Source: an optimization exercise on an open RTL-to-GDS flow (aim: small area, a short achievable clock period and few clock cycles). Production flows keep margins and buffers that such runs may drop. The RTL was checked by simulation tests, not by an equivalence proof against the original design. Not every run is shown, and edits may drop behaviour that the tests do not exercise.

### Clock wires, drivers and flops, run 1

(1 px per um)
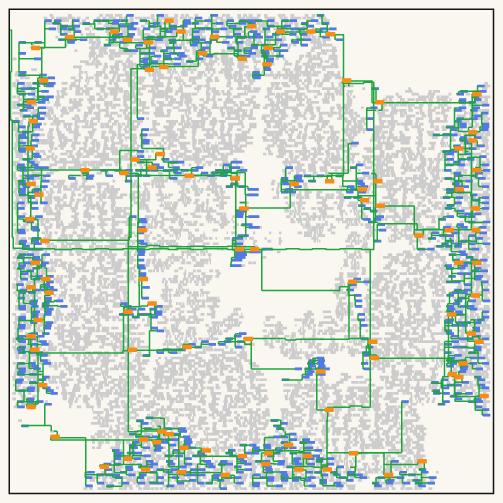
### Routed metal, one color a layer, run 1

(1 px per um) Only two layers are drawn.
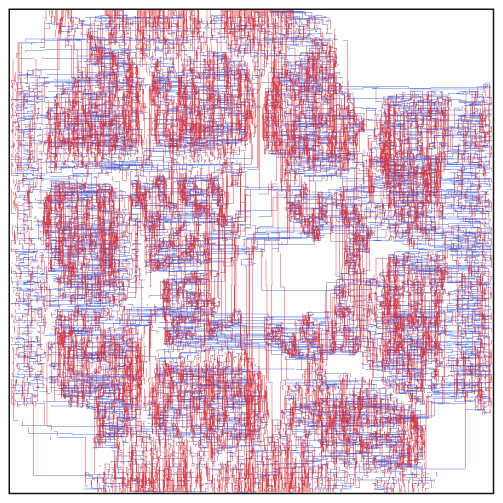
### Sequential cells grouped by signal name, run 1

(1 px per um) Other sequential cells in the stronger gray, the rest of the logic in the fainter gray.
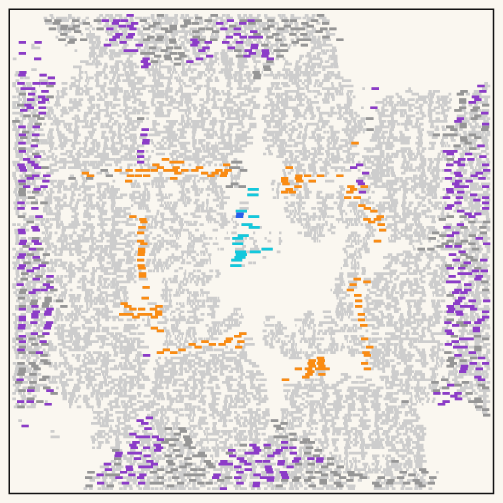
**run.sh**
```bash
#!/bin/bash
# synth_recipe.tcl (not shown) runs the flow's synth.tcl, then flattens the netlist and writes it again
# the make line also repeats each setting of config.mk as NAME=value (left out here)
make -C /OpenROAD-flow-scripts/flow DESIGN_CONFIG=/design/flow/config.mk WORK_HOME=/design/flow/orfs CLKGATE_MAP_FILE= SYNTH_SCRIPT=/design/flow/synth_recipe.tcl finish
```
**config.mk**
```make
export PLATFORM = sky130hd
export DESIGN_NAME = conv_window_unit
export DESIGN_NICKNAME = conv_window_unit
export VERILOG_FILES = /design/flow/design.v
export SDC_FILE = /design/flow/constraint.sdc
export NUM_CORES = 4
export LEC_CHECK = 0
export CAP_MARGIN = 20
export CORE_MARGIN = 2
export CORE_UTILIZATION = 40
export SLEW_MARGIN = 20
export SYNTH_HIERARCHICAL = 1
export SYNTH_MINIMUM_KEEP_SIZE = 0
```
**constraint.sdc**
```tcl
create_clock -name core_clock -period 120.0 [get_ports {clk}]
set_input_delay 24.0000 -clock core_clock [delete_from_list [all_inputs] [get_ports {clk}]]
set_output_delay 24.0000 -clock core_clock [all_outputs]
set_load 0.01 [all_outputs]
```
**design.v**
```verilog
module fa(input a, input b, input c, output s, output co);
  assign s = a ^ b ^ c;
  assign co = (a & b) | (a & c) | (b & c);
endmodule
module ha(input a, input b, output s, output co);
  assign s = a ^ b;
  assign co = a & b;
endmodule
module hn(input a, input b, output s, output co);
  xn2 ux(a, b, s);
  or2 uo(a, b, co);
endmodule
module xn2(input a, input b, output y);
  assign y = ~(a ^ b);
endmodule
module or2(input a, input b, output y);
  assign y = a | b;
endmodule
module mj(input a, input b, input c, output co);
  assign co = (a & b) | (a & c) | (b & c);
endmodule
module satadd(input [15:0] a, input [15:0] b, output [15:0] z);
  wire [16:0] s = {a[15], a} + {b[15], b};
  assign z = (s[16] ^ s[15]) ? {s[16], {15{~s[16]}}} : s[15:0];
endmodule
module bsel(input a1, input a0, input one, input two, input neg, output x);
  assign x = ((one & a1) | (two & a0)) ^ neg;
endmodule
module satmul(input [15:0] a, input [15:0] b, output [15:0] z);
  wire one1 = b[0];
  wire two2 = b[1] & ~b[0];
  wire q3 = ((one1 & a[0]) ^ b[1]);
  wire n4;
  bsel un4(a[1], a[0], one1, two2, b[1], n4);
  wire n5;
  bsel un5(a[2], a[1], one1, two2, b[1], n5);
  wire n6;
  bsel un6(a[3], a[2], one1, two2, b[1], n6);
  wire n7;
  bsel un7(a[4], a[3], one1, two2, b[1], n7);
  wire n8;
  bsel un8(a[5], a[4], one1, two2, b[1], n8);
  wire n9;
  bsel un9(a[6], a[5], one1, two2, b[1], n9);
  wire n10;
  bsel un10(a[7], a[6], one1, two2, b[1], n10);
  wire n11;
  bsel un11(a[8], a[7], one1, two2, b[1], n11);
  wire n12;
  bsel un12(a[9], a[8], one1, two2, b[1], n12);
  wire n13;
  bsel un13(a[10], a[9], one1, two2, b[1], n13);
  wire n14;
  bsel un14(a[11], a[10], one1, two2, b[1], n14);
  wire n15;
  bsel un15(a[12], a[11], one1, two2, b[1], n15);
  wire n16;
  bsel un16(a[13], a[12], one1, two2, b[1], n16);
  wire n17;
  bsel un17(a[14], a[13], one1, two2, b[1], n17);
  wire n18;
  bsel un18(a[15], a[14], one1, two2, b[1], n18);
  wire q19 = ~((a[15] & (one1 | two2)) ^ b[1]);
  wire one20 = b[2] ^ b[1];
  wire two21 = (b[3] & ~b[2] & ~b[1]) | (~b[3] & b[2] & b[1]);
  wire q22 = ((one20 & a[0]) ^ b[3]);
  wire n23;
  bsel un23(a[1], a[0], one20, two21, b[3], n23);
  wire n24;
  bsel un24(a[2], a[1], one20, two21, b[3], n24);
  wire n25;
  bsel un25(a[3], a[2], one20, two21, b[3], n25);
  wire n26;
  bsel un26(a[4], a[3], one20, two21, b[3], n26);
  wire n27;
  bsel un27(a[5], a[4], one20, two21, b[3], n27);
  wire n28;
  bsel un28(a[6], a[5], one20, two21, b[3], n28);
  wire n29;
  bsel un29(a[7], a[6], one20, two21, b[3], n29);
  wire n30;
  bsel un30(a[8], a[7], one20, two21, b[3], n30);
  wire n31;
  bsel un31(a[9], a[8], one20, two21, b[3], n31);
  wire n32;
  bsel un32(a[10], a[9], one20, two21, b[3], n32);
  wire n33;
  bsel un33(a[11], a[10], one20, two21, b[3], n33);
  wire n34;
  bsel un34(a[12], a[11], one20, two21, b[3], n34);
  wire n35;
  bsel un35(a[13], a[12], one20, two21, b[3], n35);
  wire n36;
  bsel un36(a[14], a[13], one20, two21, b[3], n36);
  wire n37;
  bsel un37(a[15], a[14], one20, two21, b[3], n37);
  wire q38 = ~((a[15] & (one20 | two21)) ^ b[3]);
  wire one39 = b[4] ^ b[3];
  wire two40 = (b[5] & ~b[4] & ~b[3]) | (~b[5] & b[4] & b[3]);
  wire q41 = ((one39 & a[0]) ^ b[5]);
  wire n42;
  bsel un42(a[1], a[0], one39, two40, b[5], n42);
  wire n43;
  bsel un43(a[2], a[1], one39, two40, b[5], n43);
  wire n44;
  bsel un44(a[3], a[2], one39, two40, b[5], n44);
  wire n45;
  bsel un45(a[4], a[3], one39, two40, b[5], n45);
  wire n46;
  bsel un46(a[5], a[4], one39, two40, b[5], n46);
  wire n47;
  bsel un47(a[6], a[5], one39, two40, b[5], n47);
  wire n48;
  bsel un48(a[7], a[6], one39, two40, b[5], n48);
  wire n49;
  bsel un49(a[8], a[7], one39, two40, b[5], n49);
  wire n50;
  bsel un50(a[9], a[8], one39, two40, b[5], n50);
  wire n51;
  bsel un51(a[10], a[9], one39, two40, b[5], n51);
  wire n52;
  bsel un52(a[11], a[10], one39, two40, b[5], n52);
  wire n53;
  bsel un53(a[12], a[11], one39, two40, b[5], n53);
  wire n54;
  bsel un54(a[13], a[12], one39, two40, b[5], n54);
  wire n55;
  bsel un55(a[14], a[13], one39, two40, b[5], n55);
  wire n56;
  bsel un56(a[15], a[14], one39, two40, b[5], n56);
  wire q57 = ~((a[15] & (one39 | two40)) ^ b[5]);
  wire one58 = b[6] ^ b[5];
  wire two59 = (b[7] & ~b[6] & ~b[5]) | (~b[7] & b[6] & b[5]);
  wire q60 = ((one58 & a[0]) ^ b[7]);
  wire n61;
  bsel un61(a[1], a[0], one58, two59, b[7], n61);
  wire n62;
  bsel un62(a[2], a[1], one58, two59, b[7], n62);
  wire n63;
  bsel un63(a[3], a[2], one58, two59, b[7], n63);
  wire n64;
  bsel un64(a[4], a[3], one58, two59, b[7], n64);
  wire n65;
  bsel un65(a[5], a[4], one58, two59, b[7], n65);
  wire n66;
  bsel un66(a[6], a[5], one58, two59, b[7], n66);
  wire n67;
  bsel un67(a[7], a[6], one58, two59, b[7], n67);
  wire n68;
  bsel un68(a[8], a[7], one58, two59, b[7], n68);
  wire n69;
  bsel un69(a[9], a[8], one58, two59, b[7], n69);
  wire n70;
  bsel un70(a[10], a[9], one58, two59, b[7], n70);
  wire n71;
  bsel un71(a[11], a[10], one58, two59, b[7], n71);
  wire n72;
  bsel un72(a[12], a[11], one58, two59, b[7], n72);
  wire n73;
  bsel un73(a[13], a[12], one58, two59, b[7], n73);
  wire n74;
  bsel un74(a[14], a[13], one58, two59, b[7], n74);
  wire n75;
  bsel un75(a[15], a[14], one58, two59, b[7], n75);
  wire q76 = ~((a[15] & (one58 | two59)) ^ b[7]);
  wire one77 = b[8] ^ b[7];
  wire two78 = (b[9] & ~b[8] & ~b[7]) | (~b[9] & b[8] & b[7]);
  wire q79 = ((one77 & a[0]) ^ b[9]);
  wire n80;
  bsel un80(a[1], a[0], one77, two78, b[9], n80);
  wire n81;
  bsel un81(a[2], a[1], one77, two78, b[9], n81);
  wire n82;
  bsel un82(a[3], a[2], one77, two78, b[9], n82);
  wire n83;
  bsel un83(a[4], a[3], one77, two78, b[9], n83);
  wire n84;
  bsel un84(a[5], a[4], one77, two78, b[9], n84);
  wire n85;
  bsel un85(a[6], a[5], one77, two78, b[9], n85);
  wire n86;
  bsel un86(a[7], a[6], one77, two78, b[9], n86);
  wire n87;
  bsel un87(a[8], a[7], one77, two78, b[9], n87);
  wire n88;
  bsel un88(a[9], a[8], one77, two78, b[9], n88);
  wire n89;
  bsel un89(a[10], a[9], one77, two78, b[9], n89);
  wire n90;
  bsel un90(a[11], a[10], one77, two78, b[9], n90);
  wire n91;
  bsel un91(a[12], a[11], one77, two78, b[9], n91);
  wire n92;
  bsel un92(a[13], a[12], one77, two78, b[9], n92);
  wire n93;
  bsel un93(a[14], a[13], one77, two78, b[9], n93);
  wire n94;
  bsel un94(a[15], a[14], one77, two78, b[9], n94);
  wire q95 = ~((a[15] & (one77 | two78)) ^ b[9]);
  wire one96 = b[10] ^ b[9];
  wire two97 = (b[11] & ~b[10] & ~b[9]) | (~b[11] & b[10] & b[9]);
  wire q98 = ((one96 & a[0]) ^ b[11]);
  wire n99;
  bsel un99(a[1], a[0], one96, two97, b[11], n99);
  wire n100;
  bsel un100(a[2], a[1], one96, two97, b[11], n100);
  wire n101;
  bsel un101(a[3], a[2], one96, two97, b[11], n101);
  wire n102;
  bsel un102(a[4], a[3], one96, two97, b[11], n102);
  wire n103;
  bsel un103(a[5], a[4], one96, two97, b[11], n103);
  wire n104;
  bsel un104(a[6], a[5], one96, two97, b[11], n104);
  wire n105;
  bsel un105(a[7], a[6], one96, two97, b[11], n105);
  wire n106;
  bsel un106(a[8], a[7], one96, two97, b[11], n106);
  wire n107;
  bsel un107(a[9], a[8], one96, two97, b[11], n107);
  wire n108;
  bsel un108(a[10], a[9], one96, two97, b[11], n108);
  wire n109;
  bsel un109(a[11], a[10], one96, two97, b[11], n109);
  wire n110;
  bsel un110(a[12], a[11], one96, two97, b[11], n110);
  wire n111;
  bsel un111(a[13], a[12], one96, two97, b[11], n111);
  wire n112;
  bsel un112(a[14], a[13], one96, two97, b[11], n112);
  wire n113;
  bsel un113(a[15], a[14], one96, two97, b[11], n113);
  wire q114 = ~((a[15] & (one96 | two97)) ^ b[11]);
  wire one115 = b[12] ^ b[11];
  wire two116 = (b[13] & ~b[12] & ~b[11]) | (~b[13] & b[12] & b[11]);
  wire q117 = ((one115 & a[0]) ^ b[13]);
  wire n118;
  bsel un118(a[1], a[0], one115, two116, b[13], n118);
  wire n119;
  bsel un119(a[2], a[1], one115, two116, b[13], n119);
  wire n120;
  bsel un120(a[3], a[2], one115, two116, b[13], n120);
  wire n121;
  bsel un121(a[4], a[3], one115, two116, b[13], n121);
  wire n122;
  bsel un122(a[5], a[4], one115, two116, b[13], n122);
  wire n123;
  bsel un123(a[6], a[5], one115, two116, b[13], n123);
  wire n124;
  bsel un124(a[7], a[6], one115, two116, b[13], n124);
  wire n125;
  bsel un125(a[8], a[7], one115, two116, b[13], n125);
  wire n126;
  bsel un126(a[9], a[8], one115, two116, b[13], n126);
  wire n127;
  bsel un127(a[10], a[9], one115, two116, b[13], n127);
  wire n128;
  bsel un128(a[11], a[10], one115, two116, b[13], n128);
  wire n129;
  bsel un129(a[12], a[11], one115, two116, b[13], n129);
  wire n130;
  bsel un130(a[13], a[12], one115, two116, b[13], n130);
  wire n131;
  bsel un131(a[14], a[13], one115, two116, b[13], n131);
  wire n132;
  bsel un132(a[15], a[14], one115, two116, b[13], n132);
  wire q133 = ~((a[15] & (one115 | two116)) ^ b[13]);
  wire one134 = b[14] ^ b[13];
  wire two135 = (b[15] & ~b[14] & ~b[13]) | (~b[15] & b[14] & b[13]);
  wire q136 = ((one134 & a[0]) ^ b[15]);
  wire n137;
  bsel un137(a[1], a[0], one134, two135, b[15], n137);
  wire n138;
  bsel un138(a[2], a[1], one134, two135, b[15], n138);
  wire n139;
  bsel un139(a[3], a[2], one134, two135, b[15], n139);
  wire n140;
  bsel un140(a[4], a[3], one134, two135, b[15], n140);
  wire n141;
  bsel un141(a[5], a[4], one134, two135, b[15], n141);
  wire n142;
  bsel un142(a[6], a[5], one134, two135, b[15], n142);
  wire n143;
  bsel un143(a[7], a[6], one134, two135, b[15], n143);
  wire n144;
  bsel un144(a[8], a[7], one134, two135, b[15], n144);
  wire n145;
  bsel un145(a[9], a[8], one134, two135, b[15], n145);
  wire n146;
  bsel un146(a[10], a[9], one134, two135, b[15], n146);
  wire n147;
  bsel un147(a[11], a[10], one134, two135, b[15], n147);
  wire n148;
  bsel un148(a[12], a[11], one134, two135, b[15], n148);
  wire n149;
  bsel un149(a[13], a[12], one134, two135, b[15], n149);
  wire n150;
  bsel un150(a[14], a[13], one134, two135, b[15], n150);
  wire n151;
  bsel un151(a[15], a[14], one134, two135, b[15], n151);
  wire q152 = ~((a[15] & (one134 | two135)) ^ b[15]);
  wire n153, n154;
  ha un153(n13, n30, n153, n154);
  wire n155, n156;
  ha un155(n14, n31, n155, n156);
  wire n157, n158;
  fa un157(n15, n32, n49, n157, n158);
  wire n159, n160;
  ha un159(n66, n83, n159, n160);
  wire n161, n162;
  fa un161(n16, n33, n50, n161, n162);
  wire n163, n164;
  ha un163(n67, n84, n163, n164);
  wire n165, n166;
  fa un165(n17, n34, n51, n165, n166);
  wire n167, n168;
  fa un167(n68, n85, n102, n167, n168);
  wire n169, n170;
  ha un169(n119, q136, n169, n170);
  wire n171, n172;
  fa un171(n18, n35, n52, n171, n172);
  wire n173, n174;
  fa un173(n69, n86, n103, n173, n174);
  wire n175, n176;
  ha un175(n120, n137, n175, n176);
  wire n177, n178;
  hn un177(q19, n36, n177, n178);
  wire n179, n180;
  fa un179(n53, n70, n87, n179, n180);
  wire n181, n182;
  fa un181(n104, n121, n138, n181, n182);
  wire n183, n184;
  hn un183(n37, n54, n183, n184);
  wire n185, n186;
  fa un185(n71, n88, n105, n185, n186);
  wire n187, n188;
  ha un187(n122, n139, n187, n188);
  wire n189, n190;
  fa un189(q38, n55, n72, n189, n190);
  wire n191, n192;
  fa un191(n89, n106, n123, n191, n192);
  wire n193, n194;
  hn un193(n56, n73, n193, n194);
  wire n195, n196;
  ha un195(n90, n107, n195, n196);
  wire n197, n198;
  fa un197(q57, n74, n91, n197, n198);
  wire n199, n200;
  hn un199(n75, n92, n199, n200);
  wire n201, n202;
  ha un201(n9, n26, n201, n202);
  wire n203, n204;
  ha un203(n10, n27, n203, n204);
  wire n205, n206;
  fa un205(n11, n28, n45, n205, n206);
  wire n207, n208;
  ha un207(n62, q79, n207, n208);
  wire n209, n210;
  fa un209(n12, n29, n46, n209, n210);
  wire n211, n212;
  ha un211(n63, n80, n211, n212);
  wire n213, n214;
  fa un213(n153, n47, n64, n213, n214);
  wire n215, n216;
  fa un215(n81, q98, b[11], n215, n216);
  wire n217, n218;
  fa un217(n154, n155, n48, n217, n218);
  wire n219, n220;
  fa un219(n65, n82, n99, n219, n220);
  wire n221, n222;
  fa un221(n156, n157, n159, n221, n222);
  wire n223, n224;
  fa un223(n100, q117, b[13], n223, n224);
  wire n225, n226;
  fa un225(n158, n160, n161, n225, n226);
  wire n227, n228;
  fa un227(n163, n101, n118, n227, n228);
  wire n229, n230;
  fa un229(n162, n164, n165, n229, n230);
  wire n231, n232;
  fa un231(n167, n169, b[15], n231, n232);
  wire n233, n234;
  fa un233(n166, n168, n170, n233, n234);
  wire n235, n236;
  fa un235(n171, n173, n175, n235, n236);
  wire n237, n238;
  fa un237(n172, n174, n176, n237, n238);
  wire n239, n240;
  fa un239(n177, n179, n181, n239, n240);
  wire n241, n242;
  fa un241(n178, n180, n182, n241, n242);
  wire n243, n244;
  fa un243(n183, n185, n187, n243, n244);
  wire n245, n246;
  fa un245(n184, n186, n188, n245, n246);
  wire n247, n248;
  fa un247(n189, n191, n140, n247, n248);
  wire n249, n250;
  fa un249(n190, n192, n193, n249, n250);
  wire n251, n252;
  fa un251(n195, n124, n141, n251, n252);
  wire n253, n254;
  fa un253(n194, n196, n197, n253, n254);
  wire n255, n256;
  fa un255(n108, n125, n142, n255, n256);
  wire n257, n258;
  fa un257(n198, n199, n109, n257, n258);
  wire n259, n260;
  ha un259(n126, n143, n259, n260);
  wire n261, n262;
  fa un261(n200, q76, n93, n261, n262);
  wire n263, n264;
  fa un263(n110, n127, n144, n263, n264);
  wire n265, n266;
  hn un265(n94, n111, n265, n266);
  wire n267, n268;
  ha un267(n128, n145, n267, n268);
  wire n269, n270;
  fa un269(q95, n112, n129, n269, n270);
  wire n271, n272;
  hn un271(n113, n130, n271, n272);
  wire n273, n274;
  ha un273(n7, n24, n273, n274);
  wire n275, n276;
  ha un275(n8, n25, n275, n276);
  wire n277, n278;
  fa un277(n201, n43, q60, n277, n278);
  wire n279, n280;
  fa un279(n202, n203, n44, n279, n280);
  wire n281, n282;
  fa un281(n204, n205, n207, n281, n282);
  wire n283, n284;
  fa un283(n206, n208, n209, n283, n284);
  wire n285, n286;
  fa un285(n210, n212, n213, n285, n286);
  wire n287, n288;
  fa un287(n214, n216, n217, n287, n288);
  wire n289, n290;
  fa un289(n218, n220, n221, n289, n290);
  wire n291, n292;
  fa un291(n222, n224, n225, n291, n292);
  wire n293, n294;
  fa un293(n226, n228, n229, n293, n294);
  wire n295, n296;
  fa un295(n230, n232, n233, n295, n296);
  wire n297, n298;
  fa un297(n234, n236, n237, n297, n298);
  wire n299, n300;
  fa un299(n238, n240, n241, n299, n300);
  wire n301, n302;
  fa un301(n242, n244, n245, n301, n302);
  wire n303, n304;
  fa un303(n246, n248, n249, n303, n304);
  wire n305, n306;
  fa un305(n250, n252, n253, n305, n306);
  wire n307, n308;
  fa un307(n254, n256, n257, n307, n308);
  wire n309, n310;
  fa un309(n258, n260, n261, n309, n310);
  wire n311, n312;
  fa un311(n262, n264, n265, n311, n312);
  wire n313, n314;
  fa un313(n266, n268, n269, n313, n314);
  wire n315, n316;
  ha un315(n270, n271, n315, n316);
  wire n317, n318;
  fa un317(n272, q114, n131, n317, n318);
  wire n319, n320;
  hn un319(n132, n149, n319, n320);
  wire n321, n322;
  ha un321(n5, q22, n321, n322);
  wire n323, n324;
  ha un323(n6, n23, n323, n324);
  wire n325, n326;
  fa un325(n273, q41, b[5], n325, n326);
  wire n327, n328;
  fa un327(n274, n275, n42, n327, n328);
  wire n329, n330;
  fa un329(n276, n277, b[7], n329, n330);
  wire n331, n332;
  fa un331(n278, n279, n61, n331, n332);
  wire n333, n334;
  fa un333(n280, n281, b[9], n333, n334);
  wire n335, n336;
  fa un335(n282, n283, n211, n335, n336);
  wire n337, n338;
  fa un337(n284, n285, n215, n337, n338);
  wire n339, n340;
  fa un339(n286, n287, n219, n339, n340);
  wire n341, n342;
  fa un341(n288, n289, n223, n341, n342);
  wire n343, n344;
  fa un343(n290, n291, n227, n343, n344);
  wire n345, n346;
  fa un345(n292, n293, n231, n345, n346);
  wire n347, n348;
  fa un347(n294, n295, n235, n347, n348);
  wire n349, n350;
  fa un349(n296, n297, n239, n349, n350);
  wire n351, n352;
  fa un351(n298, n299, n243, n351, n352);
  wire n353, n354;
  fa un353(n300, n301, n247, n353, n354);
  wire n355, n356;
  fa un355(n302, n303, n251, n355, n356);
  wire n357, n358;
  fa un357(n304, n305, n255, n357, n358);
  wire n359, n360;
  fa un359(n306, n307, n259, n359, n360);
  wire n361, n362;
  fa un361(n308, n309, n263, n361, n362);
  wire n363, n364;
  fa un363(n310, n311, n267, n363, n364);
  wire n365, n366;
  fa un365(n312, n313, n146, n365, n366);
  wire n367, n368;
  fa un367(n314, n315, n147, n367, n368);
  wire n369, n370;
  fa un369(n316, n317, n148, n369, n370);
  wire n371, n372;
  ha un371(n318, n319, n371, n372);
  wire n373, n374;
  fa un373(n320, q133, n150, n373, n374);
  wire w375 = ~n151;
  wire n376, n377;
  ha un376(q3, b[1], n376, n377);
  wire n378, n379;
  ha un378(n4, n377, n378, n379);
  wire n380;
  mj un380(n321, b[3], n379, n380);
  wire n381;
  mj un381(n322, n323, n380, n381);
  wire n382;
  mj un382(n324, n325, n381, n382);
  wire n383;
  mj un383(n326, n327, n382, n383);
  wire n384;
  mj un384(n328, n329, n383, n384);
  wire n385;
  mj un385(n330, n331, n384, n385);
  wire n386;
  mj un386(n332, n333, n385, n386);
  wire n387;
  mj un387(n334, n335, n386, n387);
  wire n388;
  mj un388(n336, n337, n387, n388);
  wire n389, n390;
  fa un389(n338, n339, n388, n389, n390);
  wire n391, n392;
  fa un391(n340, n341, n390, n391, n392);
  wire n393, n394;
  fa un393(n342, n343, n392, n393, n394);
  wire n395, n396;
  fa un395(n344, n345, n394, n395, n396);
  wire n397, n398;
  fa un397(n346, n347, n396, n397, n398);
  wire n399, n400;
  fa un399(n348, n349, n398, n399, n400);
  wire n401, n402;
  fa un401(n350, n351, n400, n401, n402);
  wire n403, n404;
  fa un403(n352, n353, n402, n403, n404);
  wire n405, n406;
  fa un405(n354, n355, n404, n405, n406);
  wire n407, n408;
  fa un407(n356, n357, n406, n407, n408);
  wire n409, n410;
  fa un409(n358, n359, n408, n409, n410);
  wire n411, n412;
  fa un411(n360, n361, n410, n411, n412);
  wire n413, n414;
  fa un413(n362, n363, n412, n413, n414);
  wire n415, n416;
  fa un415(n364, n365, n414, n415, n416);
  wire n417, n418;
  fa un417(n366, n367, n416, n417, n418);
  wire n419, n420;
  fa un419(n368, n369, n418, n419, n420);
  wire n421, n422;
  fa un421(n370, n371, n420, n421, n422);
  wire n423, n424;
  fa un423(n372, n373, n422, n423, n424);
  wire n425, n426;
  fa un425(n374, w375, n424, n425, n426);
  wire n427, n428;
  fa un427(n151, q152, n426, n427, n428);
  wire w429 = ~n428;
  wire [20:0] p = {w429, n427, n425, n423, n421, n419, n417, n415, n413, n411, n409, n407, n405, n403, n401, n399, n397, n395, n393, n391, n389};
  wire ovf = ~((&p[20:15]) | ~(|p[20:15]));
  assign z = ovf ? {p[20], {15{~p[20]}}} : p[15:0];
endmodule
module conv_window_unit(clk, reset, in_valid, in_ready, window, filter, filterSize,
		out_valid, value);
	input clk, reset;
	input in_valid;
	output in_ready;
	input [399:0] window;
	input [399:0] filter;
	input [15:0] filterSize;
	output out_valid;
	output signed [15:0] value;
	localparam K = 9;
	reg [399:0] win_r, fil_r;
	reg a_busy, a_last;
	reg [1:0] a_batch;
	reg [1:0] a_size;      
	reg b_valid, b_first, b_last;
	reg [1:0] b_pos;       
	reg [16*K-1:0] prod_r;
	reg [15:0] acc;
	reg out_v;
	wire accept = in_valid & in_ready & ~reset;
	assign in_ready = ~a_busy | a_last;
	assign out_valid = out_v;
	assign value = acc;
	always @(posedge clk) begin
		if (accept) begin
			win_r[16*(25-K)-1:0] <= window[16*(25-K)-1:0];
			fil_r[16*(25-K)-1:0] <= filter[16*(25-K)-1:0];
		end else begin
			win_r[16*(25-K)-1:0] <= win_r[16*25-1:16*K];
			fil_r[16*(25-K)-1:0] <= fil_r[16*25-1:16*K];
		end
		win_r[399:16*(25-K)] <= window[399:16*(25-K)];
		fil_r[399:16*(25-K)] <= filter[399:16*(25-K)];
	end
	wire [1:0] in_size = filterSize[2:0] - 3'd2;
	always @(posedge clk) begin
		if (reset) begin
			a_busy <= 1'b0;
		end else if (accept) begin
			a_busy <= 1'b1;
		end else if (a_last) begin
			a_busy <= 1'b0;
		end
		if (accept) begin
			a_size <= in_size;
			a_batch <= 2'd0;
			a_last <= ~in_size[1];
		end else begin
			a_batch <= a_batch + 2'd1;
			a_last <= (a_size == 2'd2) | (a_batch == 2'd1);
		end
	end
	wire [16*K-1:0] prod;
	genvar i;
	generate
		for (i = 0; i < K; i = i + 1) begin : mults
			satmul mp(win_r[16*i +: 16], fil_r[16*i +: 16], prod[16*i +: 16]);
		end
	endgenerate
	always @(posedge clk) begin
		if (reset)
			b_valid <= 1'b0;
		else
			b_valid <= a_busy;
		b_first <= (a_batch == 2'd0);
		b_last <= a_last;
		b_pos <= ~a_last ? 2'd2 : (a_size == 2'd0) ? 2'd0 : (a_size == 2'd1) ? 2'd2 : 2'd1;
		prod_r <= prod;
	end
	wire [15:0] acc_in = b_first ? 16'd0 : acc;
	wire [16*K-1:0] part;
	satadd ad0(acc_in, prod_r[15:0], part[15:0]);
	generate
		for (i = 1; i < K; i = i + 1) begin : chain
			satadd ad(prod_r[16*i +: 16], part[16*(i-1) +: 16], part[16*i +: 16]);
		end
	endgenerate
	always @(posedge clk) begin
		if (b_valid)
			acc <= (b_pos == 2'd0) ? part[16*3 +: 16] : (b_pos == 2'd1) ? part[16*(K-3) +: 16] : part[16*(K-1) +: 16];
		if (reset)
			out_v <= 1'b0;
		else
			out_v <= b_valid & b_last;
	end
endmodule
```
==> results.cfg, run 1 <==
[synth]
yosys.area_share.adder_pct = 27.74
async_reset_ff_share_pct = 0
synth.distinct_cells = 68
yosysMostFrequentCell = xnor2_1
synth_area_leaders = dfxtp_1 (21%), fa_1 (21%), a22oi_2 (15%)

[finish]
final_common_cell = xnor2_1
clock_area_share_pct = 3.380
reg_top3 = fil_r: 400 flops, win_r: 400 flops, prod_r: 144 flops
drive_above_1_share_pct = 28.88
clkbuf_count = 152
flops_and_latches = 972

[clock_tree]
cts_buffers = 107
ctsHoldBuffers = 0

[worst_setup_path]
r2r-start = b_first$_DFF_P_
path_cells = clkdlybuf4s50_1 > nand3b_4 > buf_4 > buf_12 > buf_4 > buf_4 > mux2_2
cp-end-kind = flip-flop
crit_cells = 7
critPathMaxFanout = 114
crit_slowest_cell = buf_4
cp_common_cell = buf_4
required_ns = 120.62

[detailed_routing]
drt-wirelength-per-cell_um = 20.73
met3_length_um = 11230
wirelength_um = 240800

[placement]
port_buffers = 822
dp_slack_ns = 90.74
placed_cells_incl_taps = 11410

[hold_path]
hold_path.class = flip-flop to flip-flop
worstHoldStart = b_last$_DFF_P_

[sta]
hold_viol_final = 0
skew_ns = 0.03918
setup_violations = 0

[run_status]
status = no timing/DRC/antenna violations

[global_routing]
grt_max_degree = 115

[floorplan]
die_w_um = 482.6

[pwr]
Testbench counts for the RTL of run 1, summed over its fixed seeds: cycles 4,973.
-- 'Clock wires, drivers and flops' (at the start) --
[green] clock wires | length: 13900 um
[blue] flip-flops | count: 972
[orange] cells driving clock nets | count: 107
flops lie: all over the die

-- 'Routed metal, one color a layer' (at the start) --
[red] met2 | wire length: 119 mm
[blue] met1 | wire length: 104 mm

-- 'Sequential cells grouped by signal name' (at the start) --
[purple] win_r | sequential cells: 400 | where: all over the die
[cyan] acc | sequential cells: 16 | where: middle
[blue] b_pos | sequential cells: 2
[orange] prod_r | sequential cells: 144

==> inputs of run 2 (changes only) <==
--- a/design.v
+++ b/design.v
@@ -20,8 +20,61 @@
   assign co = (a & b) | (a & c) | (b & c);
 endmodule
 module satadd(input [15:0] a, input [15:0] b, output [15:0] z);
-  wire [16:0] s = {a[15], a} + {b[15], b};
-  assign z = (s[16] ^ s[15]) ? {s[16], {15{~s[16]}}} : s[15:0];
+  wire [15:0] g = a & b;
+  wire [15:0] p = a ^ b;
+  wire G1 = g[1] | (p[1] & g[0]);
+  wire G2 = g[3] | (p[3] & g[2]);
+  wire P2 = p[3] & p[2];
+  wire G3 = g[5] | (p[5] & g[4]);
+  wire P3 = p[5] & p[4];
+  wire G4 = g[7] | (p[7] & g[6]);
+  wire P4 = p[7] & p[6];
+  wire G5 = g[9] | (p[9] & g[8]);
+  wire P5 = p[9] & p[8];
+  wire G6 = g[11] | (p[11] & g[10]);
+  wire P6 = p[11] & p[10];
+  wire G7 = g[13] | (p[13] & g[12]);
+  wire P7 = p[13] & p[12];
+  wire G8 = g[15] | (p[15] & g[14]);
+  wire P8 = p[15] & p[14];
+  wire G9 = g[2] | (p[2] & G1);
+  wire G10 = G2 | (P2 & G1);
+  wire G11 = g[6] | (p[6] & G3);
+  wire P11 = p[6] & P3;
+  wire G12 = G4 | (P4 & G3);
+  wire P12 = P4 & P3;
+  wire G13 = g[10] | (p[10] & G5);
+  wire P13 = p[10] & P5;
+  wire G14 = G6 | (P6 & G5);
+  wire P14 = P6 & P5;
+  wire G15 = g[14] | (p[14] & G7);
+  wire P15 = p[14] & P7;
+  wire G16 = G8 | (P8 & G7);
+  wire P16 = P8 & P7;
+  wire G17 = g[4] | (p[4] & G10);
+  wire G18 = G3 | (P3 & G10);
+  wire G19 = G11 | (P11 & G10);
+  wire G20 = G12 | (P12 & G10);
+  wire G21 = g[12] | (p[12] & G14);
+  wire P21 = p[12] & P14;
+  wire G22 = G7 | (P7 & G14);
+  wire P22 = P7 & P14;
+  wire G23 = G15 | (P15 & G14);
+  wire P23 = P15 & P14;
+  wire G24 = G16 | (P16 & G14);
+  wire P24 = P16 & P14;
+  wire G25 = g[8] | (p[8] & G20);
+  wire G26 = G5 | (P5 & G20);
+  wire G27 = G13 | (P13 & G20);
+  wire G28 = G14 | (P14 & G20);
+  wire G29 = G21 | (P21 & G20);
+  wire G30 = G22 | (P22 & G20);
+  wire G31 = G23 | (P23 & G20);
+  wire G32 = G24 | (P24 & G20);
+  wire [16:0] c = {G32, G31, G30, G29, G28, G27, G26, G25, G20, G19, G18, G17, G10, G9, G1, g[0], 1'b0};
+  wire [15:0] s = p ^ c[15:0];
+  wire ovf = c[16] ^ c[15];
+  assign z = ovf ? {a[15], {15{~a[15]}}} : s;
 endmodule
 module bsel(input a1, input a0, input one, input two, input neg, output x);
   assign x = ((one & a1) | (two & a0)) ^ neg;
@@ -614,7 +667,7 @@
 	assign out_valid = out_v;
 	assign value = acc;
 	always @(posedge clk) begin
-		if (accept) begin
+		if (in_ready) begin
 			win_r[16*(25-K)-1:0] <= window[16*(25-K)-1:0];
 			fil_r[16*(25-K)-1:0] <= filter[16*(25-K)-1:0];
 		end else begin
@@ -633,7 +686,7 @@
 		end else if (a_last) begin
 			a_busy <= 1'b0;
 		end
-		if (accept) begin
+		if (in_ready) begin
 			a_size <= in_size;
 			a_batch <= 2'd0;
 			a_last <= ~in_size[1];
### Finished layout with every layer on, run 2

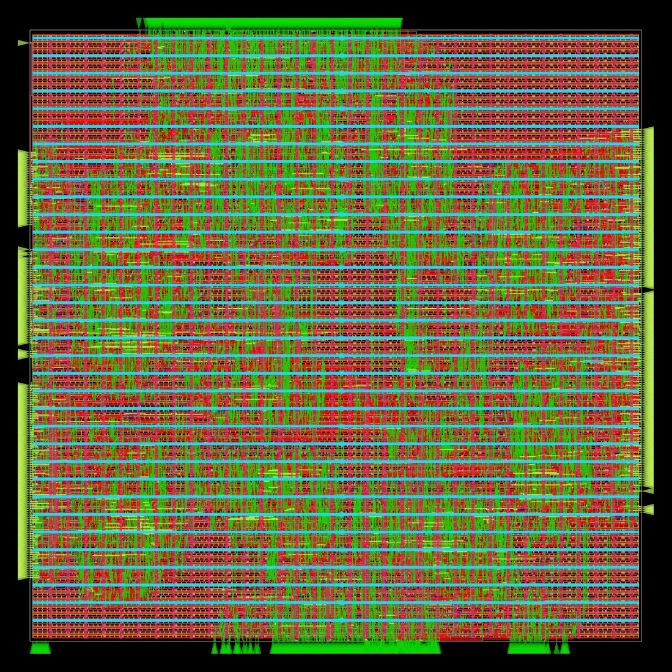
Rows: 171
Die Wd: 471.4 um
I/O pin cnt: 837
fin area: 0.1036 mm^2
Total Routed Length: 246300 um

### Wire density map, run 2

24 x 24 tiles, from dark blue (low) to red (high), scaled to the fullest tile. Values are wire area over tile area, all layers added.
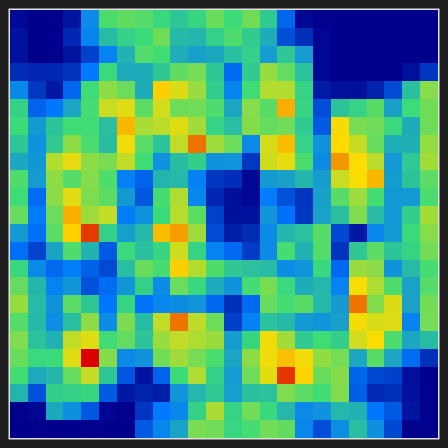
fullest tile: 0.44
emptiest ninth of the die: top right
mean over tiles: 0.17

==> run 2 against run 1 <==
  * Critical path type is now flip-flop to output pin
  * Register-to-register slack worse by 1.6 ns
  * Critical endpoint is now in_ready
  * Non-clock buffer count decreased by 21
  * Area after synthesis is 4.7% lower
==> results.cfg, run 2 <==
[finish]
area_growth_pct = 18.53
drive_above_1_share_pct = 19.82
reg_top3 = fil_r: 400 flops, win_r: 400 flops, prod_r: 144 flops
final_common_cell = nand2_1
clock_area_share_pct = 3.884
num-nonclk-inverters = 104
flops_and_latches = 972
seqCellArea_mm2 = 0.01964
final-nonclk-buf-share_pct = 9.962
clkbuf_count = 142
buffers = 1097

[synth]
yosys.area_share.adder_pct = 28.23
synth_area_mm2 = 0.08737
synth_area_leaders = fa_1 (22%), dfxtp_1 (22%), a22oi_2 (15%)
async_reset_ff_share_pct = 0
yosysMostFrequentCell = nand2_1
postSynthAreaPerCell_um2 = 10.81
synth_top_family_by_area = adder cells
synth-compound-area-share_pct = 20.05
yosysWarnings = 7
synth.distinct_cells = 51

[worst_setup_path]
r2r-start = b_first$_DFF_P_
r2r_setup_slack_ns = 95.76
critPathMaxFanout = 62
critical_path.top_delay_family = buffers and inverters
cp-end-kind = output pin
crit_cells = 3
path_cells = nor2b_4 > inv_8 > clkdlybuf4s50_1
crit_slowest_cell = clkdlybuf4s50_1
required_ns = 96.00
worst_ep_arrival_time_ns = 2.41

[placement]
dp_slack_ns = 94.27
port_buffers = 822
placed_cells_incl_taps = 11781
dp_hpwl_um = 182900

[run_status]
status = no timing/DRC/antenna violations

[detailed_routing]
drt-wirelength-per-cell_um = 20.53
ant_nets = 0
vias = 62967
drtIter0Drc = 3177
met3_length_um = 9530
highest_layer = met5

[sta]
fin_crit_sh_pct = 22.01
rsz0062_at_grt = no
setup_violations = 0
hold_viol_final = 0
skew_ns = 0.03241

[hold_path]
hold_path.class = flip-flop to flip-flop
worstHoldStart = win_r[381]$_DFF_P_

[floorplan]
initial_utilization_pct = 40.23
die_area_mm2 = 0.2222
tapcell.inserted = 2854

[clock_tree]
ctsHoldBuffers = 0
cts_buffers = 109

[global_routing]
met1_usage_pct = 28.26
grt_max_degree = 180
Testbench counts for the RTL of run 2, summed over its fixed seeds: cycles 4,973.
### Clock wires, drivers and flops, run 2

(1 px per um)
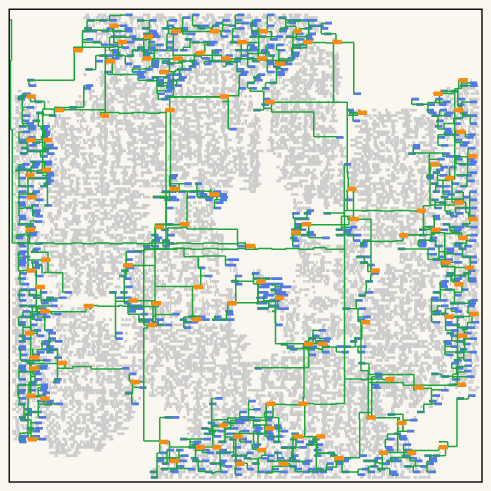

==> inputs of run 3 (changes only) <==
==> flow/run.sh (new file) <==
#!/bin/bash
# The standard layout (standard.sh, all steps), with one change: the
# buffers that global placement puts on the input and output ports are
# sky130_fd_sc_hd__buf_1 instead of the cell buffer_ports picks by default.
set -euo pipefail
export BUFFER_PORTS_ARGS="-buffer_cell sky130_fd_sc_hd__buf_1"
bash standard.sh finish > standard_finish.log 2>&1
==> standard.sh (new file) <==
#!/bin/bash
# synth_recipe.tcl (not shown) runs the flow's synth.tcl, then flattens the netlist and writes it again
# the make line also repeats each setting of config.mk as NAME=value (left out here)
make -C /OpenROAD-flow-scripts/flow DESIGN_CONFIG=/design/flow/config.mk WORK_HOME=/design/flow/orfs CLKGATE_MAP_FILE= SYNTH_SCRIPT=/design/flow/synth_recipe.tcl "${@:-finish}"
removed: run.sh
### Clock wires, drivers and flops, run 3

(1 px per um)
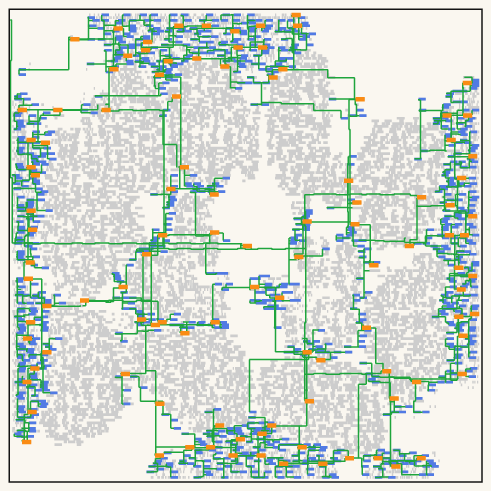
[blue] flip-flops | count: 972
[green] clock wires | length: 14000 um
[orange] cells driving clock nets | count: 107
routed clock nets: 108
flops lie: all over the die

==> run 3 against run 2 <==
  * First-iteration DRC count up 5.8%
  * Die area unchanged
  * Area after synthesis unchanged
  * Cell count down 0.17%
  * Synthesized cell count unchanged
  * Critical path type unchanged
  * Largest cell class unchanged
  * Cell area down 5.3%
  * Routed wire length down 3.8%
  * Setup slack better by 0.46 ns
  * Clock-buffer cell count up 2
==> results.cfg, run 3 <==
[floorplan]
die_w_um = 471.4
die_area_mm2 = 0.2222
tapcell.inserted = 2854
rows = 171
pin_count = 837

[placement]
port_buffers = 822
placed_cells_incl_taps = 11777

[worst_setup_path]
r2r_setup_slack_ns = 96.18
critPathMaxFanout = 39
required_ns = 96.00
r2r-start = b_first$_DFF_P_
worst_ep_arrival_time_ns = 1.95
critical_path.top_delay_family = flip-flops
crit_slowest_cell = dfxtp_1

[detailed_routing]
ant_nets = 0
highest_layer = met4
wirelength_um = 236900
drt-wirelength-per-cell_um = 19.78
drtIter0Drc = 3360

[synth]
synth-compound-area-share_pct = 20.05
async_reset_ff_share_pct = 0
synth_top_family_by_area = adder cells
yosysMostFrequentCell = nand2_1
postSynthAreaPerCell_um2 = 10.81

[run_status]
status = no timing/DRC/antenna violations

[finish]
area_growth_pct = 12.20
clkbuf_count = 144
drive_above_1_share_pct = 19.46
final_area_mm2 = 0.09804
final-nonclk-buf-share_pct = 5.248
flops_and_latches = 972
clock_area_share_pct = 3.811
num-nonclk-inverters = 104

[sta]
setup_violations = 0
rsz0062_at_grt = no
fin_crit_sh_pct = 21.62
skew_ns = 0.03604

[global_routing]
met1_usage_pct = 27.18
grt_max_degree = 160

[hold_path]
hold_path.class = flip-flop to flip-flop

[clock_tree]
cts_buffers = 107
### Sequential cells grouped by signal name, run 3

(1 px per um) Other sequential cells in the stronger gray, the rest of the logic in the fainter gray.
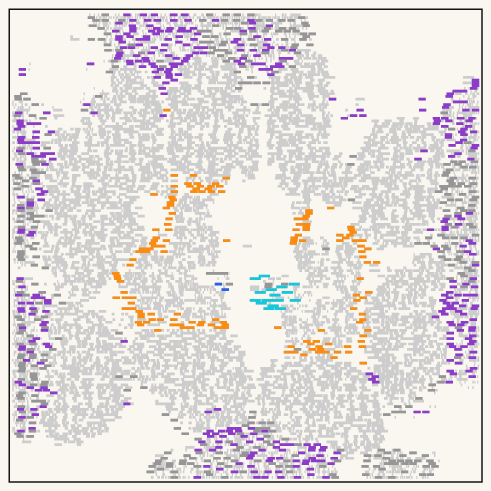
[blue] b_pos | sequential cells: 2
[purple] win_r | sequential cells: 400 | where: all over the die
[orange] prod_r | sequential cells: 144
[cyan] acc | sequential cells: 16 | where: middle
not colored: 410

==> inputs of run 4 (changes only) <==
--- a/design.v
+++ b/design.v
@@ -662,12 +662,14 @@
 	reg [16*K-1:0] prod_r;
 	reg [15:0] acc;
 	reg out_v;
-	wire accept = in_valid & in_ready & ~reset;
-	assign in_ready = ~a_busy | a_last;
+	reg rdy_q, rdy_n;
+	wire ready = ~rdy_n;
+	wire accept = in_valid & ready & ~reset;
+	assign in_ready = rdy_q;
 	assign out_valid = out_v;
 	assign value = acc;
 	always @(posedge clk) begin
-		if (in_ready) begin
+		if (ready) begin
 			win_r[16*(25-K)-1:0] <= window[16*(25-K)-1:0];
 			fil_r[16*(25-K)-1:0] <= filter[16*(25-K)-1:0];
 		end else begin
@@ -678,21 +680,18 @@
 		fil_r[399:16*(25-K)] <= filter[399:16*(25-K)];
 	end
 	wire [1:0] in_size = filterSize[2:0] - 3'd2;
+	wire busy_d = ~reset & (accept | (a_busy & ~a_last));
+	wire last_d = ready ? ~in_size[1] : (a_size == 2'd2) | (a_batch == 2'd1);
 	always @(posedge clk) begin
-		if (reset) begin
-			a_busy <= 1'b0;
-		end else if (accept) begin
-			a_busy <= 1'b1;
-		end else if (a_last) begin
-			a_busy <= 1'b0;
-		end
-		if (in_ready) begin
+		a_busy <= busy_d;
+		a_last <= last_d;
+		rdy_q <= ~busy_d | last_d;
+		rdy_n <= busy_d & ~last_d;
+		if (ready) begin
 			a_size <= in_size;
 			a_batch <= 2'd0;
-			a_last <= ~in_size[1];
 		end else begin
 			a_batch <= a_batch + 2'd1;
-			a_last <= (a_size == 2'd2) | (a_batch == 2'd1);
 		end
 	end
 	wire [16*K-1:0] prod;
==> flow/run.sh (replaced) <==
#!/bin/bash
# The standard layout (standard.sh, all steps) with two changes:
# - after synthesis, flow/downsize.tcl gives the multiplier cells and the
#   window/filter load multiplexers their smallest drive strength;
# - the buffers that global placement puts on the ports are
#   sky130_fd_sc_hd__buf_1 instead of the cell buffer_ports picks by default.
set -euo pipefail
export POST_SYNTH_TCL="$PWD/flow/downsize.tcl"
export BUFFER_PORTS_ARGS="-buffer_cell sky130_fd_sc_hd__buf_1"
bash standard.sh finish > standard_finish.log 2>&1
==> flow/downsize.tcl (new file) <==
set db [ord::get_db]
set block [ord::get_db_block]
set lib_masters [dict create]
foreach lib [$db getLibs] {
  foreach m [$lib getMasters] {
    dict set lib_masters [$m getName] $m
  }
}
proc smallest { name } {
  upvar lib_masters lib_masters
  if { ![regexp {^(sky130_fd_sc_hd__[a-z0-9]+)_([0-9]+)$} $name -> base size] } {
    return ""
  }
  if { [regexp {df|dl|clk|conb|tap|fill|decap|diode} $base] } {
    return ""
  }
  set best ""
  set best_area 0
  foreach s {0 1 2 4} {
    set cand "${base}_$s"
    if { [dict exists $lib_masters $cand] } {
      set m [dict get $lib_masters $cand]
      set a [expr {[$m getWidth] * [$m getHeight]}]
      if { $best eq "" || $a < $best_area } {
        set best $m
        set best_area $a
      }
    }
  }
  return $best
}
proc drives_window_reg { inst } {
  foreach it [$inst getITerms] {
    if { ![$it isOutputSignal] } { continue }
    set net [$it getNet]
    if { $net eq "NULL" } { continue }
    foreach it2 [$net getITerms] {
      set n [[$it2 getInst] getName]
      if { [string match "win_r*" $n] || [string match "fil_r*" $n] } {
        return 1
      }
    }
  }
  return 0
}
proc is_seq { inst } {
  return [regexp {__(df|edf|sdf|dl)} [[$inst getMaster] getName]]
}
set cone [dict create]
set work {}
foreach inst [$block getInsts] {
  if { [string match "prod_r*" [$inst getName]] } {
    lappend work $inst
  }
}
while { [llength $work] > 0 } {
  set inst [lindex $work end]
  set work [lrange $work 0 end-1]
  foreach it [$inst getITerms] {
    if { ![$it isInputSignal] } { continue }
    set net [$it getNet]
    if { $net eq "NULL" } { continue }
    foreach it2 [$net getITerms] {
      if { ![$it2 isOutputSignal] } { continue }
      set drv [$it2 getInst]
      set dn [$drv getName]
      if { [is_seq $drv] || [dict exists $cone $dn] } { continue }
      dict set cone $dn 1
      lappend work $drv
    }
  }
}
puts "downsize: [dict size $cone] cells drive the product registers"
set swapped 0
set saved 0
foreach inst [$block getInsts] {
  set name [$inst getName]
  set m [$inst getMaster]
  set mname [$m getName]
  if { [dict exists $cone $name] || ([string match "*mux2*" $mname] && [drives_window_reg $inst]) } {
    set new [smallest $mname]
    if { $new ne "" && [$new getName] ne $mname } {
      set saved [expr {$saved + [$m getWidth] * [$m getHeight] - [$new getWidth] * [$new getHeight]}]
      $inst swapMaster $new
      incr swapped
    }
  }
}
puts "downsize: swapped $swapped cells, [expr {$saved / 1e6}] um2 less"
==> run 4 against run 3 <==
  * Routed wire length decreased by 9.3%
  * First-iteration DRC count is 24% higher
  * Die area is 7.4% lower
  * Cell area shrank 6.2%
  * Synthesized cell count decreased by 13%
  * Sequential share of layout area increased by 1.4 points
  * Clock skew rose by 0.010 ns
==> results.cfg, run 4 <==
[finish]
final_area_mm2 = 0.09198
final-nonclk-buf-share_pct = 5.384
seqCellArea_mm2 = 0.01968
buffers = 1069
flops_and_latches = 974
clkbuf_count = 142

[floorplan]
tapcell.inserted = 2672
pin_count = 837

[detailed_routing]
drtIter0Drc = 4169
drt-wirelength-per-cell_um = 19.97
vias = 58228
met3_length_um = 11320
highest_layer = met4
wirelength_um = 214900

[run_status]
status = no timing/DRC/antenna violations

[worst_setup_path]
critPathMaxFanout = 2
crit_cells = 1
cp-end-kind = output pin
worst_ep_arrival_time_ns = 1.60
required_ns = 96.00

[clock_tree]
ctsHoldBuffers = 0
cts_buffers = 111

[placement]
dp_slack_ns = 95.04

[synth]
postSynthAreaPerCell_um2 = 11.53

[hold_path]
worstHoldStart = a_last$_DFF_P_
Testbench counts for the RTL of run 4, summed over its fixed seeds: cycles 4,973.
### Sequential cells grouped by signal name, run 4

(1 px per um) Other sequential cells in the stronger gray, the rest of the logic in the fainter gray.
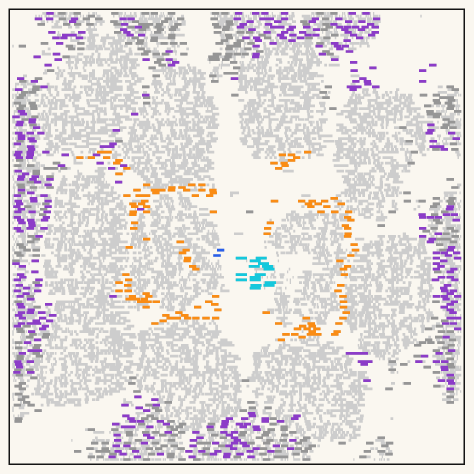
[blue] b_pos | sequential cells: 2
[purple] win_r | sequential cells: 400 | where: all over the die
[cyan] acc | sequential cells: 16 | where: middle
[orange] prod_r | sequential cells: 144
not colored: 412

### Routed metal, one color a layer, run 4

(1 px per um) Only two layers are drawn.
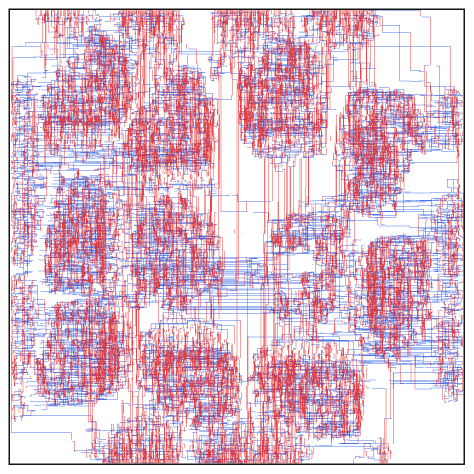
[red] met2 | wire length: 108 mm
[blue] met1 | wire length: 89.8 mm

==> inputs of run 5 (changes only) <==
--- a/config.mk
+++ b/config.mk
@@ -8,6 +8,7 @@
 export CAP_MARGIN = 20
 export CORE_MARGIN = 2
 export CORE_UTILIZATION = 40
+export CTS_BUF_LIST = sky130_fd_sc_hd__clkbuf_8
 export SLEW_MARGIN = 20
 export SYNTH_HIERARCHICAL = 1
 export SYNTH_MINIMUM_KEEP_SIZE = 0
### Finished layout with every layer on, run 5

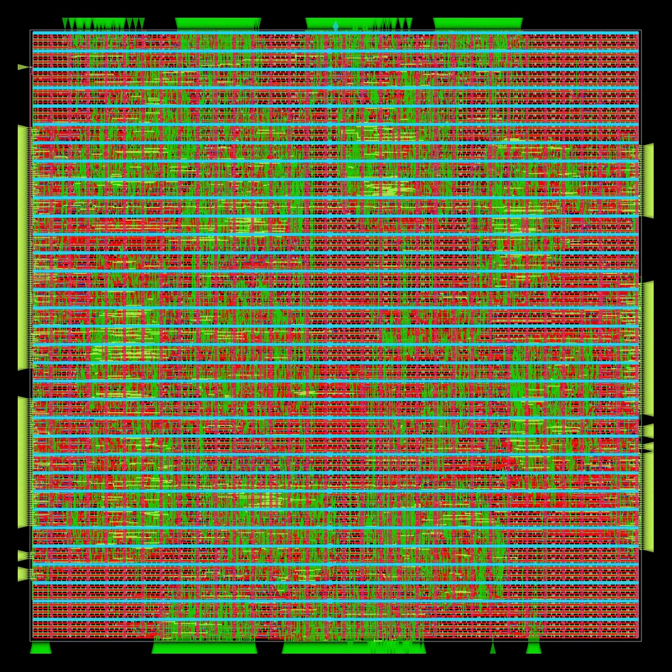
Core Util, Final: 45.59%
Total Routed Length: 215400 um
chip height: 453.6 um
Rows: 165

==> run 5 against run 4 <==
  * Setup slack worse by 0.16 ns
  * Flip-flop and latch count stayed put
  * Non-clock buffer count stayed put
  * Cell count is 0.95% higher
  * Core utilization is 0.058 points lower
  * Critical endpoint unchanged
  * Highest routed layer unchanged
==> results.cfg, run 5 <==
[run_status]
status = no timing/DRC/antenna violations

[floorplan]
initial_utilization_pct = 40.12

[sta]
hold_viol_final = 0
fin_crit_sh_pct = 21.47
setup_violations = 0
rsz0062_at_grt = no
skew_ns = 0.06377

[detailed_routing]
highest_layer = met4
ant_nets = 0
drtIter0Drc = 4121
vias = 58531
met3_length_um = 11650

[placement]
port_buffers = 822
placed_cells_incl_taps = 10552
dp_hpwl_um = 161100

[worst_setup_path]
cp-end-kind = output pin
critical_path.top_delay_family = buffers and inverters
crit_cells = 1
r2r_setup_slack_ns = 96.12
crit_slowest_cell = buf_1
required_ns = 96.00
worst_ep_arrival_time_ns = 1.76

[finish]
reg_top3 = fil_r: 400 flops, win_r: 400 flops, prod_r: 144 flops
flops_and_latches = 974
final-nonclk-buf-share_pct = 5.391
final_common_cell = xnor2_1
drive_above_1_share_pct = 6.954
clock_area_share_pct = 4.062

[global_routing]
grt_max_degree = 124

[synth]
yosysWarnings = 7
### Wire density map, run 5

23 x 23 tiles, from dark blue (low) to red (high), scaled to the fullest tile. Values are wire area over tile area, all layers added.
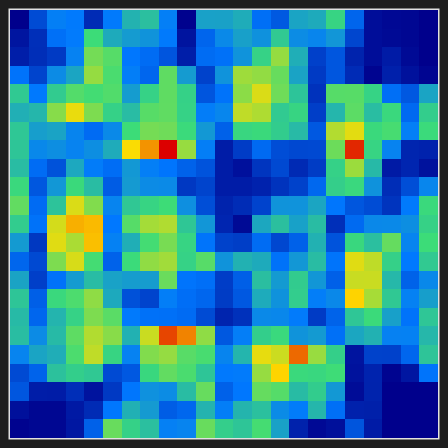
mean over tiles: 0.17
nearly empty tiles: 5.3%
fullest tile: 0.51
tiles over half the peak: 19%

==> inputs of run 6 (changes only) <==
--- a/design.v
+++ b/design.v
@@ -720,8 +720,7 @@
 		end
 	endgenerate
 	always @(posedge clk) begin
-		if (b_valid)
-			acc <= (b_pos == 2'd0) ? part[16*3 +: 16] : (b_pos == 2'd1) ? part[16*(K-3) +: 16] : part[16*(K-1) +: 16];
+		acc <= (b_pos == 2'd0) ? part[16*3 +: 16] : (b_pos == 2'd1) ? part[16*(K-3) +: 16] : part[16*(K-1) +: 16];
 		if (reset)
 			out_v <= 1'b0;
 		else
==> flow/run.sh (replaced) <==
#!/bin/bash
# The standard layout (standard.sh, all steps) with these changes:
# - after synthesis, flow/downsize.tcl gives the multiplier cells and the
#   window/filter load multiplexers their smallest drive strength;
# - the port buffers that global placement adds are sky130_fd_sc_hd__buf_1
#   on the inputs and sky130_fd_sc_hd__buf_4 on the outputs (flow/outbuf.tcl)
#   instead of the cell buffer_ports picks by default.
set -euo pipefail
export POST_SYNTH_TCL="$PWD/flow/downsize.tcl"
export PRE_GLOBAL_PLACE_TCL="$PWD/flow/outbuf.tcl"
export BUFFER_PORTS_ARGS="-inputs -buffer_cell sky130_fd_sc_hd__buf_1"
bash standard.sh finish > standard_finish.log 2>&1
==> flow/outbuf.tcl (new file) <==
# Run by ORFS before global placement (PRE_GLOBAL_PLACE_TCL): buffers the
# output ports with sky130_fd_sc_hd__buf_4, which drives the port wire and
# load faster than buf_1; the input ports are buffered right after this by
# global_place.tcl's own buffer_ports call (BUFFER_PORTS_ARGS -inputs).
buffer_ports -outputs -buffer_cell sky130_fd_sc_hd__buf_4
--- a/config.mk
+++ b/config.mk
@@ -8,7 +8,6 @@
 export CAP_MARGIN = 20
 export CORE_MARGIN = 2
 export CORE_UTILIZATION = 40
-export CTS_BUF_LIST = sky130_fd_sc_hd__clkbuf_8
 export SLEW_MARGIN = 20
 export SYNTH_HIERARCHICAL = 1
 export SYNTH_MINIMUM_KEEP_SIZE = 0
### Clock wires, drivers and flops, run 6

(1 px per um)
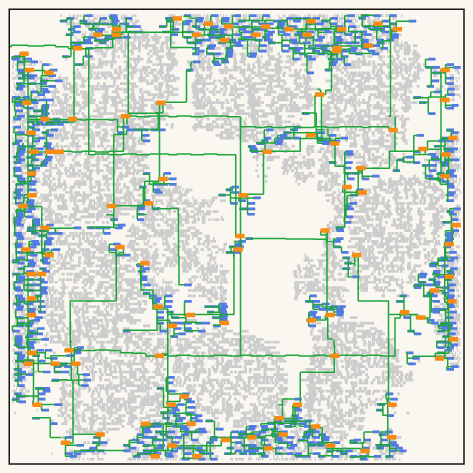
skew final: 0.02216 ns

### Finished layout with every layer on, run 6

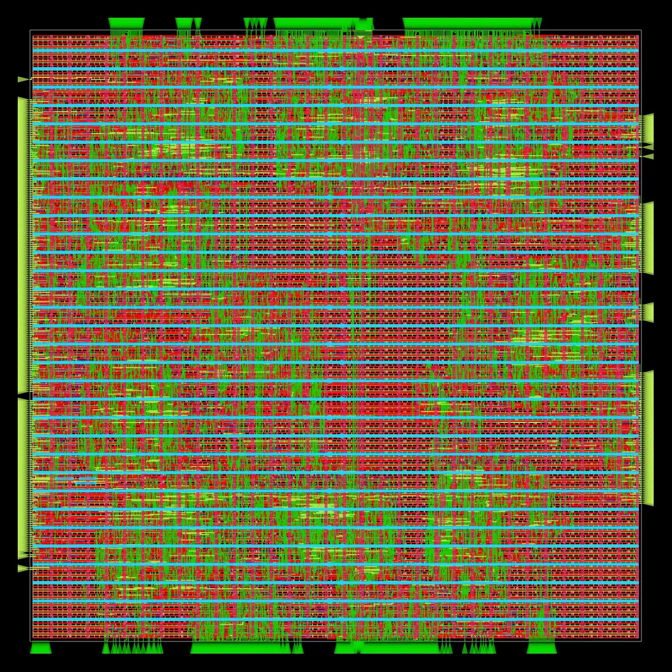
Core Util, Final: 45.81%
die area: 0.2053 mm^2

==> run 6 against run 5 <==
  * Clock skew decreased by 0.042 ns
  * Synthesized cell count unchanged
  * Sequential share of layout area decreased by 0.12 points
  * Cell count decreased by 1.2%
  * Register-to-register slack improved by 0.45 ns
  * Die area decreased by 0.20%
  * Critical path depth decreased by 1
  * Non-clock buffer count decreased by 8
==> results.cfg, run 6 <==
[detailed_routing]
drtIter0Drc = 4218
wirelength_um = 214900
ant_nets = 0
met3_length_um = 11600
drt-wirelength-per-cell_um = 20.03
highest_layer = met5

[sta]
setup_violations = 0
rsz0062_at_grt = no

[worst_setup_path]
cp-end-kind = output pin
r2r_setup_slack_ns = 96.57
worst_ep_arrival_time_ns = 1.44
critPathMaxFanout = 2
required_ns = 96.00
crit_cells = 0

[finish]
clock_area_share_pct = 4.071
final_common_cell = xnor2_1
final-nonclk-buf-share_pct = 5.412
area_growth_pct = 13.58
flops_and_latches = 974
drive_above_1_share_pct = 6.279
clkbuf_count = 142
seqCellArea_mm2 = 0.01952

[floorplan]
die_h_um = 453.1
pin_count = 837
die_w_um = 453.1

[hold_path]
worstHoldStart = a_last$_DFF_P_

[placement]
placed_cells_incl_taps = 10528
dp_slack_ns = 95.30

[synth]
postSynthAreaPerCell_um2 = 11.51
synth_area_mm2 = 0.08069

[global_routing]
grt_max_degree = 151
met1_usage_pct = 27.23

[run_status]
status = no timing/DRC/antenna violations

[clock_tree]
cts_buffers = 109
Testbench counts for the RTL of run 6, summed over its fixed seeds: cycles 4,973.
==> inputs of run 7 (changes only) <==
--- a/config.mk
+++ b/config.mk
@@ -8,6 +8,8 @@
 export CAP_MARGIN = 20
 export CORE_MARGIN = 2
 export CORE_UTILIZATION = 40
+export CTS_CLUSTER_DIAMETER = 100
+export CTS_CLUSTER_SIZE = 30
 export SLEW_MARGIN = 20
 export SYNTH_HIERARCHICAL = 1
 export SYNTH_MINIMUM_KEEP_SIZE = 0
### Clock wires, drivers and flops, run 7

(1 px per um)
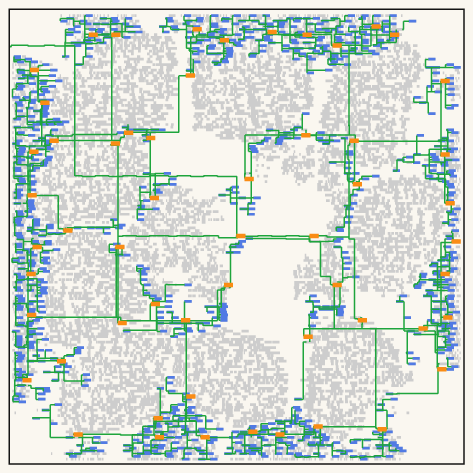
[blue] flip-flops | count: 974
[green] clock wires | length: 12200 um
[orange] cells driving clock nets | count: 56
flops lie: all over the die

==> run 7 against run 6 <==
  * Still clean on timing, DRC and antenna
  * Via count shrank 0.88%
  * Die area unchanged
  * Cell count is 1.0% lower
  * Core utilization is 0.82 points lower
  * Area after synthesis did not move
  * Non-clock buffer count stayed put
  * Cell area shrank 1.8%
  * Register-to-register slack lost 0.02 ns
  * Routed wire length shrank 0.80%
==> results.cfg, run 7 <==
[finish]
drive_above_1_share_pct = 5.261
reg_top3 = fil_r: 400 flops, win_r: 400 flops, prod_r: 144 flops
final-nonclk-buf-share_pct = 5.511
flops_and_latches = 974
final_common_cell = xnor2_1
clock_area_share_pct = 2.324
final_area_mm2 = 0.09000
num-nonclk-inverters = 105
clkbuf_count = 57
area_growth_pct = 11.55
buffers = 1061

[worst_setup_path]
required_ns = 96.00
critPathMaxFanout = 2
crit_cells = 0
cp-end-kind = output pin
worst_ep_arrival_time_ns = 1.42
r2r_setup_slack_ns = 96.55

[floorplan]
die_area_mm2 = 0.2053
tapcell.inserted = 2656
die_w_um = 453.1
coreArea_mm2 = 0.2001
pin_count = 837
die_h_um = 453.1
initial_utilization_pct = 40.33

[global_routing]
grt_max_degree = 151
grt_pass1_vias = 60263
met1_usage_pct = 27.23

[hold_path]
hold_path.class = flip-flop to flip-flop
worstHoldStart = a_last$_DFF_P_

[placement]
dp_hpwl_um = 161000
dp_slack_ns = 95.30
place_area_mm2 = 0.08789
placed_cells_incl_taps = 10528

[detailed_routing]
highest_layer = met5
drt-wirelength-per-cell_um = 20.07
met3_length_um = 11090
ant_nets = 0
vias = 57626
wirelength_um = 213200

[sta]
rsz0062_at_grt = no
post-route-min-period_ns = 25.42
setup_violations = 0
skew_ns = 0.04941
hold_viol_final = 0

[clock_tree]
ctsHoldBuffers = 0
cts_buffers = 56

[run_status]
status = no timing/DRC/antenna violations

[synth]
yosysWarnings = 7
postSynthAreaPerCell_um2 = 11.51
### Sequential cells grouped by signal name, run 7

(1 px per um) Other sequential cells in the stronger gray, the rest of the logic in the fainter gray.
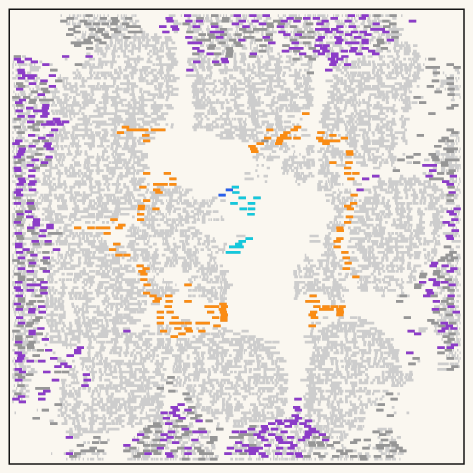
sequential cell area share: 21.69%
Core Util, Final: 44.99%
Reg area: 0.01952 mm^2

==> inputs of run 8 (changes only) <==
==> flow/run.sh (replaced) <==
#!/bin/bash
# The standard layout (standard.sh, all steps) with these changes:
# - after synthesis, flow/downsize.tcl gives the multiplier cells and the
#   window/filter load multiplexers their smallest drive strength;
# - the port buffers that global placement adds are sky130_fd_sc_hd__buf_1
#   instead of the cell buffer_ports picks by default, and before placement
#   repair flow/outbuf.tcl makes those on the output ports buf_4.
set -euo pipefail
export POST_SYNTH_TCL="$PWD/flow/downsize.tcl"
export PRE_RESIZE_TCL="$PWD/flow/outbuf.tcl"
export BUFFER_PORTS_ARGS="-buffer_cell sky130_fd_sc_hd__buf_1"
bash standard.sh finish > standard_finish.log 2>&1
==> flow/outbuf.tcl (replaced) <==
# Run by ORFS before placement repair (PRE_RESIZE_TCL): the buffers that
# buffer_ports put on the output ports (buf_1, see run.sh) become buf_4,
# which drive the port wire and load faster. Detailed placement, which comes
# later, legalizes them.
set db [ord::get_db]
set block [ord::get_db_block]
set buf4 [$db findMaster sky130_fd_sc_hd__buf_4]
set n 0
foreach bt [$block getBTerms] {
  if { [$bt getIoType] ne "OUTPUT" } { continue }
  set net [$bt getNet]
  if { $net eq "NULL" } { continue }
  foreach it [$net getITerms] {
    if { ![$it isOutputSignal] } { continue }
    set inst [$it getInst]
    if { [[$inst getMaster] getName] eq "sky130_fd_sc_hd__buf_1" } {
      $inst swapMaster $buf4
      incr n
    }
  }
}
puts "outbuf: $n output port buffers are now buf_4"
==> run 8 against run 7 <==
  * Fmax fell by 0.15%
  * Setup slack worse by 0.037 ns
  * Highest routed layer is now met4
  * Clock skew is 0.0024 ns higher
  * First-iteration DRC count shrank 9.7%
  * Clock-buffer cell count increased by 1
  * Cell area barely moved
  * Area after synthesis did not move
  * Sequential share of layout area hardly changed
  * Critical endpoint is now value[6]
  * Synthesized cell count unchanged
==> results.cfg, run 8 <==
[floorplan]
tapcell.inserted = 2656

[detailed_routing]
ant_nets = 0
drt-wirelength-per-cell_um = 19.99
vias = 57689
highest_layer = met4
met3_length_um = 10990
drtIter0Drc = 3745

[hold_path]
hold_path.class = flip-flop to flip-flop
worstHoldStart = a_last$_DFF_P_

[worst_setup_path]
critPathMaxFanout = 2
r2r-start = b_first$_DFF_P_
worst_ep_arrival_time_ns = 1.46
path_cells = buf_4

[placement]
port_buffers = 822
placed_cells_incl_taps = 10549
dp_slack_ns = 95.27
dp_hpwl_um = 160600

[sta]
skew_ns = 0.05181
rsz0062_at_grt = no
fin_crit_sh_pct = 21.22
post-route-min-period_ns = 25.46

[finish]
drive_above_1_share_pct = 5.462
final_area_mm2 = 0.09007
final-nonclk-buf-share_pct = 5.684
clock_area_share_pct = 2.223
buffers = 1084
clkbuf_count = 58
sh_seq_area_pct = 21.68
reg_top3 = fil_r: 400 flops, win_r: 400 flops, prod_r: 144 flops
final_common_cell = xnor2_1

[synth]
synth_area_mm2 = 0.08069
postSynthAreaPerCell_um2 = 11.51
yosysWarnings = 7

[run_status]
status = no timing/DRC/antenna violations

[global_routing]
met1_usage_pct = 27.60
### Routed metal, one color a layer, run 8

(1 px per um) Only two layers are drawn.
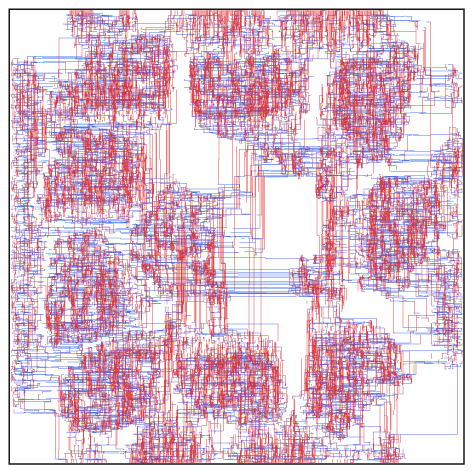
[red] met2 | wire length: 103 mm
[blue] met1 | wire length: 92.0 mm

### Finished layout with every layer on, run 8

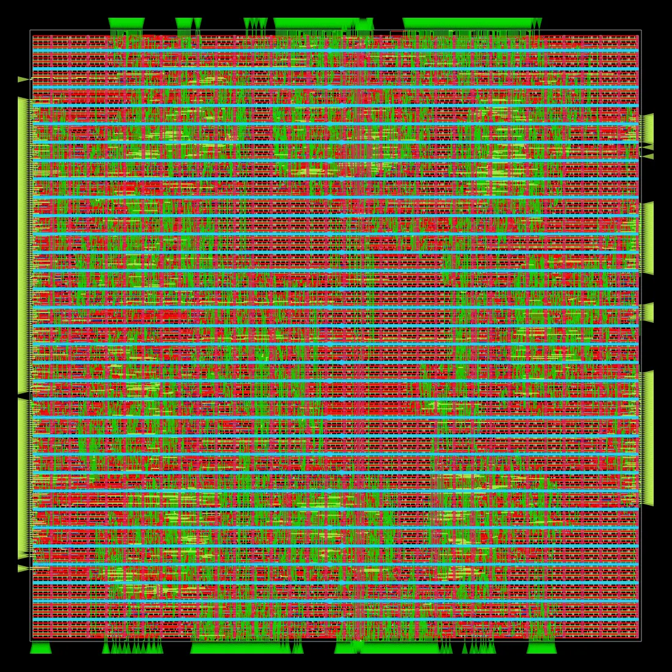
chip height: 453.1 um
Total Routed Length: 212600 um
Core Util, Final: 45.02%
Rows: 164

==> inputs of run 9 (changes only) <==
--- a/config.mk
+++ b/config.mk
@@ -8,8 +8,8 @@
 export CAP_MARGIN = 20
 export CORE_MARGIN = 2
 export CORE_UTILIZATION = 40
-export CTS_CLUSTER_DIAMETER = 100
-export CTS_CLUSTER_SIZE = 30
+export CTS_CLUSTER_DIAMETER = 80
+export CTS_CLUSTER_SIZE = 24
 export SLEW_MARGIN = 20
 export SYNTH_HIERARCHICAL = 1
 export SYNTH_MINIMUM_KEEP_SIZE = 0
==> run 9 against run 8 <==
  * Still clean on timing, DRC and antenna
  * Core utilization is 0.43 points higher
  * Global-route usage grew 0.11 points
  * Cell count up 0.39%
  * Critical path type unchanged
  * Critical endpoint unchanged
  * Hold slack worse by 0.0050 ns
  * Highest routed layer unchanged
==> results.cfg, run 9 <==
[placement]
place_area_mm2 = 0.08804
dp_slack_ns = 95.27
dp_hpwl_um = 160600

[worst_setup_path]
required_ns = 96.00
crit_slowest_cell = dfxtp_1
cp-end-kind = output pin
critPathMaxFanout = 2
worst_ep_arrival_time_ns = 1.46
path_cells = buf_4
r2r_setup_slack_ns = 97.30

[detailed_routing]
wirelength_um = 213100
drt-wirelength-per-cell_um = 19.95
ant_nets = 0
highest_layer = met4
drtIter0Drc = 3880

[synth]
synth_area_mm2 = 0.08069
postSynthAreaPerCell_um2 = 11.51

[floorplan]
pin_count = 837
initial_utilization_pct = 40.33
rows = 164
die_area_mm2 = 0.2053
die_w_um = 453.1
coreArea_mm2 = 0.2001

[finish]
final_area_mm2 = 0.09093
drive_above_1_share_pct = 5.932
fin_util_pct = 45.45
buffers = 1084
sh_seq_area_pct = 21.47
final-nonclk-buf-share_pct = 5.631
flops_and_latches = 974
clock_area_share_pct = 3.148

[sta]
skew_ns = 0.04016
rsz0062_at_grt = no
setup_violations = 0
fin_crit_sh_pct = 21.22

[hold_path]
worstHoldStart = a_last$_DFF_P_
hold_path.class = flip-flop to flip-flop

[run_status]
status = no timing/DRC/antenna violations

[global_routing]
met1_usage_pct = 27.52

[clock_tree]
ctsHoldBuffers = 0
### Clock wires, drivers and flops, run 9

(1 px per um)
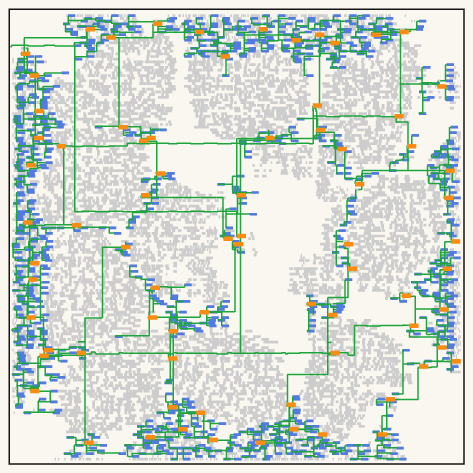
[blue] flip-flops | count: 974
[orange] cells driving clock nets | count: 76
[green] clock wires | length: 12600 um
flops lie: all over the die
routed clock nets: 77

### Wire density map, run 9

23 x 23 tiles, from dark blue (low) to red (high), scaled to the fullest tile. Values are wire area over tile area, all layers added.
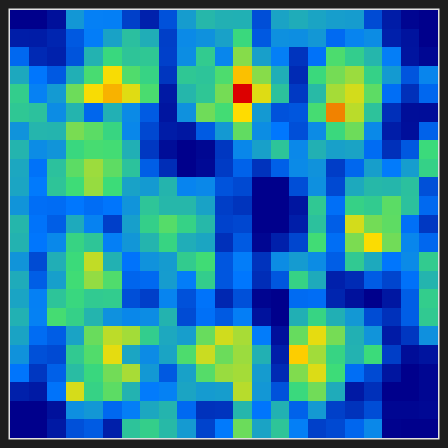
fullest tile: 0.53
mean over tiles: 0.17
nearly empty tiles: 6.8%

### Finished layout with every layer on, run 9

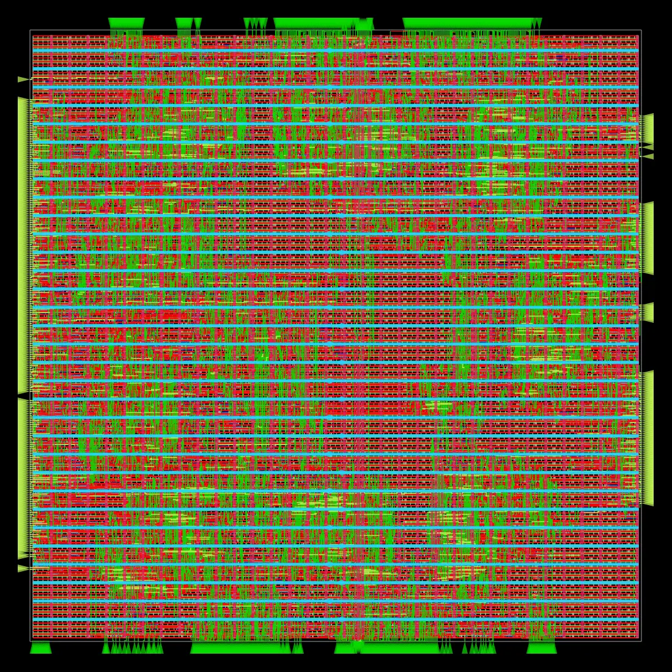

==> inputs of run 10 (changes only) <==
==> config.mk (replaced) <==
export PLATFORM = sky130hd
export DESIGN_NAME = conv_window_unit
export DESIGN_NICKNAME = conv_window_unit
export VERILOG_FILES = /design/flow/design.v
export SDC_FILE = /design/flow/constraint.sdc
export NUM_CORES = 4
export LEC_CHECK = 0
export CAP_MARGIN = 10
export CORE_MARGIN = 2
export CORE_UTILIZATION = 40
export CTS_CLUSTER_DIAMETER = 100
export CTS_CLUSTER_SIZE = 30
export SLEW_MARGIN = 10
export SYNTH_HIERARCHICAL = 1
export SYNTH_MINIMUM_KEEP_SIZE = 0
### Finished layout with every layer on, run 10

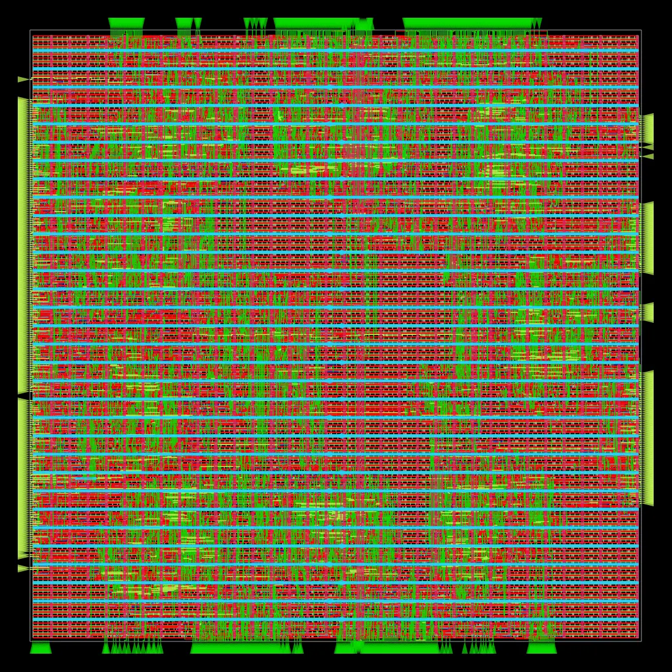
fin area: 0.09006 mm^2
Total Routed Length: 212300 um
non-filler cells, final: 10637
Core Util, Final: 45.02%

==> run 10 against run 9 <==
  * Still clean on timing, DRC and antenna
  * Routed wire length shrank 0.37%
  * Setup slack lost 0.027 ns
  * Clock skew grew 0.0090 ns
  * Flip-flop and latch count is the same
  * Area after synthesis is the same
  * Global-route usage shrank 0.16 points
  * First-iteration DRC count grew 9.8%
==> results.cfg, run 10 <==
[finish]
num-nonclk-inverters = 105
flops_and_latches = 974
clock_area_share_pct = 2.245
clkbuf_count = 57
final-nonclk-buf-share_pct = 5.668
sh_seq_area_pct = 21.68
buffers = 1082

[detailed_routing]
drt-wirelength-per-cell_um = 19.96
drtIter0Drc = 4260

[placement]
dp_hpwl_um = 160700
dp_slack_ns = 95.27
port_buffers = 822

[sta]
post-route-min-period_ns = 25.49
fin_crit_sh_pct = 21.24
rsz0062_at_grt = no

[synth]
postSynthAreaPerCell_um2 = 11.51

[worst_setup_path]
cp-end-kind = output pin
crit_slowest_cell = dfxtp_1
path_cells = buf_4
crit_cells = 1
r2r-start = b_first$_DFF_P_
r2r_setup_slack_ns = 97.30
critical_path.top_delay_family = flip-flops

[hold_path]
hold_path.class = flip-flop to flip-flop

[run_status]
status = no timing/DRC/antenna violations

[floorplan]
rows = 164
tapcell.inserted = 2656
pin_count = 837
die_w_um = 453.1
### Clock wires, drivers and flops, run 10

(1 px per um)
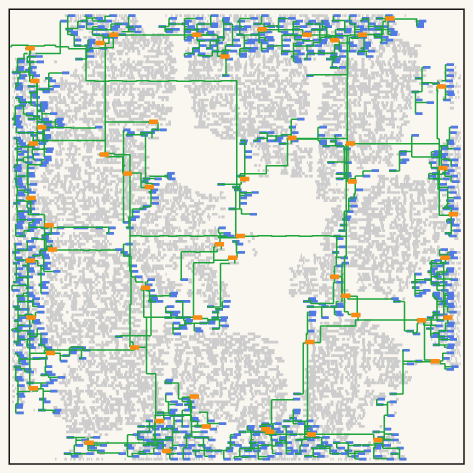
Worst-Skew Late Latency: 0.75 ns
skew final: 0.04920 ns

==> inputs of run 11 (changes only) <==
--- a/config.mk
+++ b/config.mk
@@ -5,11 +5,12 @@
 export SDC_FILE = /design/flow/constraint.sdc
 export NUM_CORES = 4
 export LEC_CHECK = 0
-export CAP_MARGIN = 10
+export CAP_MARGIN = 20
 export CORE_MARGIN = 2
-export CORE_UTILIZATION = 40
+export CORE_UTILIZATION = 60
 export CTS_CLUSTER_DIAMETER = 100
 export CTS_CLUSTER_SIZE = 30
-export SLEW_MARGIN = 10
+export PLACE_DENSITY = 0.72
+export SLEW_MARGIN = 20
 export SYNTH_HIERARCHICAL = 1
 export SYNTH_MINIMUM_KEEP_SIZE = 0
### Clock wires, drivers and flops, run 11

(1.5 px per um)
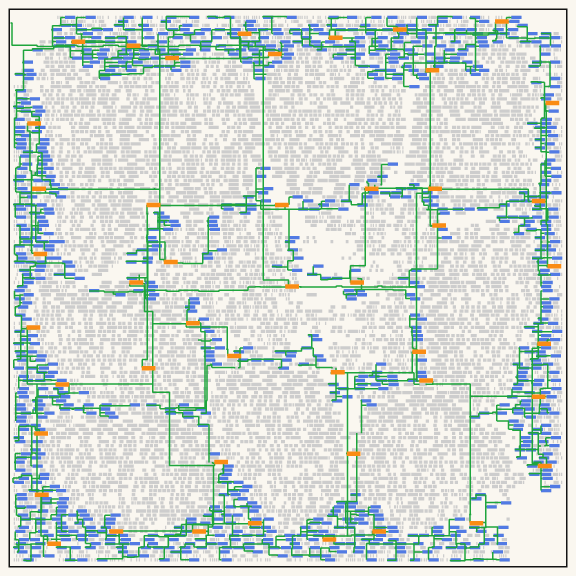
[green] clock wires | length: 10400 um
[orange] cells driving clock nets | count: 46
[blue] flip-flops | count: 974
flops lie: all over the die

### Wire density map, run 11

(1 px per um) 37 x 37 tiles, from dark blue (low) to red (high), scaled to the fullest tile. Values are wire area over tile area, all layers added.
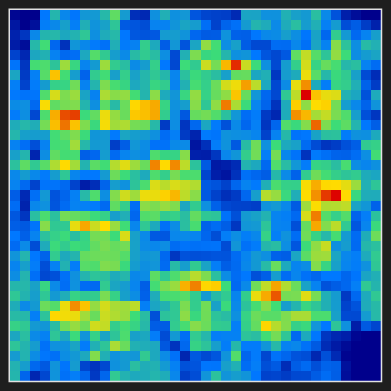
mean over tiles: 0.24
emptiest ninth of the die: bottom right
fullest tile: 0.64
tiles over half the peak: 24%
nearly empty tiles: 1.6%

==> run 11 against run 10 <==
  * Still clean
  * Routed wire length shrank 5.2%
  * Synthesized cell count unchanged
  * Cell area fell by 1.9%
  * Die area down 33%
  * Sequential share of layout area up 0.43 points
  * Critical path depth is the same
  * Clock-buffer cell count decreased by 8
  * Highest routed layer is now met4
==> results.cfg, run 11 <==
[finish]
final_area_mm2 = 0.08833
num-nonclk-inverters = 105
sh_seq_area_pct = 22.10
final_common_cell = xnor2_1
flops_and_latches = 974
clkbuf_count = 49
clock_area_share_pct = 1.737
area_growth_pct = 9.473
drive_above_1_share_pct = 5.025
seqCellArea_mm2 = 0.01952
final-nonclk-buf-share_pct = 5.598
fin_util_pct = 66.19
instances_no_fill = 9710

[placement]
dp_hpwl_um = 151900
port_buffers = 822
dp_slack_ns = 95.30
place_area_mm2 = 0.08677

[floorplan]
tapcell.inserted = 1768
die_h_um = 370.7
initial_utilization_pct = 60.46
rows = 134
die_area_mm2 = 0.1374
coreArea_mm2 = 0.1335

[detailed_routing]
drtIter0Drc = 4836
highest_layer = met4
drt-wirelength-per-cell_um = 20.71
vias = 58359
ant_nets = 0

[synth]
postSynthAreaPerCell_um2 = 11.51
yosysWarnings = 7
synth_area_mm2 = 0.08069

[hold_path]
worstHoldStart = a_last$_DFF_P_
hold_path.class = flip-flop to flip-flop

[sta]
post-route-min-period_ns = 25.37
fin_crit_sh_pct = 21.14
rsz0062_at_grt = no
skew_ns = 0.03516
hold_viol_final = 0

[worst_setup_path]
cp-end-kind = output pin
critPathMaxFanout = 2
required_ns = 96.00
crit_cells = 1
path_cells = buf_4
worst_ep_arrival_time_ns = 1.37

[global_routing]
grt_max_degree = 156
met1_usage_pct = 38.38

[run_status]
status = no timing/DRC/antenna violations

[clock_tree]
ctsHoldBuffers = 0
clock_latency_ns = 0.67
==> inputs of run 12 (changes only) <==
--- a/design.v
+++ b/design.v
@@ -667,7 +667,8 @@
 	wire accept = in_valid & ready & ~reset;
 	assign in_ready = rdy_q;
 	assign out_valid = out_v;
-	assign value = acc;
+	reg [15:0] val_r;
+	assign value = val_r;
 	always @(posedge clk) begin
 		if (ready) begin
 			win_r[16*(25-K)-1:0] <= window[16*(25-K)-1:0];
@@ -719,8 +720,10 @@
 			satadd ad(prod_r[16*i +: 16], part[16*(i-1) +: 16], part[16*i +: 16]);
 		end
 	endgenerate
+	wire [15:0] res = (b_pos == 2'd0) ? part[16*3 +: 16] : (b_pos == 2'd1) ? part[16*(K-3) +: 16] : part[16*(K-1) +: 16];
 	always @(posedge clk) begin
-		acc <= (b_pos == 2'd0) ? part[16*3 +: 16] : (b_pos == 2'd1) ? part[16*(K-3) +: 16] : part[16*(K-1) +: 16];
+		acc <= part[16*(K-1) +: 16];
+		val_r <= res;
 		if (reset)
 			out_v <= 1'b0;
 		else
--- a/config.mk
+++ b/config.mk
@@ -7,10 +7,9 @@
 export LEC_CHECK = 0
 export CAP_MARGIN = 20
 export CORE_MARGIN = 2
-export CORE_UTILIZATION = 60
+export CORE_UTILIZATION = 40
 export CTS_CLUSTER_DIAMETER = 100
 export CTS_CLUSTER_SIZE = 30
-export PLACE_DENSITY = 0.72
 export SLEW_MARGIN = 20
 export SYNTH_HIERARCHICAL = 1
 export SYNTH_MINIMUM_KEEP_SIZE = 0
### Clock wires, drivers and flops, run 12

(1 px per um)
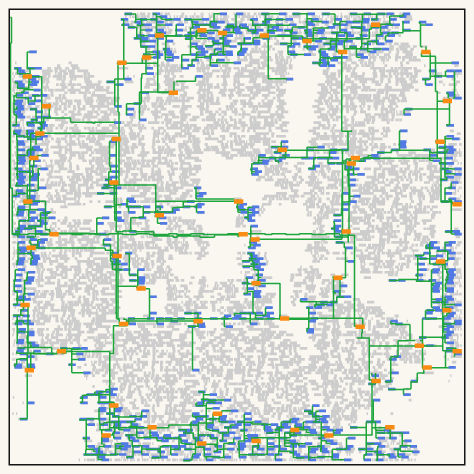
[blue] flip-flops | count: 990
[green] clock wires | length: 12600 um
[orange] cells driving clock nets | count: 57
routed clock nets: 58

### Sequential cells grouped by signal name, run 12

(1 px per um) Other sequential cells in the stronger gray, the rest of the logic in the fainter gray.
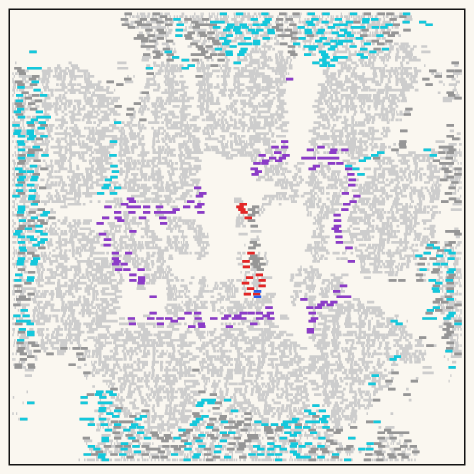
sequential cell area share: 21.90%

==> run 12 against run 11 <==
  * Clock skew is 0.0027 ns higher
  * Highest routed layer is now met5
  * Register-to-register slack worse by 0.42 ns
  * Synthesized cell count is 0.23% higher
  * Area after synthesis rose by 0.40%
  * Cell area grew 2.6%
  * Global-route usage is 8.7 points lower
  * Setup slack lost 0.13 ns
  * Clock-buffer cell count grew 12
  * Hold slack worse by 0.0095 ns
  * First-iteration DRC count decreased by 20%
==> results.cfg, run 12 <==
[floorplan]
die_w_um = 454.0
initial_utilization_pct = 40.16
rows = 165
coreArea_mm2 = 0.2017
tapcell.inserted = 2672

[finish]
clkbuf_count = 61
buffers = 1073
final-nonclk-buf-share_pct = 5.559
instances_no_fill = 10678
area_growth_pct = 11.86
final_area_mm2 = 0.09061
num-nonclk-inverters = 105
reg_top3 = fil_r: 400 flops, win_r: 400 flops, prod_r: 144 flops
drive_above_1_share_pct = 5.488
flops_and_latches = 990
clock_area_share_pct = 2.491

[worst_setup_path]
critPathMaxFanout = 1
path_cells = buf_4
critical_path.top_delay_family = flip-flops
crit_cells = 1
worst_ep_arrival_time_ns = 1.50
crit_slowest_cell = dfxtp_1
required_ns = 96.00
r2r-start = b_first$_DFF_P_

[sta]
skew_ns = 0.03788
post-route-min-period_ns = 25.50
hold_viol_final = 0
fin_crit_sh_pct = 21.25

[hold_path]
worstHoldStart = a_last$_DFF_P_
hold_path.class = flip-flop to flip-flop

[clock_tree]
cts_buffers = 57
ctsHoldBuffers = 0
clock_latency_ns = 0.74

[placement]
place_area_mm2 = 0.08831
port_buffers = 822
placed_cells_incl_taps = 10572
dp_slack_ns = 95.29

[global_routing]
met1_usage_pct = 26.61
grt_pass1_vias = 60324
grt_max_degree = 81

[detailed_routing]
drt-wirelength-per-cell_um = 19.97
highest_layer = met5
wirelength_um = 213200
drtIter0Drc = 3868
ant_nets = 0

[synth]
postSynthAreaPerCell_um2 = 11.53
synth_area_mm2 = 0.08101
yosysWarnings = 7

[run_status]
status = no timing/DRC/antenna violations
Testbench counts for the RTL of run 12, summed over its fixed seeds: cycles 4,973.
==> inputs of run 13 (changes only) <==
--- a/config.mk
+++ b/config.mk
@@ -7,9 +7,10 @@
 export LEC_CHECK = 0
 export CAP_MARGIN = 20
 export CORE_MARGIN = 2
-export CORE_UTILIZATION = 40
+export CORE_UTILIZATION = 70
 export CTS_CLUSTER_DIAMETER = 100
 export CTS_CLUSTER_SIZE = 30
+export PLACE_DENSITY = 0.8
 export SLEW_MARGIN = 20
 export SYNTH_HIERARCHICAL = 1
 export SYNTH_MINIMUM_KEEP_SIZE = 0
### Clock wires, drivers and flops, run 13

(1.5 px per um)
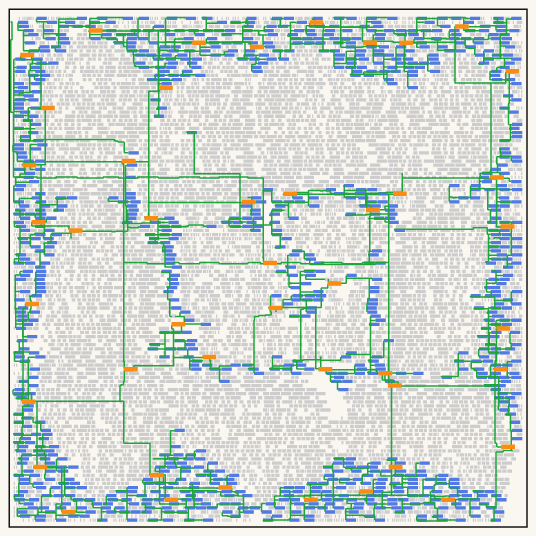
[orange] cells driving clock nets | count: 45
[green] clock wires | length: 10000 um
[blue] flip-flops | count: 990
routed clock nets: 46
flops lie: all over the die

==> run 13 against run 12 <==
  * Highest routed layer unchanged
  * Non-clock buffer count decreased by 12
  * Critical path depth unchanged
  * Critical path type unchanged
  * Largest cell class unchanged
  * Die area decreased by 43%
  * Routed wire length decreased by 8.1%
  * Setup slack improved by 0.10 ns
  * Clock-buffer cell count decreased by 14
  * Still clean on timing, DRC and antenna
==> results.cfg, run 13 <==
[detailed_routing]
wirelength_um = 195900
drtIter0Drc = 5389
vias = 59037
highest_layer = met5
drt-wirelength-per-cell_um = 20.69
met3_length_um = 14590
ant_nets = 0

[finish]
clkbuf_count = 47
sh_seq_area_pct = 22.49
buffers = 1061
seqCellArea_mm2 = 0.01984
instances_no_fill = 9466
final_common_cell = xnor2_1
clock_area_share_pct = 1.610
drive_above_1_share_pct = 4.941
num-nonclk-inverters = 105
reg_top3 = fil_r: 400 flops, win_r: 400 flops, prod_r: 144 flops
area_growth_pct = 8.898

[placement]
dp_slack_ns = 95.32
place_area_mm2 = 0.08677
placed_cells_incl_taps = 9400
port_buffers = 822
dp_hpwl_um = 147100

[clock_tree]
clock_latency_ns = 0.69
cts_buffers = 45
ctsHoldBuffers = 0

[run_status]
status = no timing/DRC/antenna violations

[floorplan]
pin_count = 837
tapcell.inserted = 1512
initial_utilization_pct = 70.75
coreArea_mm2 = 0.1145
die_w_um = 344.2
die_h_um = 344.2

[worst_setup_path]
cp-end-kind = output pin
path_cells = buf_4
crit_slowest_cell = dfxtp_1
r2r-start = b_first$_DFF_P_
required_ns = 96.00
r2r_setup_slack_ns = 95.71
critical_path.top_delay_family = flip-flops
critPathMaxFanout = 1

[sta]
setup_violations = 0
skew_ns = 0.04465
rsz0062_at_grt = no
hold_viol_final = 0
post-route-min-period_ns = 25.40

[global_routing]
grt_pass1_vias = 60484
grt_max_degree = 81

[hold_path]
hold_path.class = flip-flop to flip-flop
worstHoldStart = a_last$_DFF_P_

[synth]
yosysWarnings = 7
postSynthAreaPerCell_um2 = 11.53
### Finished layout with every layer on, run 13

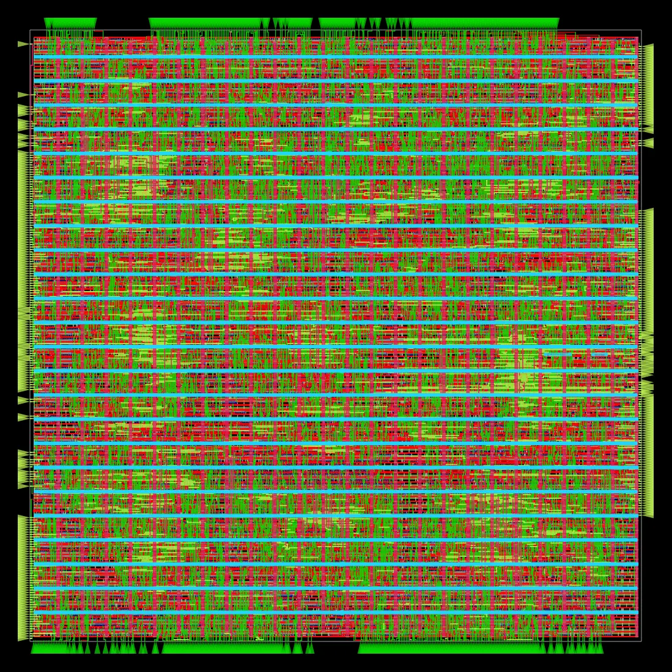
fin area: 0.08822 mm^2
Rows: 124
die area: 0.1185 mm^2
Core Util, Final: 77.04%

==> inputs of run 14 (changes only) <==
--- a/design.v
+++ b/design.v
@@ -667,8 +667,7 @@
 	wire accept = in_valid & ready & ~reset;
 	assign in_ready = rdy_q;
 	assign out_valid = out_v;
-	reg [15:0] val_r;
-	assign value = val_r;
+	assign value = acc;
 	always @(posedge clk) begin
 		if (ready) begin
 			win_r[16*(25-K)-1:0] <= window[16*(25-K)-1:0];
@@ -720,10 +719,8 @@
 			satadd ad(prod_r[16*i +: 16], part[16*(i-1) +: 16], part[16*i +: 16]);
 		end
 	endgenerate
-	wire [15:0] res = (b_pos == 2'd0) ? part[16*3 +: 16] : (b_pos == 2'd1) ? part[16*(K-3) +: 16] : part[16*(K-1) +: 16];
 	always @(posedge clk) begin
-		acc <= part[16*(K-1) +: 16];
-		val_r <= res;
+		acc <= (b_pos == 2'd0) ? part[16*3 +: 16] : (b_pos == 2'd1) ? part[16*(K-3) +: 16] : part[16*(K-1) +: 16];
 		if (reset)
 			out_v <= 1'b0;
 		else
==> flow/outbuf.tcl (replaced) <==
# Run by ORFS before placement repair (PRE_RESIZE_TCL): the buffers that
# buffer_ports put on the output ports (buf_1, see run.sh) become buf_4,
# which drive the port wire and load faster, and the flip-flops that drive
# those buffers get the drive strength 4 (same cell type) for the wire from
# the flip-flop to the buffer. Detailed placement, which comes later,
# legalizes them.
set db [ord::get_db]
set block [ord::get_db_block]
set buf4 [$db findMaster sky130_fd_sc_hd__buf_4]
set n 0
set nff 0
foreach bt [$block getBTerms] {
  if { [$bt getIoType] ne "OUTPUT" } { continue }
  set net [$bt getNet]
  if { $net eq "NULL" } { continue }
  foreach it [$net getITerms] {
    if { ![$it isOutputSignal] } { continue }
    set inst [$it getInst]
    if { [[$inst getMaster] getName] ne "sky130_fd_sc_hd__buf_1" } { continue }
    $inst swapMaster $buf4
    incr n
    # the flip-flop that drives the buffer
    foreach bit [$inst getITerms] {
      if { ![$bit isInputSignal] } { continue }
      set inet [$bit getNet]
      if { $inet eq "NULL" } { continue }
      foreach dit [$inet getITerms] {
        if { ![$dit isOutputSignal] } { continue }
        set ff [$dit getInst]
        set fm [[$ff getMaster] getName]
        if { [regexp {^(sky130_fd_sc_hd__dfxtp)_[12]$} $fm -> base] } {
          $ff swapMaster [$db findMaster ${base}_4]
          incr nff
        }
      }
    }
  }
}
puts "outbuf: $n output port buffers are now buf_4, $nff flip-flops driving them are now dfxtp_4"
### Sequential cells grouped by signal name, run 14

(1.5 px per um) Other sequential cells in the stronger gray, the rest of the logic in the fainter gray.
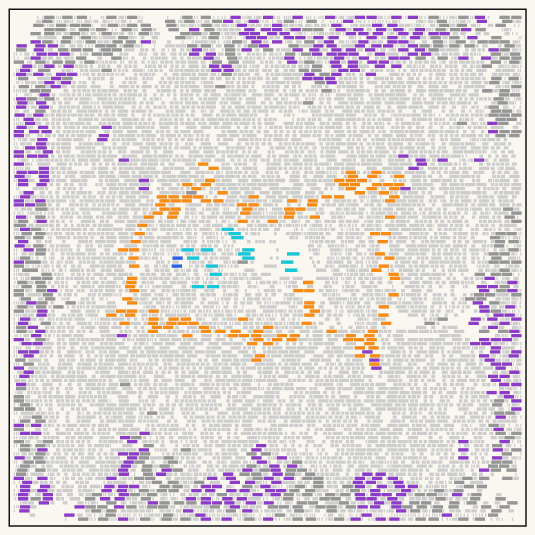
Core Util, Final: 76.92%
Reg area: 0.01959 mm^2
sequential cell area share: 22.27%

==> run 14 against run 13 <==
  * Routed wire length rose by 1.2%
  * Sequential share of layout area fell by 0.22 points
  * Die area fell by 0.39%
  * Clock-buffer cell count rose by 3
  * Area after synthesis fell by 0.40%
  * Non-clock buffer count fell by 2
  * Still clean
==> results.cfg, run 14 <==
[placement]
placed_cells_incl_taps = 9381
place_area_mm2 = 0.08651
port_buffers = 822
dp_slack_ns = 95.19

[synth]
yosysWarnings = 7

[sta]
fin_crit_sh_pct = 21.03
hold_viol_final = 0
setup_violations = 0
skew_ns = 0.02892
post-route-min-period_ns = 25.23

[worst_setup_path]
r2r_setup_slack_ns = 95.90
critPathMaxFanout = 2
critical_path.top_delay_family = flip-flops
r2r-start = b_first$_DFF_P_
path_cells = buf_4
crit_slowest_cell = dfxtp_4

[finish]
final-nonclk-buf-share_pct = 5.636
buffers = 1059
num-nonclk-inverters = 105
final_common_cell = xnor2_1
flops_and_latches = 974
clkbuf_count = 50
drive_above_1_share_pct = 5.178
clock_area_share_pct = 1.597
final_area_mm2 = 0.08796
area_growth_pct = 9.013

[clock_tree]
clock_latency_ns = 0.68
ctsHoldBuffers = 0
cts_buffers = 44

[detailed_routing]
vias = 59156
ant_nets = 0
highest_layer = met4

[floorplan]
pin_count = 837
tapcell.inserted = 1512
coreArea_mm2 = 0.1143
initial_utilization_pct = 70.57
rows = 124
die_w_um = 343.5

[hold_path]
hold_path.class = flip-flop to flip-flop
worstHoldStart = a_last$_DFF_P_

[run_status]
status = no timing/DRC/antenna violations
Testbench counts for the RTL of run 14, summed over its fixed seeds: cycles 4,973.
### Wire density map, run 14

(1 px per um) 34 x 34 tiles, from dark blue (low) to red (high), scaled to the fullest tile. Values are wire area over tile area, all layers added.
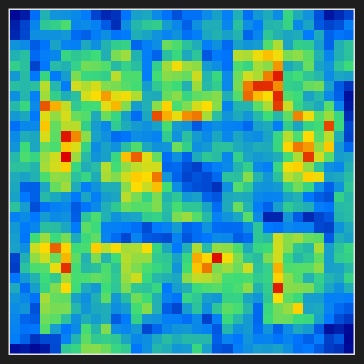
fullest tile: 0.67
tiles over half the peak: 29%
nearly empty tiles: 0.20%
mean over tiles: 0.28

==> inputs of run 15 (changes only) <==
--- a/config.mk
+++ b/config.mk
@@ -7,10 +7,10 @@
 export LEC_CHECK = 0
 export CAP_MARGIN = 20
 export CORE_MARGIN = 2
-export CORE_UTILIZATION = 70
+export CORE_UTILIZATION = 60
 export CTS_CLUSTER_DIAMETER = 100
 export CTS_CLUSTER_SIZE = 30
-export PLACE_DENSITY = 0.8
+export PLACE_DENSITY = 0.72
 export SLEW_MARGIN = 20
 export SYNTH_HIERARCHICAL = 1
 export SYNTH_MINIMUM_KEEP_SIZE = 0
==> run 15 against run 14 <==
  * Highest routed layer is now met5
  * Critical path depth is the same
  * Synthesized cell count unchanged
  * Via count shrank 1.6%
  * Global-route usage shrank 4.4 points
  * Critical path type unchanged
  * Setup slack improved by 0.0011 ns
==> results.cfg, run 15 <==
[run_status]
status = no timing/DRC/antenna violations

[finish]
seqCellArea_mm2 = 0.01959
fin_util_pct = 66.23
drive_above_1_share_pct = 5.251
clkbuf_count = 51
buffers = 1059
num-nonclk-inverters = 105
flops_and_latches = 974
instances_no_fill = 9709
reg_top3 = fil_r: 400 flops, win_r: 400 flops, prod_r: 144 flops
area_growth_pct = 9.552
clock_area_share_pct = 1.734
final_area_mm2 = 0.08839
final-nonclk-buf-share_pct = 5.594
sh_seq_area_pct = 22.16

[sta]
setup_violations = 0
post-route-min-period_ns = 25.23
rsz0062_at_grt = no
fin_crit_sh_pct = 21.03
hold_viol_final = 0
skew_ns = 0.03039

[placement]
place_area_mm2 = 0.08683
dp_slack_ns = 95.31
port_buffers = 822
placed_cells_incl_taps = 9638

[global_routing]
met1_usage_pct = 38.39
grt_pass1_vias = 60461

[worst_setup_path]
crit_slowest_cell = dfxtp_4
required_ns = 96.00
critical_path.top_delay_family = flip-flops
cp-end-kind = output pin
critPathMaxFanout = 2
worst_ep_arrival_time_ns = 1.23
path_cells = buf_4
r2r_setup_slack_ns = 96.02

[synth]
synth_area_mm2 = 0.08069
yosysWarnings = 7
postSynthAreaPerCell_um2 = 11.51

[floorplan]
die_h_um = 370.7
coreArea_mm2 = 0.1335
rows = 134
die_w_um = 370.7
tapcell.inserted = 1768
initial_utilization_pct = 60.46

[clock_tree]
clock_latency_ns = 0.67
cts_buffers = 46
ctsHoldBuffers = 0

[hold_path]
hold_path.class = flip-flop to flip-flop
worstHoldStart = a_last$_DFF_P_

[detailed_routing]
drtIter0Drc = 4597
drt-wirelength-per-cell_um = 20.67
highest_layer = met5
met3_length_um = 14170
ant_nets = 0
wirelength_um = 200700
### Sequential cells grouped by signal name, run 15

(1 px per um) Other sequential cells in the stronger gray, the rest of the logic in the fainter gray.
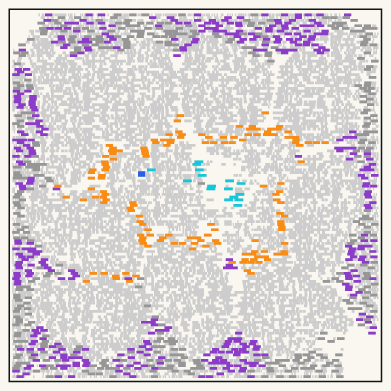
[orange] prod_r | sequential cells: 144
[blue] b_pos | sequential cells: 2
[purple] win_r | sequential cells: 400 | where: all over the die
[cyan] acc | sequential cells: 16 | where: middle
not colored: 412

### Wire density map, run 15

(1 px per um) 37 x 37 tiles, from dark blue (low) to red (high), scaled to the fullest tile. Values are wire area over tile area, all layers added.
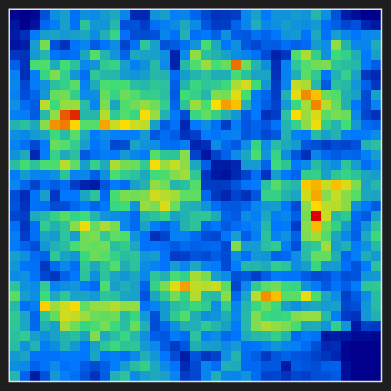
fullest tile: 0.70
nearly empty tiles: 1.5%
mean over tiles: 0.24
tiles over half the peak: 17%
emptiest ninth of the die: bottom right

### Clock wires, drivers and flops, run 15

(1.5 px per um)
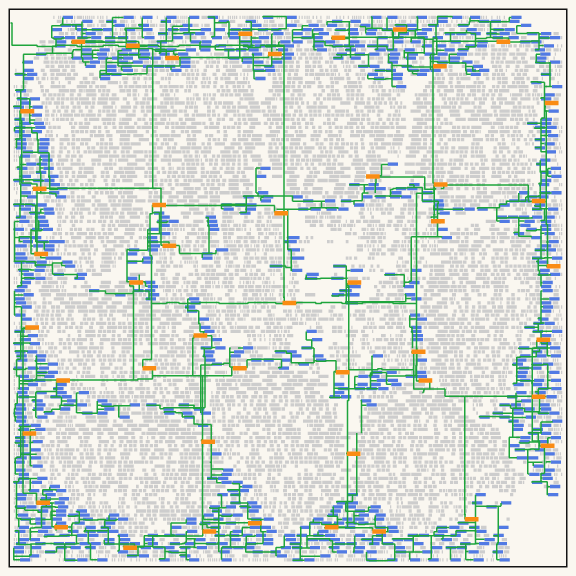

==> inputs of run 16 (changes only) <==
--- a/config.mk
+++ b/config.mk
@@ -7,10 +7,10 @@
 export LEC_CHECK = 0
 export CAP_MARGIN = 20
 export CORE_MARGIN = 2
-export CORE_UTILIZATION = 60
+export CORE_UTILIZATION = 75
 export CTS_CLUSTER_DIAMETER = 100
 export CTS_CLUSTER_SIZE = 30
-export PLACE_DENSITY = 0.72
+export PLACE_DENSITY = 0.85
 export SLEW_MARGIN = 20
 export SYNTH_HIERARCHICAL = 1
 export SYNTH_MINIMUM_KEEP_SIZE = 0
### Clock wires, drivers and flops, run 16

(1.5 px per um)
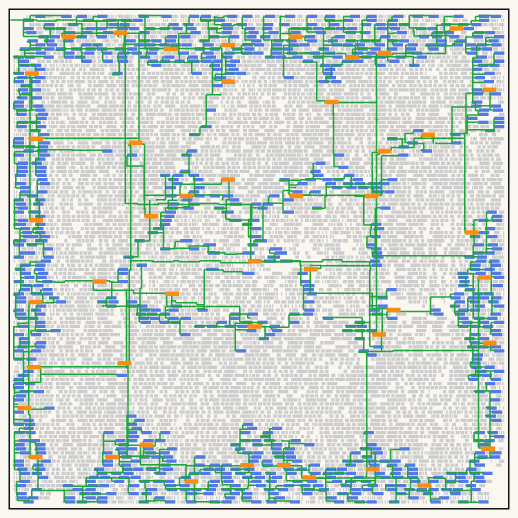
Worst-Skew Late Latency: 0.68 ns
skew final: 0.02842 ns

==> run 16 against run 15 <==
  * Critical path type unchanged
  * Largest cell class unchanged
  * Core utilization rose by 16 points
  * Global-route usage rose by 7.1 points
  * Cell count fell by 3.8%
  * Routed wire length rose by 0.12%
  * First-iteration DRC count rose by 22%
  * Cell area fell by 0.56%
  * Fmax barely moved
  * Setup slack got worse by 0.010 ns
==> results.cfg, run 16 <==
[finish]
final_common_cell = xnor2_1
clock_area_share_pct = 1.710
largest_class = multi-input gates
flops_and_latches = 974
drive_above_1_share_pct = 5.179
clkbuf_count = 48
reg_top3 = fil_r: 400 flops, win_r: 400 flops, prod_r: 144 flops
seqCellArea_mm2 = 0.01959
final-nonclk-buf-share_pct = 5.617
num-nonclk-inverters = 105
buffers = 1058

[clock_tree]
cts_buffers = 46
clk_pin_slew_ns = 0.11
ctsHoldBuffers = 0

[placement]
place_area_mm2 = 0.08636
dp_slack_ns = 95.35
port_buffers = 822
placed_cells_incl_taps = 9272
dp_hpwl_um = 149500

[detailed_routing]
vias = 60058
drt-wirelength-per-cell_um = 21.51
drtIter0Drc = 5596
highest_layer = met5
met3_length_um = 17370
ant_nets = 0

[global_routing]
antenna_found_initial = 1
grt_pass1_vias = 62847
met1_usage_pct = 45.63
grt_use_total_pct = 36.19
grt_max_degree = 165

[floorplan]
tapcell.inserted = 1403
coreArea_mm2 = 0.1069
initial_utilization_pct = 75.48
die_w_um = 332
die_h_um = 332

[worst_setup_path]
r2r-start = b_first$_DFF_P_
crit_slowest_cell = dfxtp_4
cp-end-kind = output pin
required_ns = 96.00
r2r_setup_slack_ns = 96.02
crit_cells = 1
critPathMaxFanout = 2
path_cells = buf_4

[hold_path]
hold_path.class = flip-flop to flip-flop
worstHoldStart = a_last$_DFF_P_

[sta]
slew-limit-headroom_pct = 24.44
rsz0062_at_grt = no
hold_viol_final = 0
post-route-min-period_ns = 25.24

[run_status]
status = no timing/DRC/antenna violations

[synth]
postSynthAreaPerCell_um2 = 11.51
yosysWarnings = 7
synth_area_mm2 = 0.08069
### Finished layout with every layer on, run 16

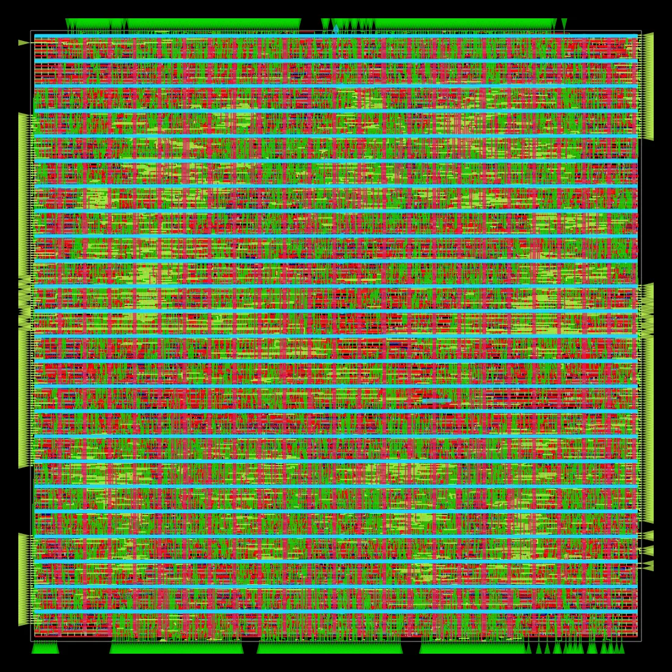
Rows: 120
die area: 0.1102 mm^2
fin area: 0.08790 mm^2
Total Routed Length: 200900 um


==> layout pictures side by side <==
Sequential cells grouped by signal name.
Plate I
(1.5 px per um) Other sequential cells in the stronger gray, the rest of the logic in the fainter gray.
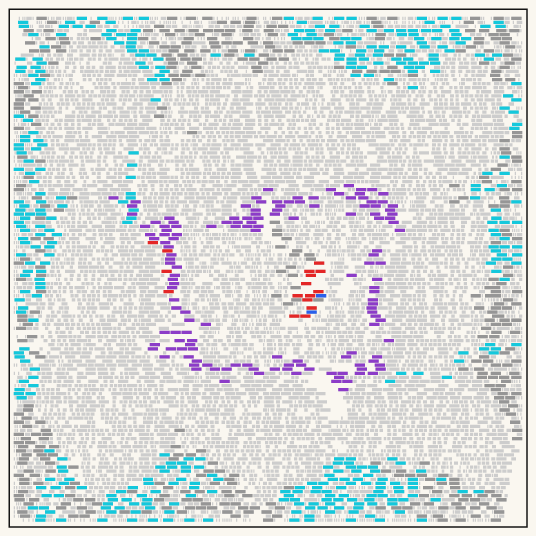
Plate II
(1 px per um) Other sequential cells in the stronger gray, the rest of the logic in the fainter gray.
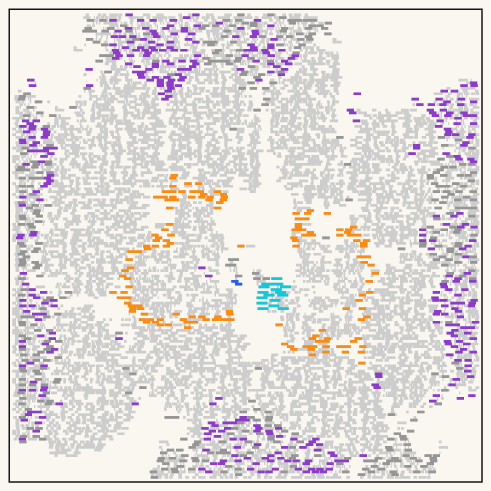
Plate III
(1 px per um) Other sequential cells in the stronger gray, the rest of the logic in the fainter gray.
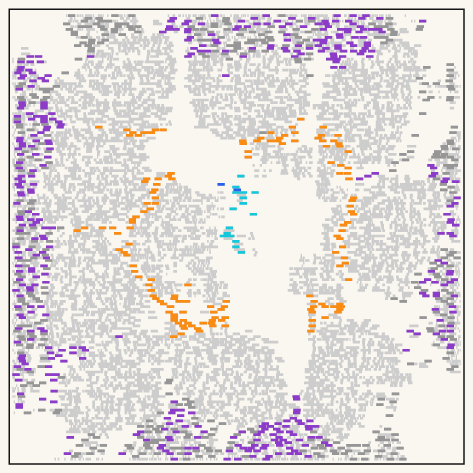
Plate IV
(1 px per um) Other sequential cells in the stronger gray, the rest of the logic in the fainter gray.
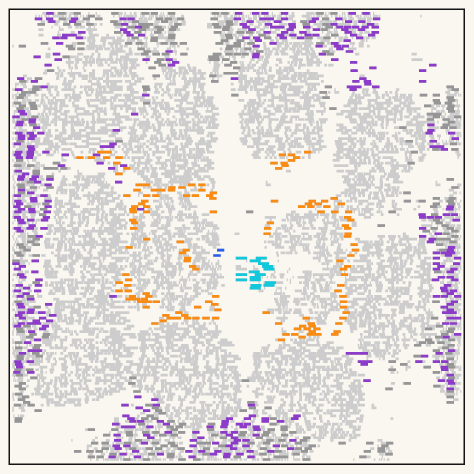
Plate V
(1 px per um) Other sequential cells in the stronger gray, the rest of the logic in the fainter gray.
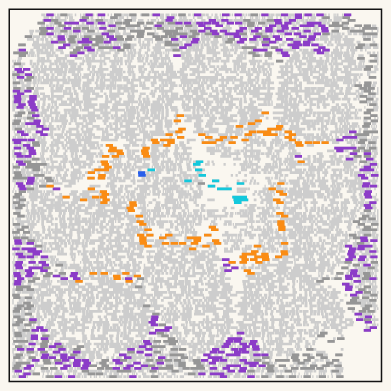
Plate VI
(1.5 px per um) Other sequential cells in the stronger gray, the rest of the logic in the fainter gray.
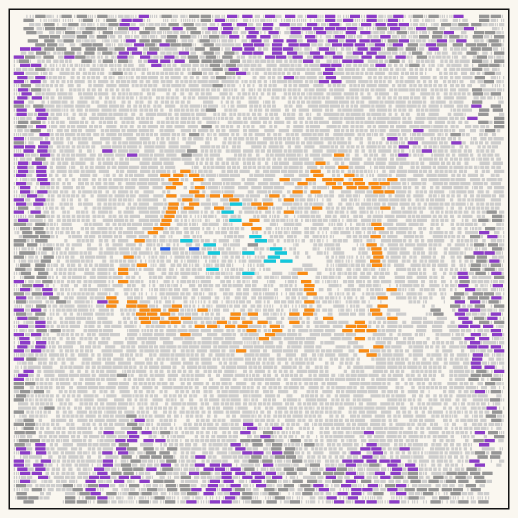
Plate III comes from run 9.
Plate I comes from run 13.
Plate V comes from run 11.
Plate IV comes from run 5.
Plate VI comes from run 16.
Plate II comes from run 2.

Key to Plate V:
[orange] prod_r | sequential cells: 144
[blue] b_pos | sequential cells: 2
[cyan] acc | sequential cells: 16 | where: middle
[purple] win_r | sequential cells: 400 | where: all over the die


==> screenshots <==
Wire density map.
image #1
23 x 23 tiles, from dark blue (low) to red (high), scaled to the fullest tile. Values are wire area over tile area, all layers added.
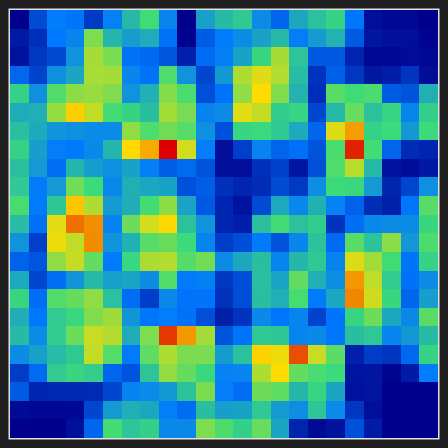
image #2
24 x 24 tiles, from dark blue (low) to red (high), scaled to the fullest tile. Values are wire area over tile area, all layers added.
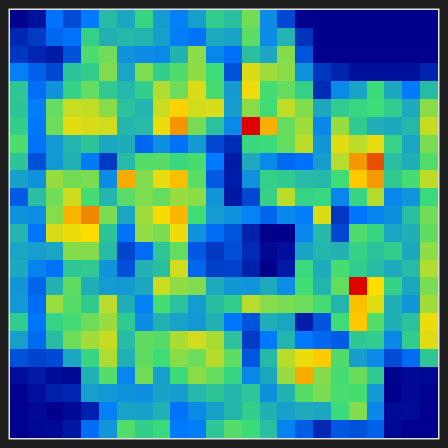
image #3
24 x 24 tiles, from dark blue (low) to red (high), scaled to the fullest tile. Values are wire area over tile area, all layers added.
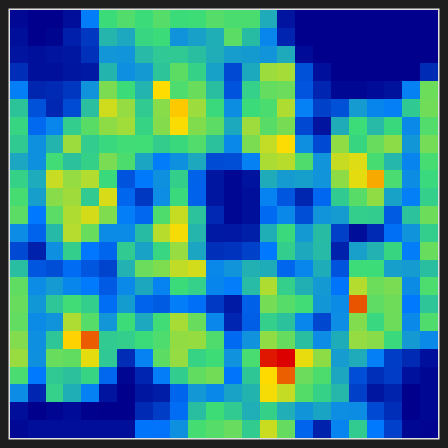
image #4
23 x 23 tiles, from dark blue (low) to red (high), scaled to the fullest tile. Values are wire area over tile area, all layers added.
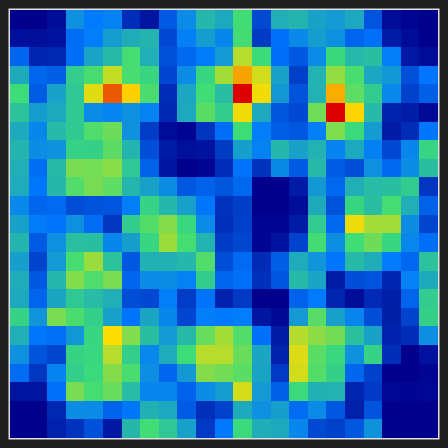
image #5
(1 px per um) 34 x 34 tiles, from dark blue (low) to red (high), scaled to the fullest tile. Values are wire area over tile area, all layers added.
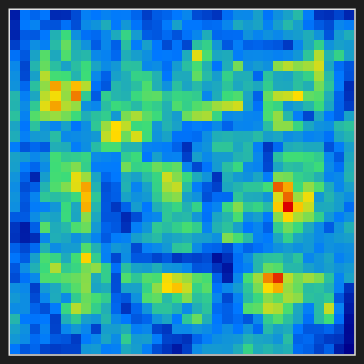
image #6
23 x 23 tiles, from dark blue (low) to red (high), scaled to the fullest tile. Values are wire area over tile area, all layers added.
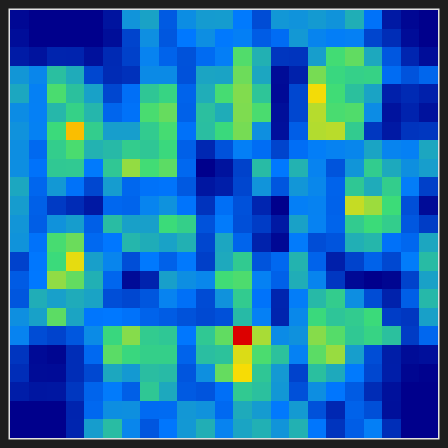
image #1 -> run 4
image #6 -> run 12
image #3 -> run 3
image #5 -> run 13
image #2 -> run 1
image #4 -> run 6

Key to image #5:
tiles over half the peak: 17%
mean over tiles: 0.27
densest ninth of the die: right middle

-- static timing again, ports no longer ideal --
The flow's constraints put no driver on any port. The routed layouts listed below were extracted and timed again, unchanged, in two steps. Step 1 (the two cells are an assumption about what drives the block):
set clk [get_ports {clk}]
set_driving_cell -lib_cell sky130_fd_sc_hd__clkbuf_16 $clk
set_driving_cell -lib_cell sky130_fd_sc_hd__buf_2 [delete_from_list [all_inputs] $clk]
Step 2 times the ports against the registers' clock, not the clock port: input delays grow and output delays shrink by t, the midpoint of the rising clock arrivals with the driver on. Slacks: no drivers / after step 1 / after step 2; pairs: no drivers / after step 1.
| run | t, ns | setup WS [ns] | worst setup path after step 2 |
|---|---|---|---|
| run 1 | 0.857 | 91.520 / 91.566 / 90.709 | input to register |
| run 2 | 0.851 | 93.591 / 93.494 / 94.346 | register to output |
| run 3 | 0.854 | 94.053 / 93.956 / 94.810 | register to output |
| run 4 | 0.842 | 94.399 / 94.314 / 95.155 | register to output |
| run 5 | 1.026 | 94.237 / 94.148 / 95.154 | input to register |
| run 6 | 0.845 | 94.556 / 94.473 / 95.318 | register to output |
| run 7 | 0.803 | 94.576 / 94.489 / 95.292 | register to output |
| run 8 | 0.803 | 94.539 / 94.451 / 95.254 | register to output |
| run 9 | 0.809 | 94.541 / 94.453 / 95.262 | register to output |
| run 10 | 0.805 | 94.514 / 94.425 / 95.230 | register to output |
| run 11 | 0.746 | 94.632 / 94.547 / 95.250 | input to register |
| run 12 | 0.821 | 94.500 / 94.408 / 95.229 | register to output |
| run 13 | 0.748 | 94.602 / 94.521 / 95.269 | register to output |
| run 14 | 0.745 | 94.769 / 94.688 / 95.207 | input to register |
| run 15 | 0.752 | 94.770 / 94.685 / 95.240 | input to register |
| run 16 | 0.746 | 94.760 / 94.680 / 95.353 | input to register |
After both steps setup and hold are still met in every run listed. For run 1, which loses most, drivers alone change the setup slack by +0.046 ns; drivers and shift together by -0.811 ns.
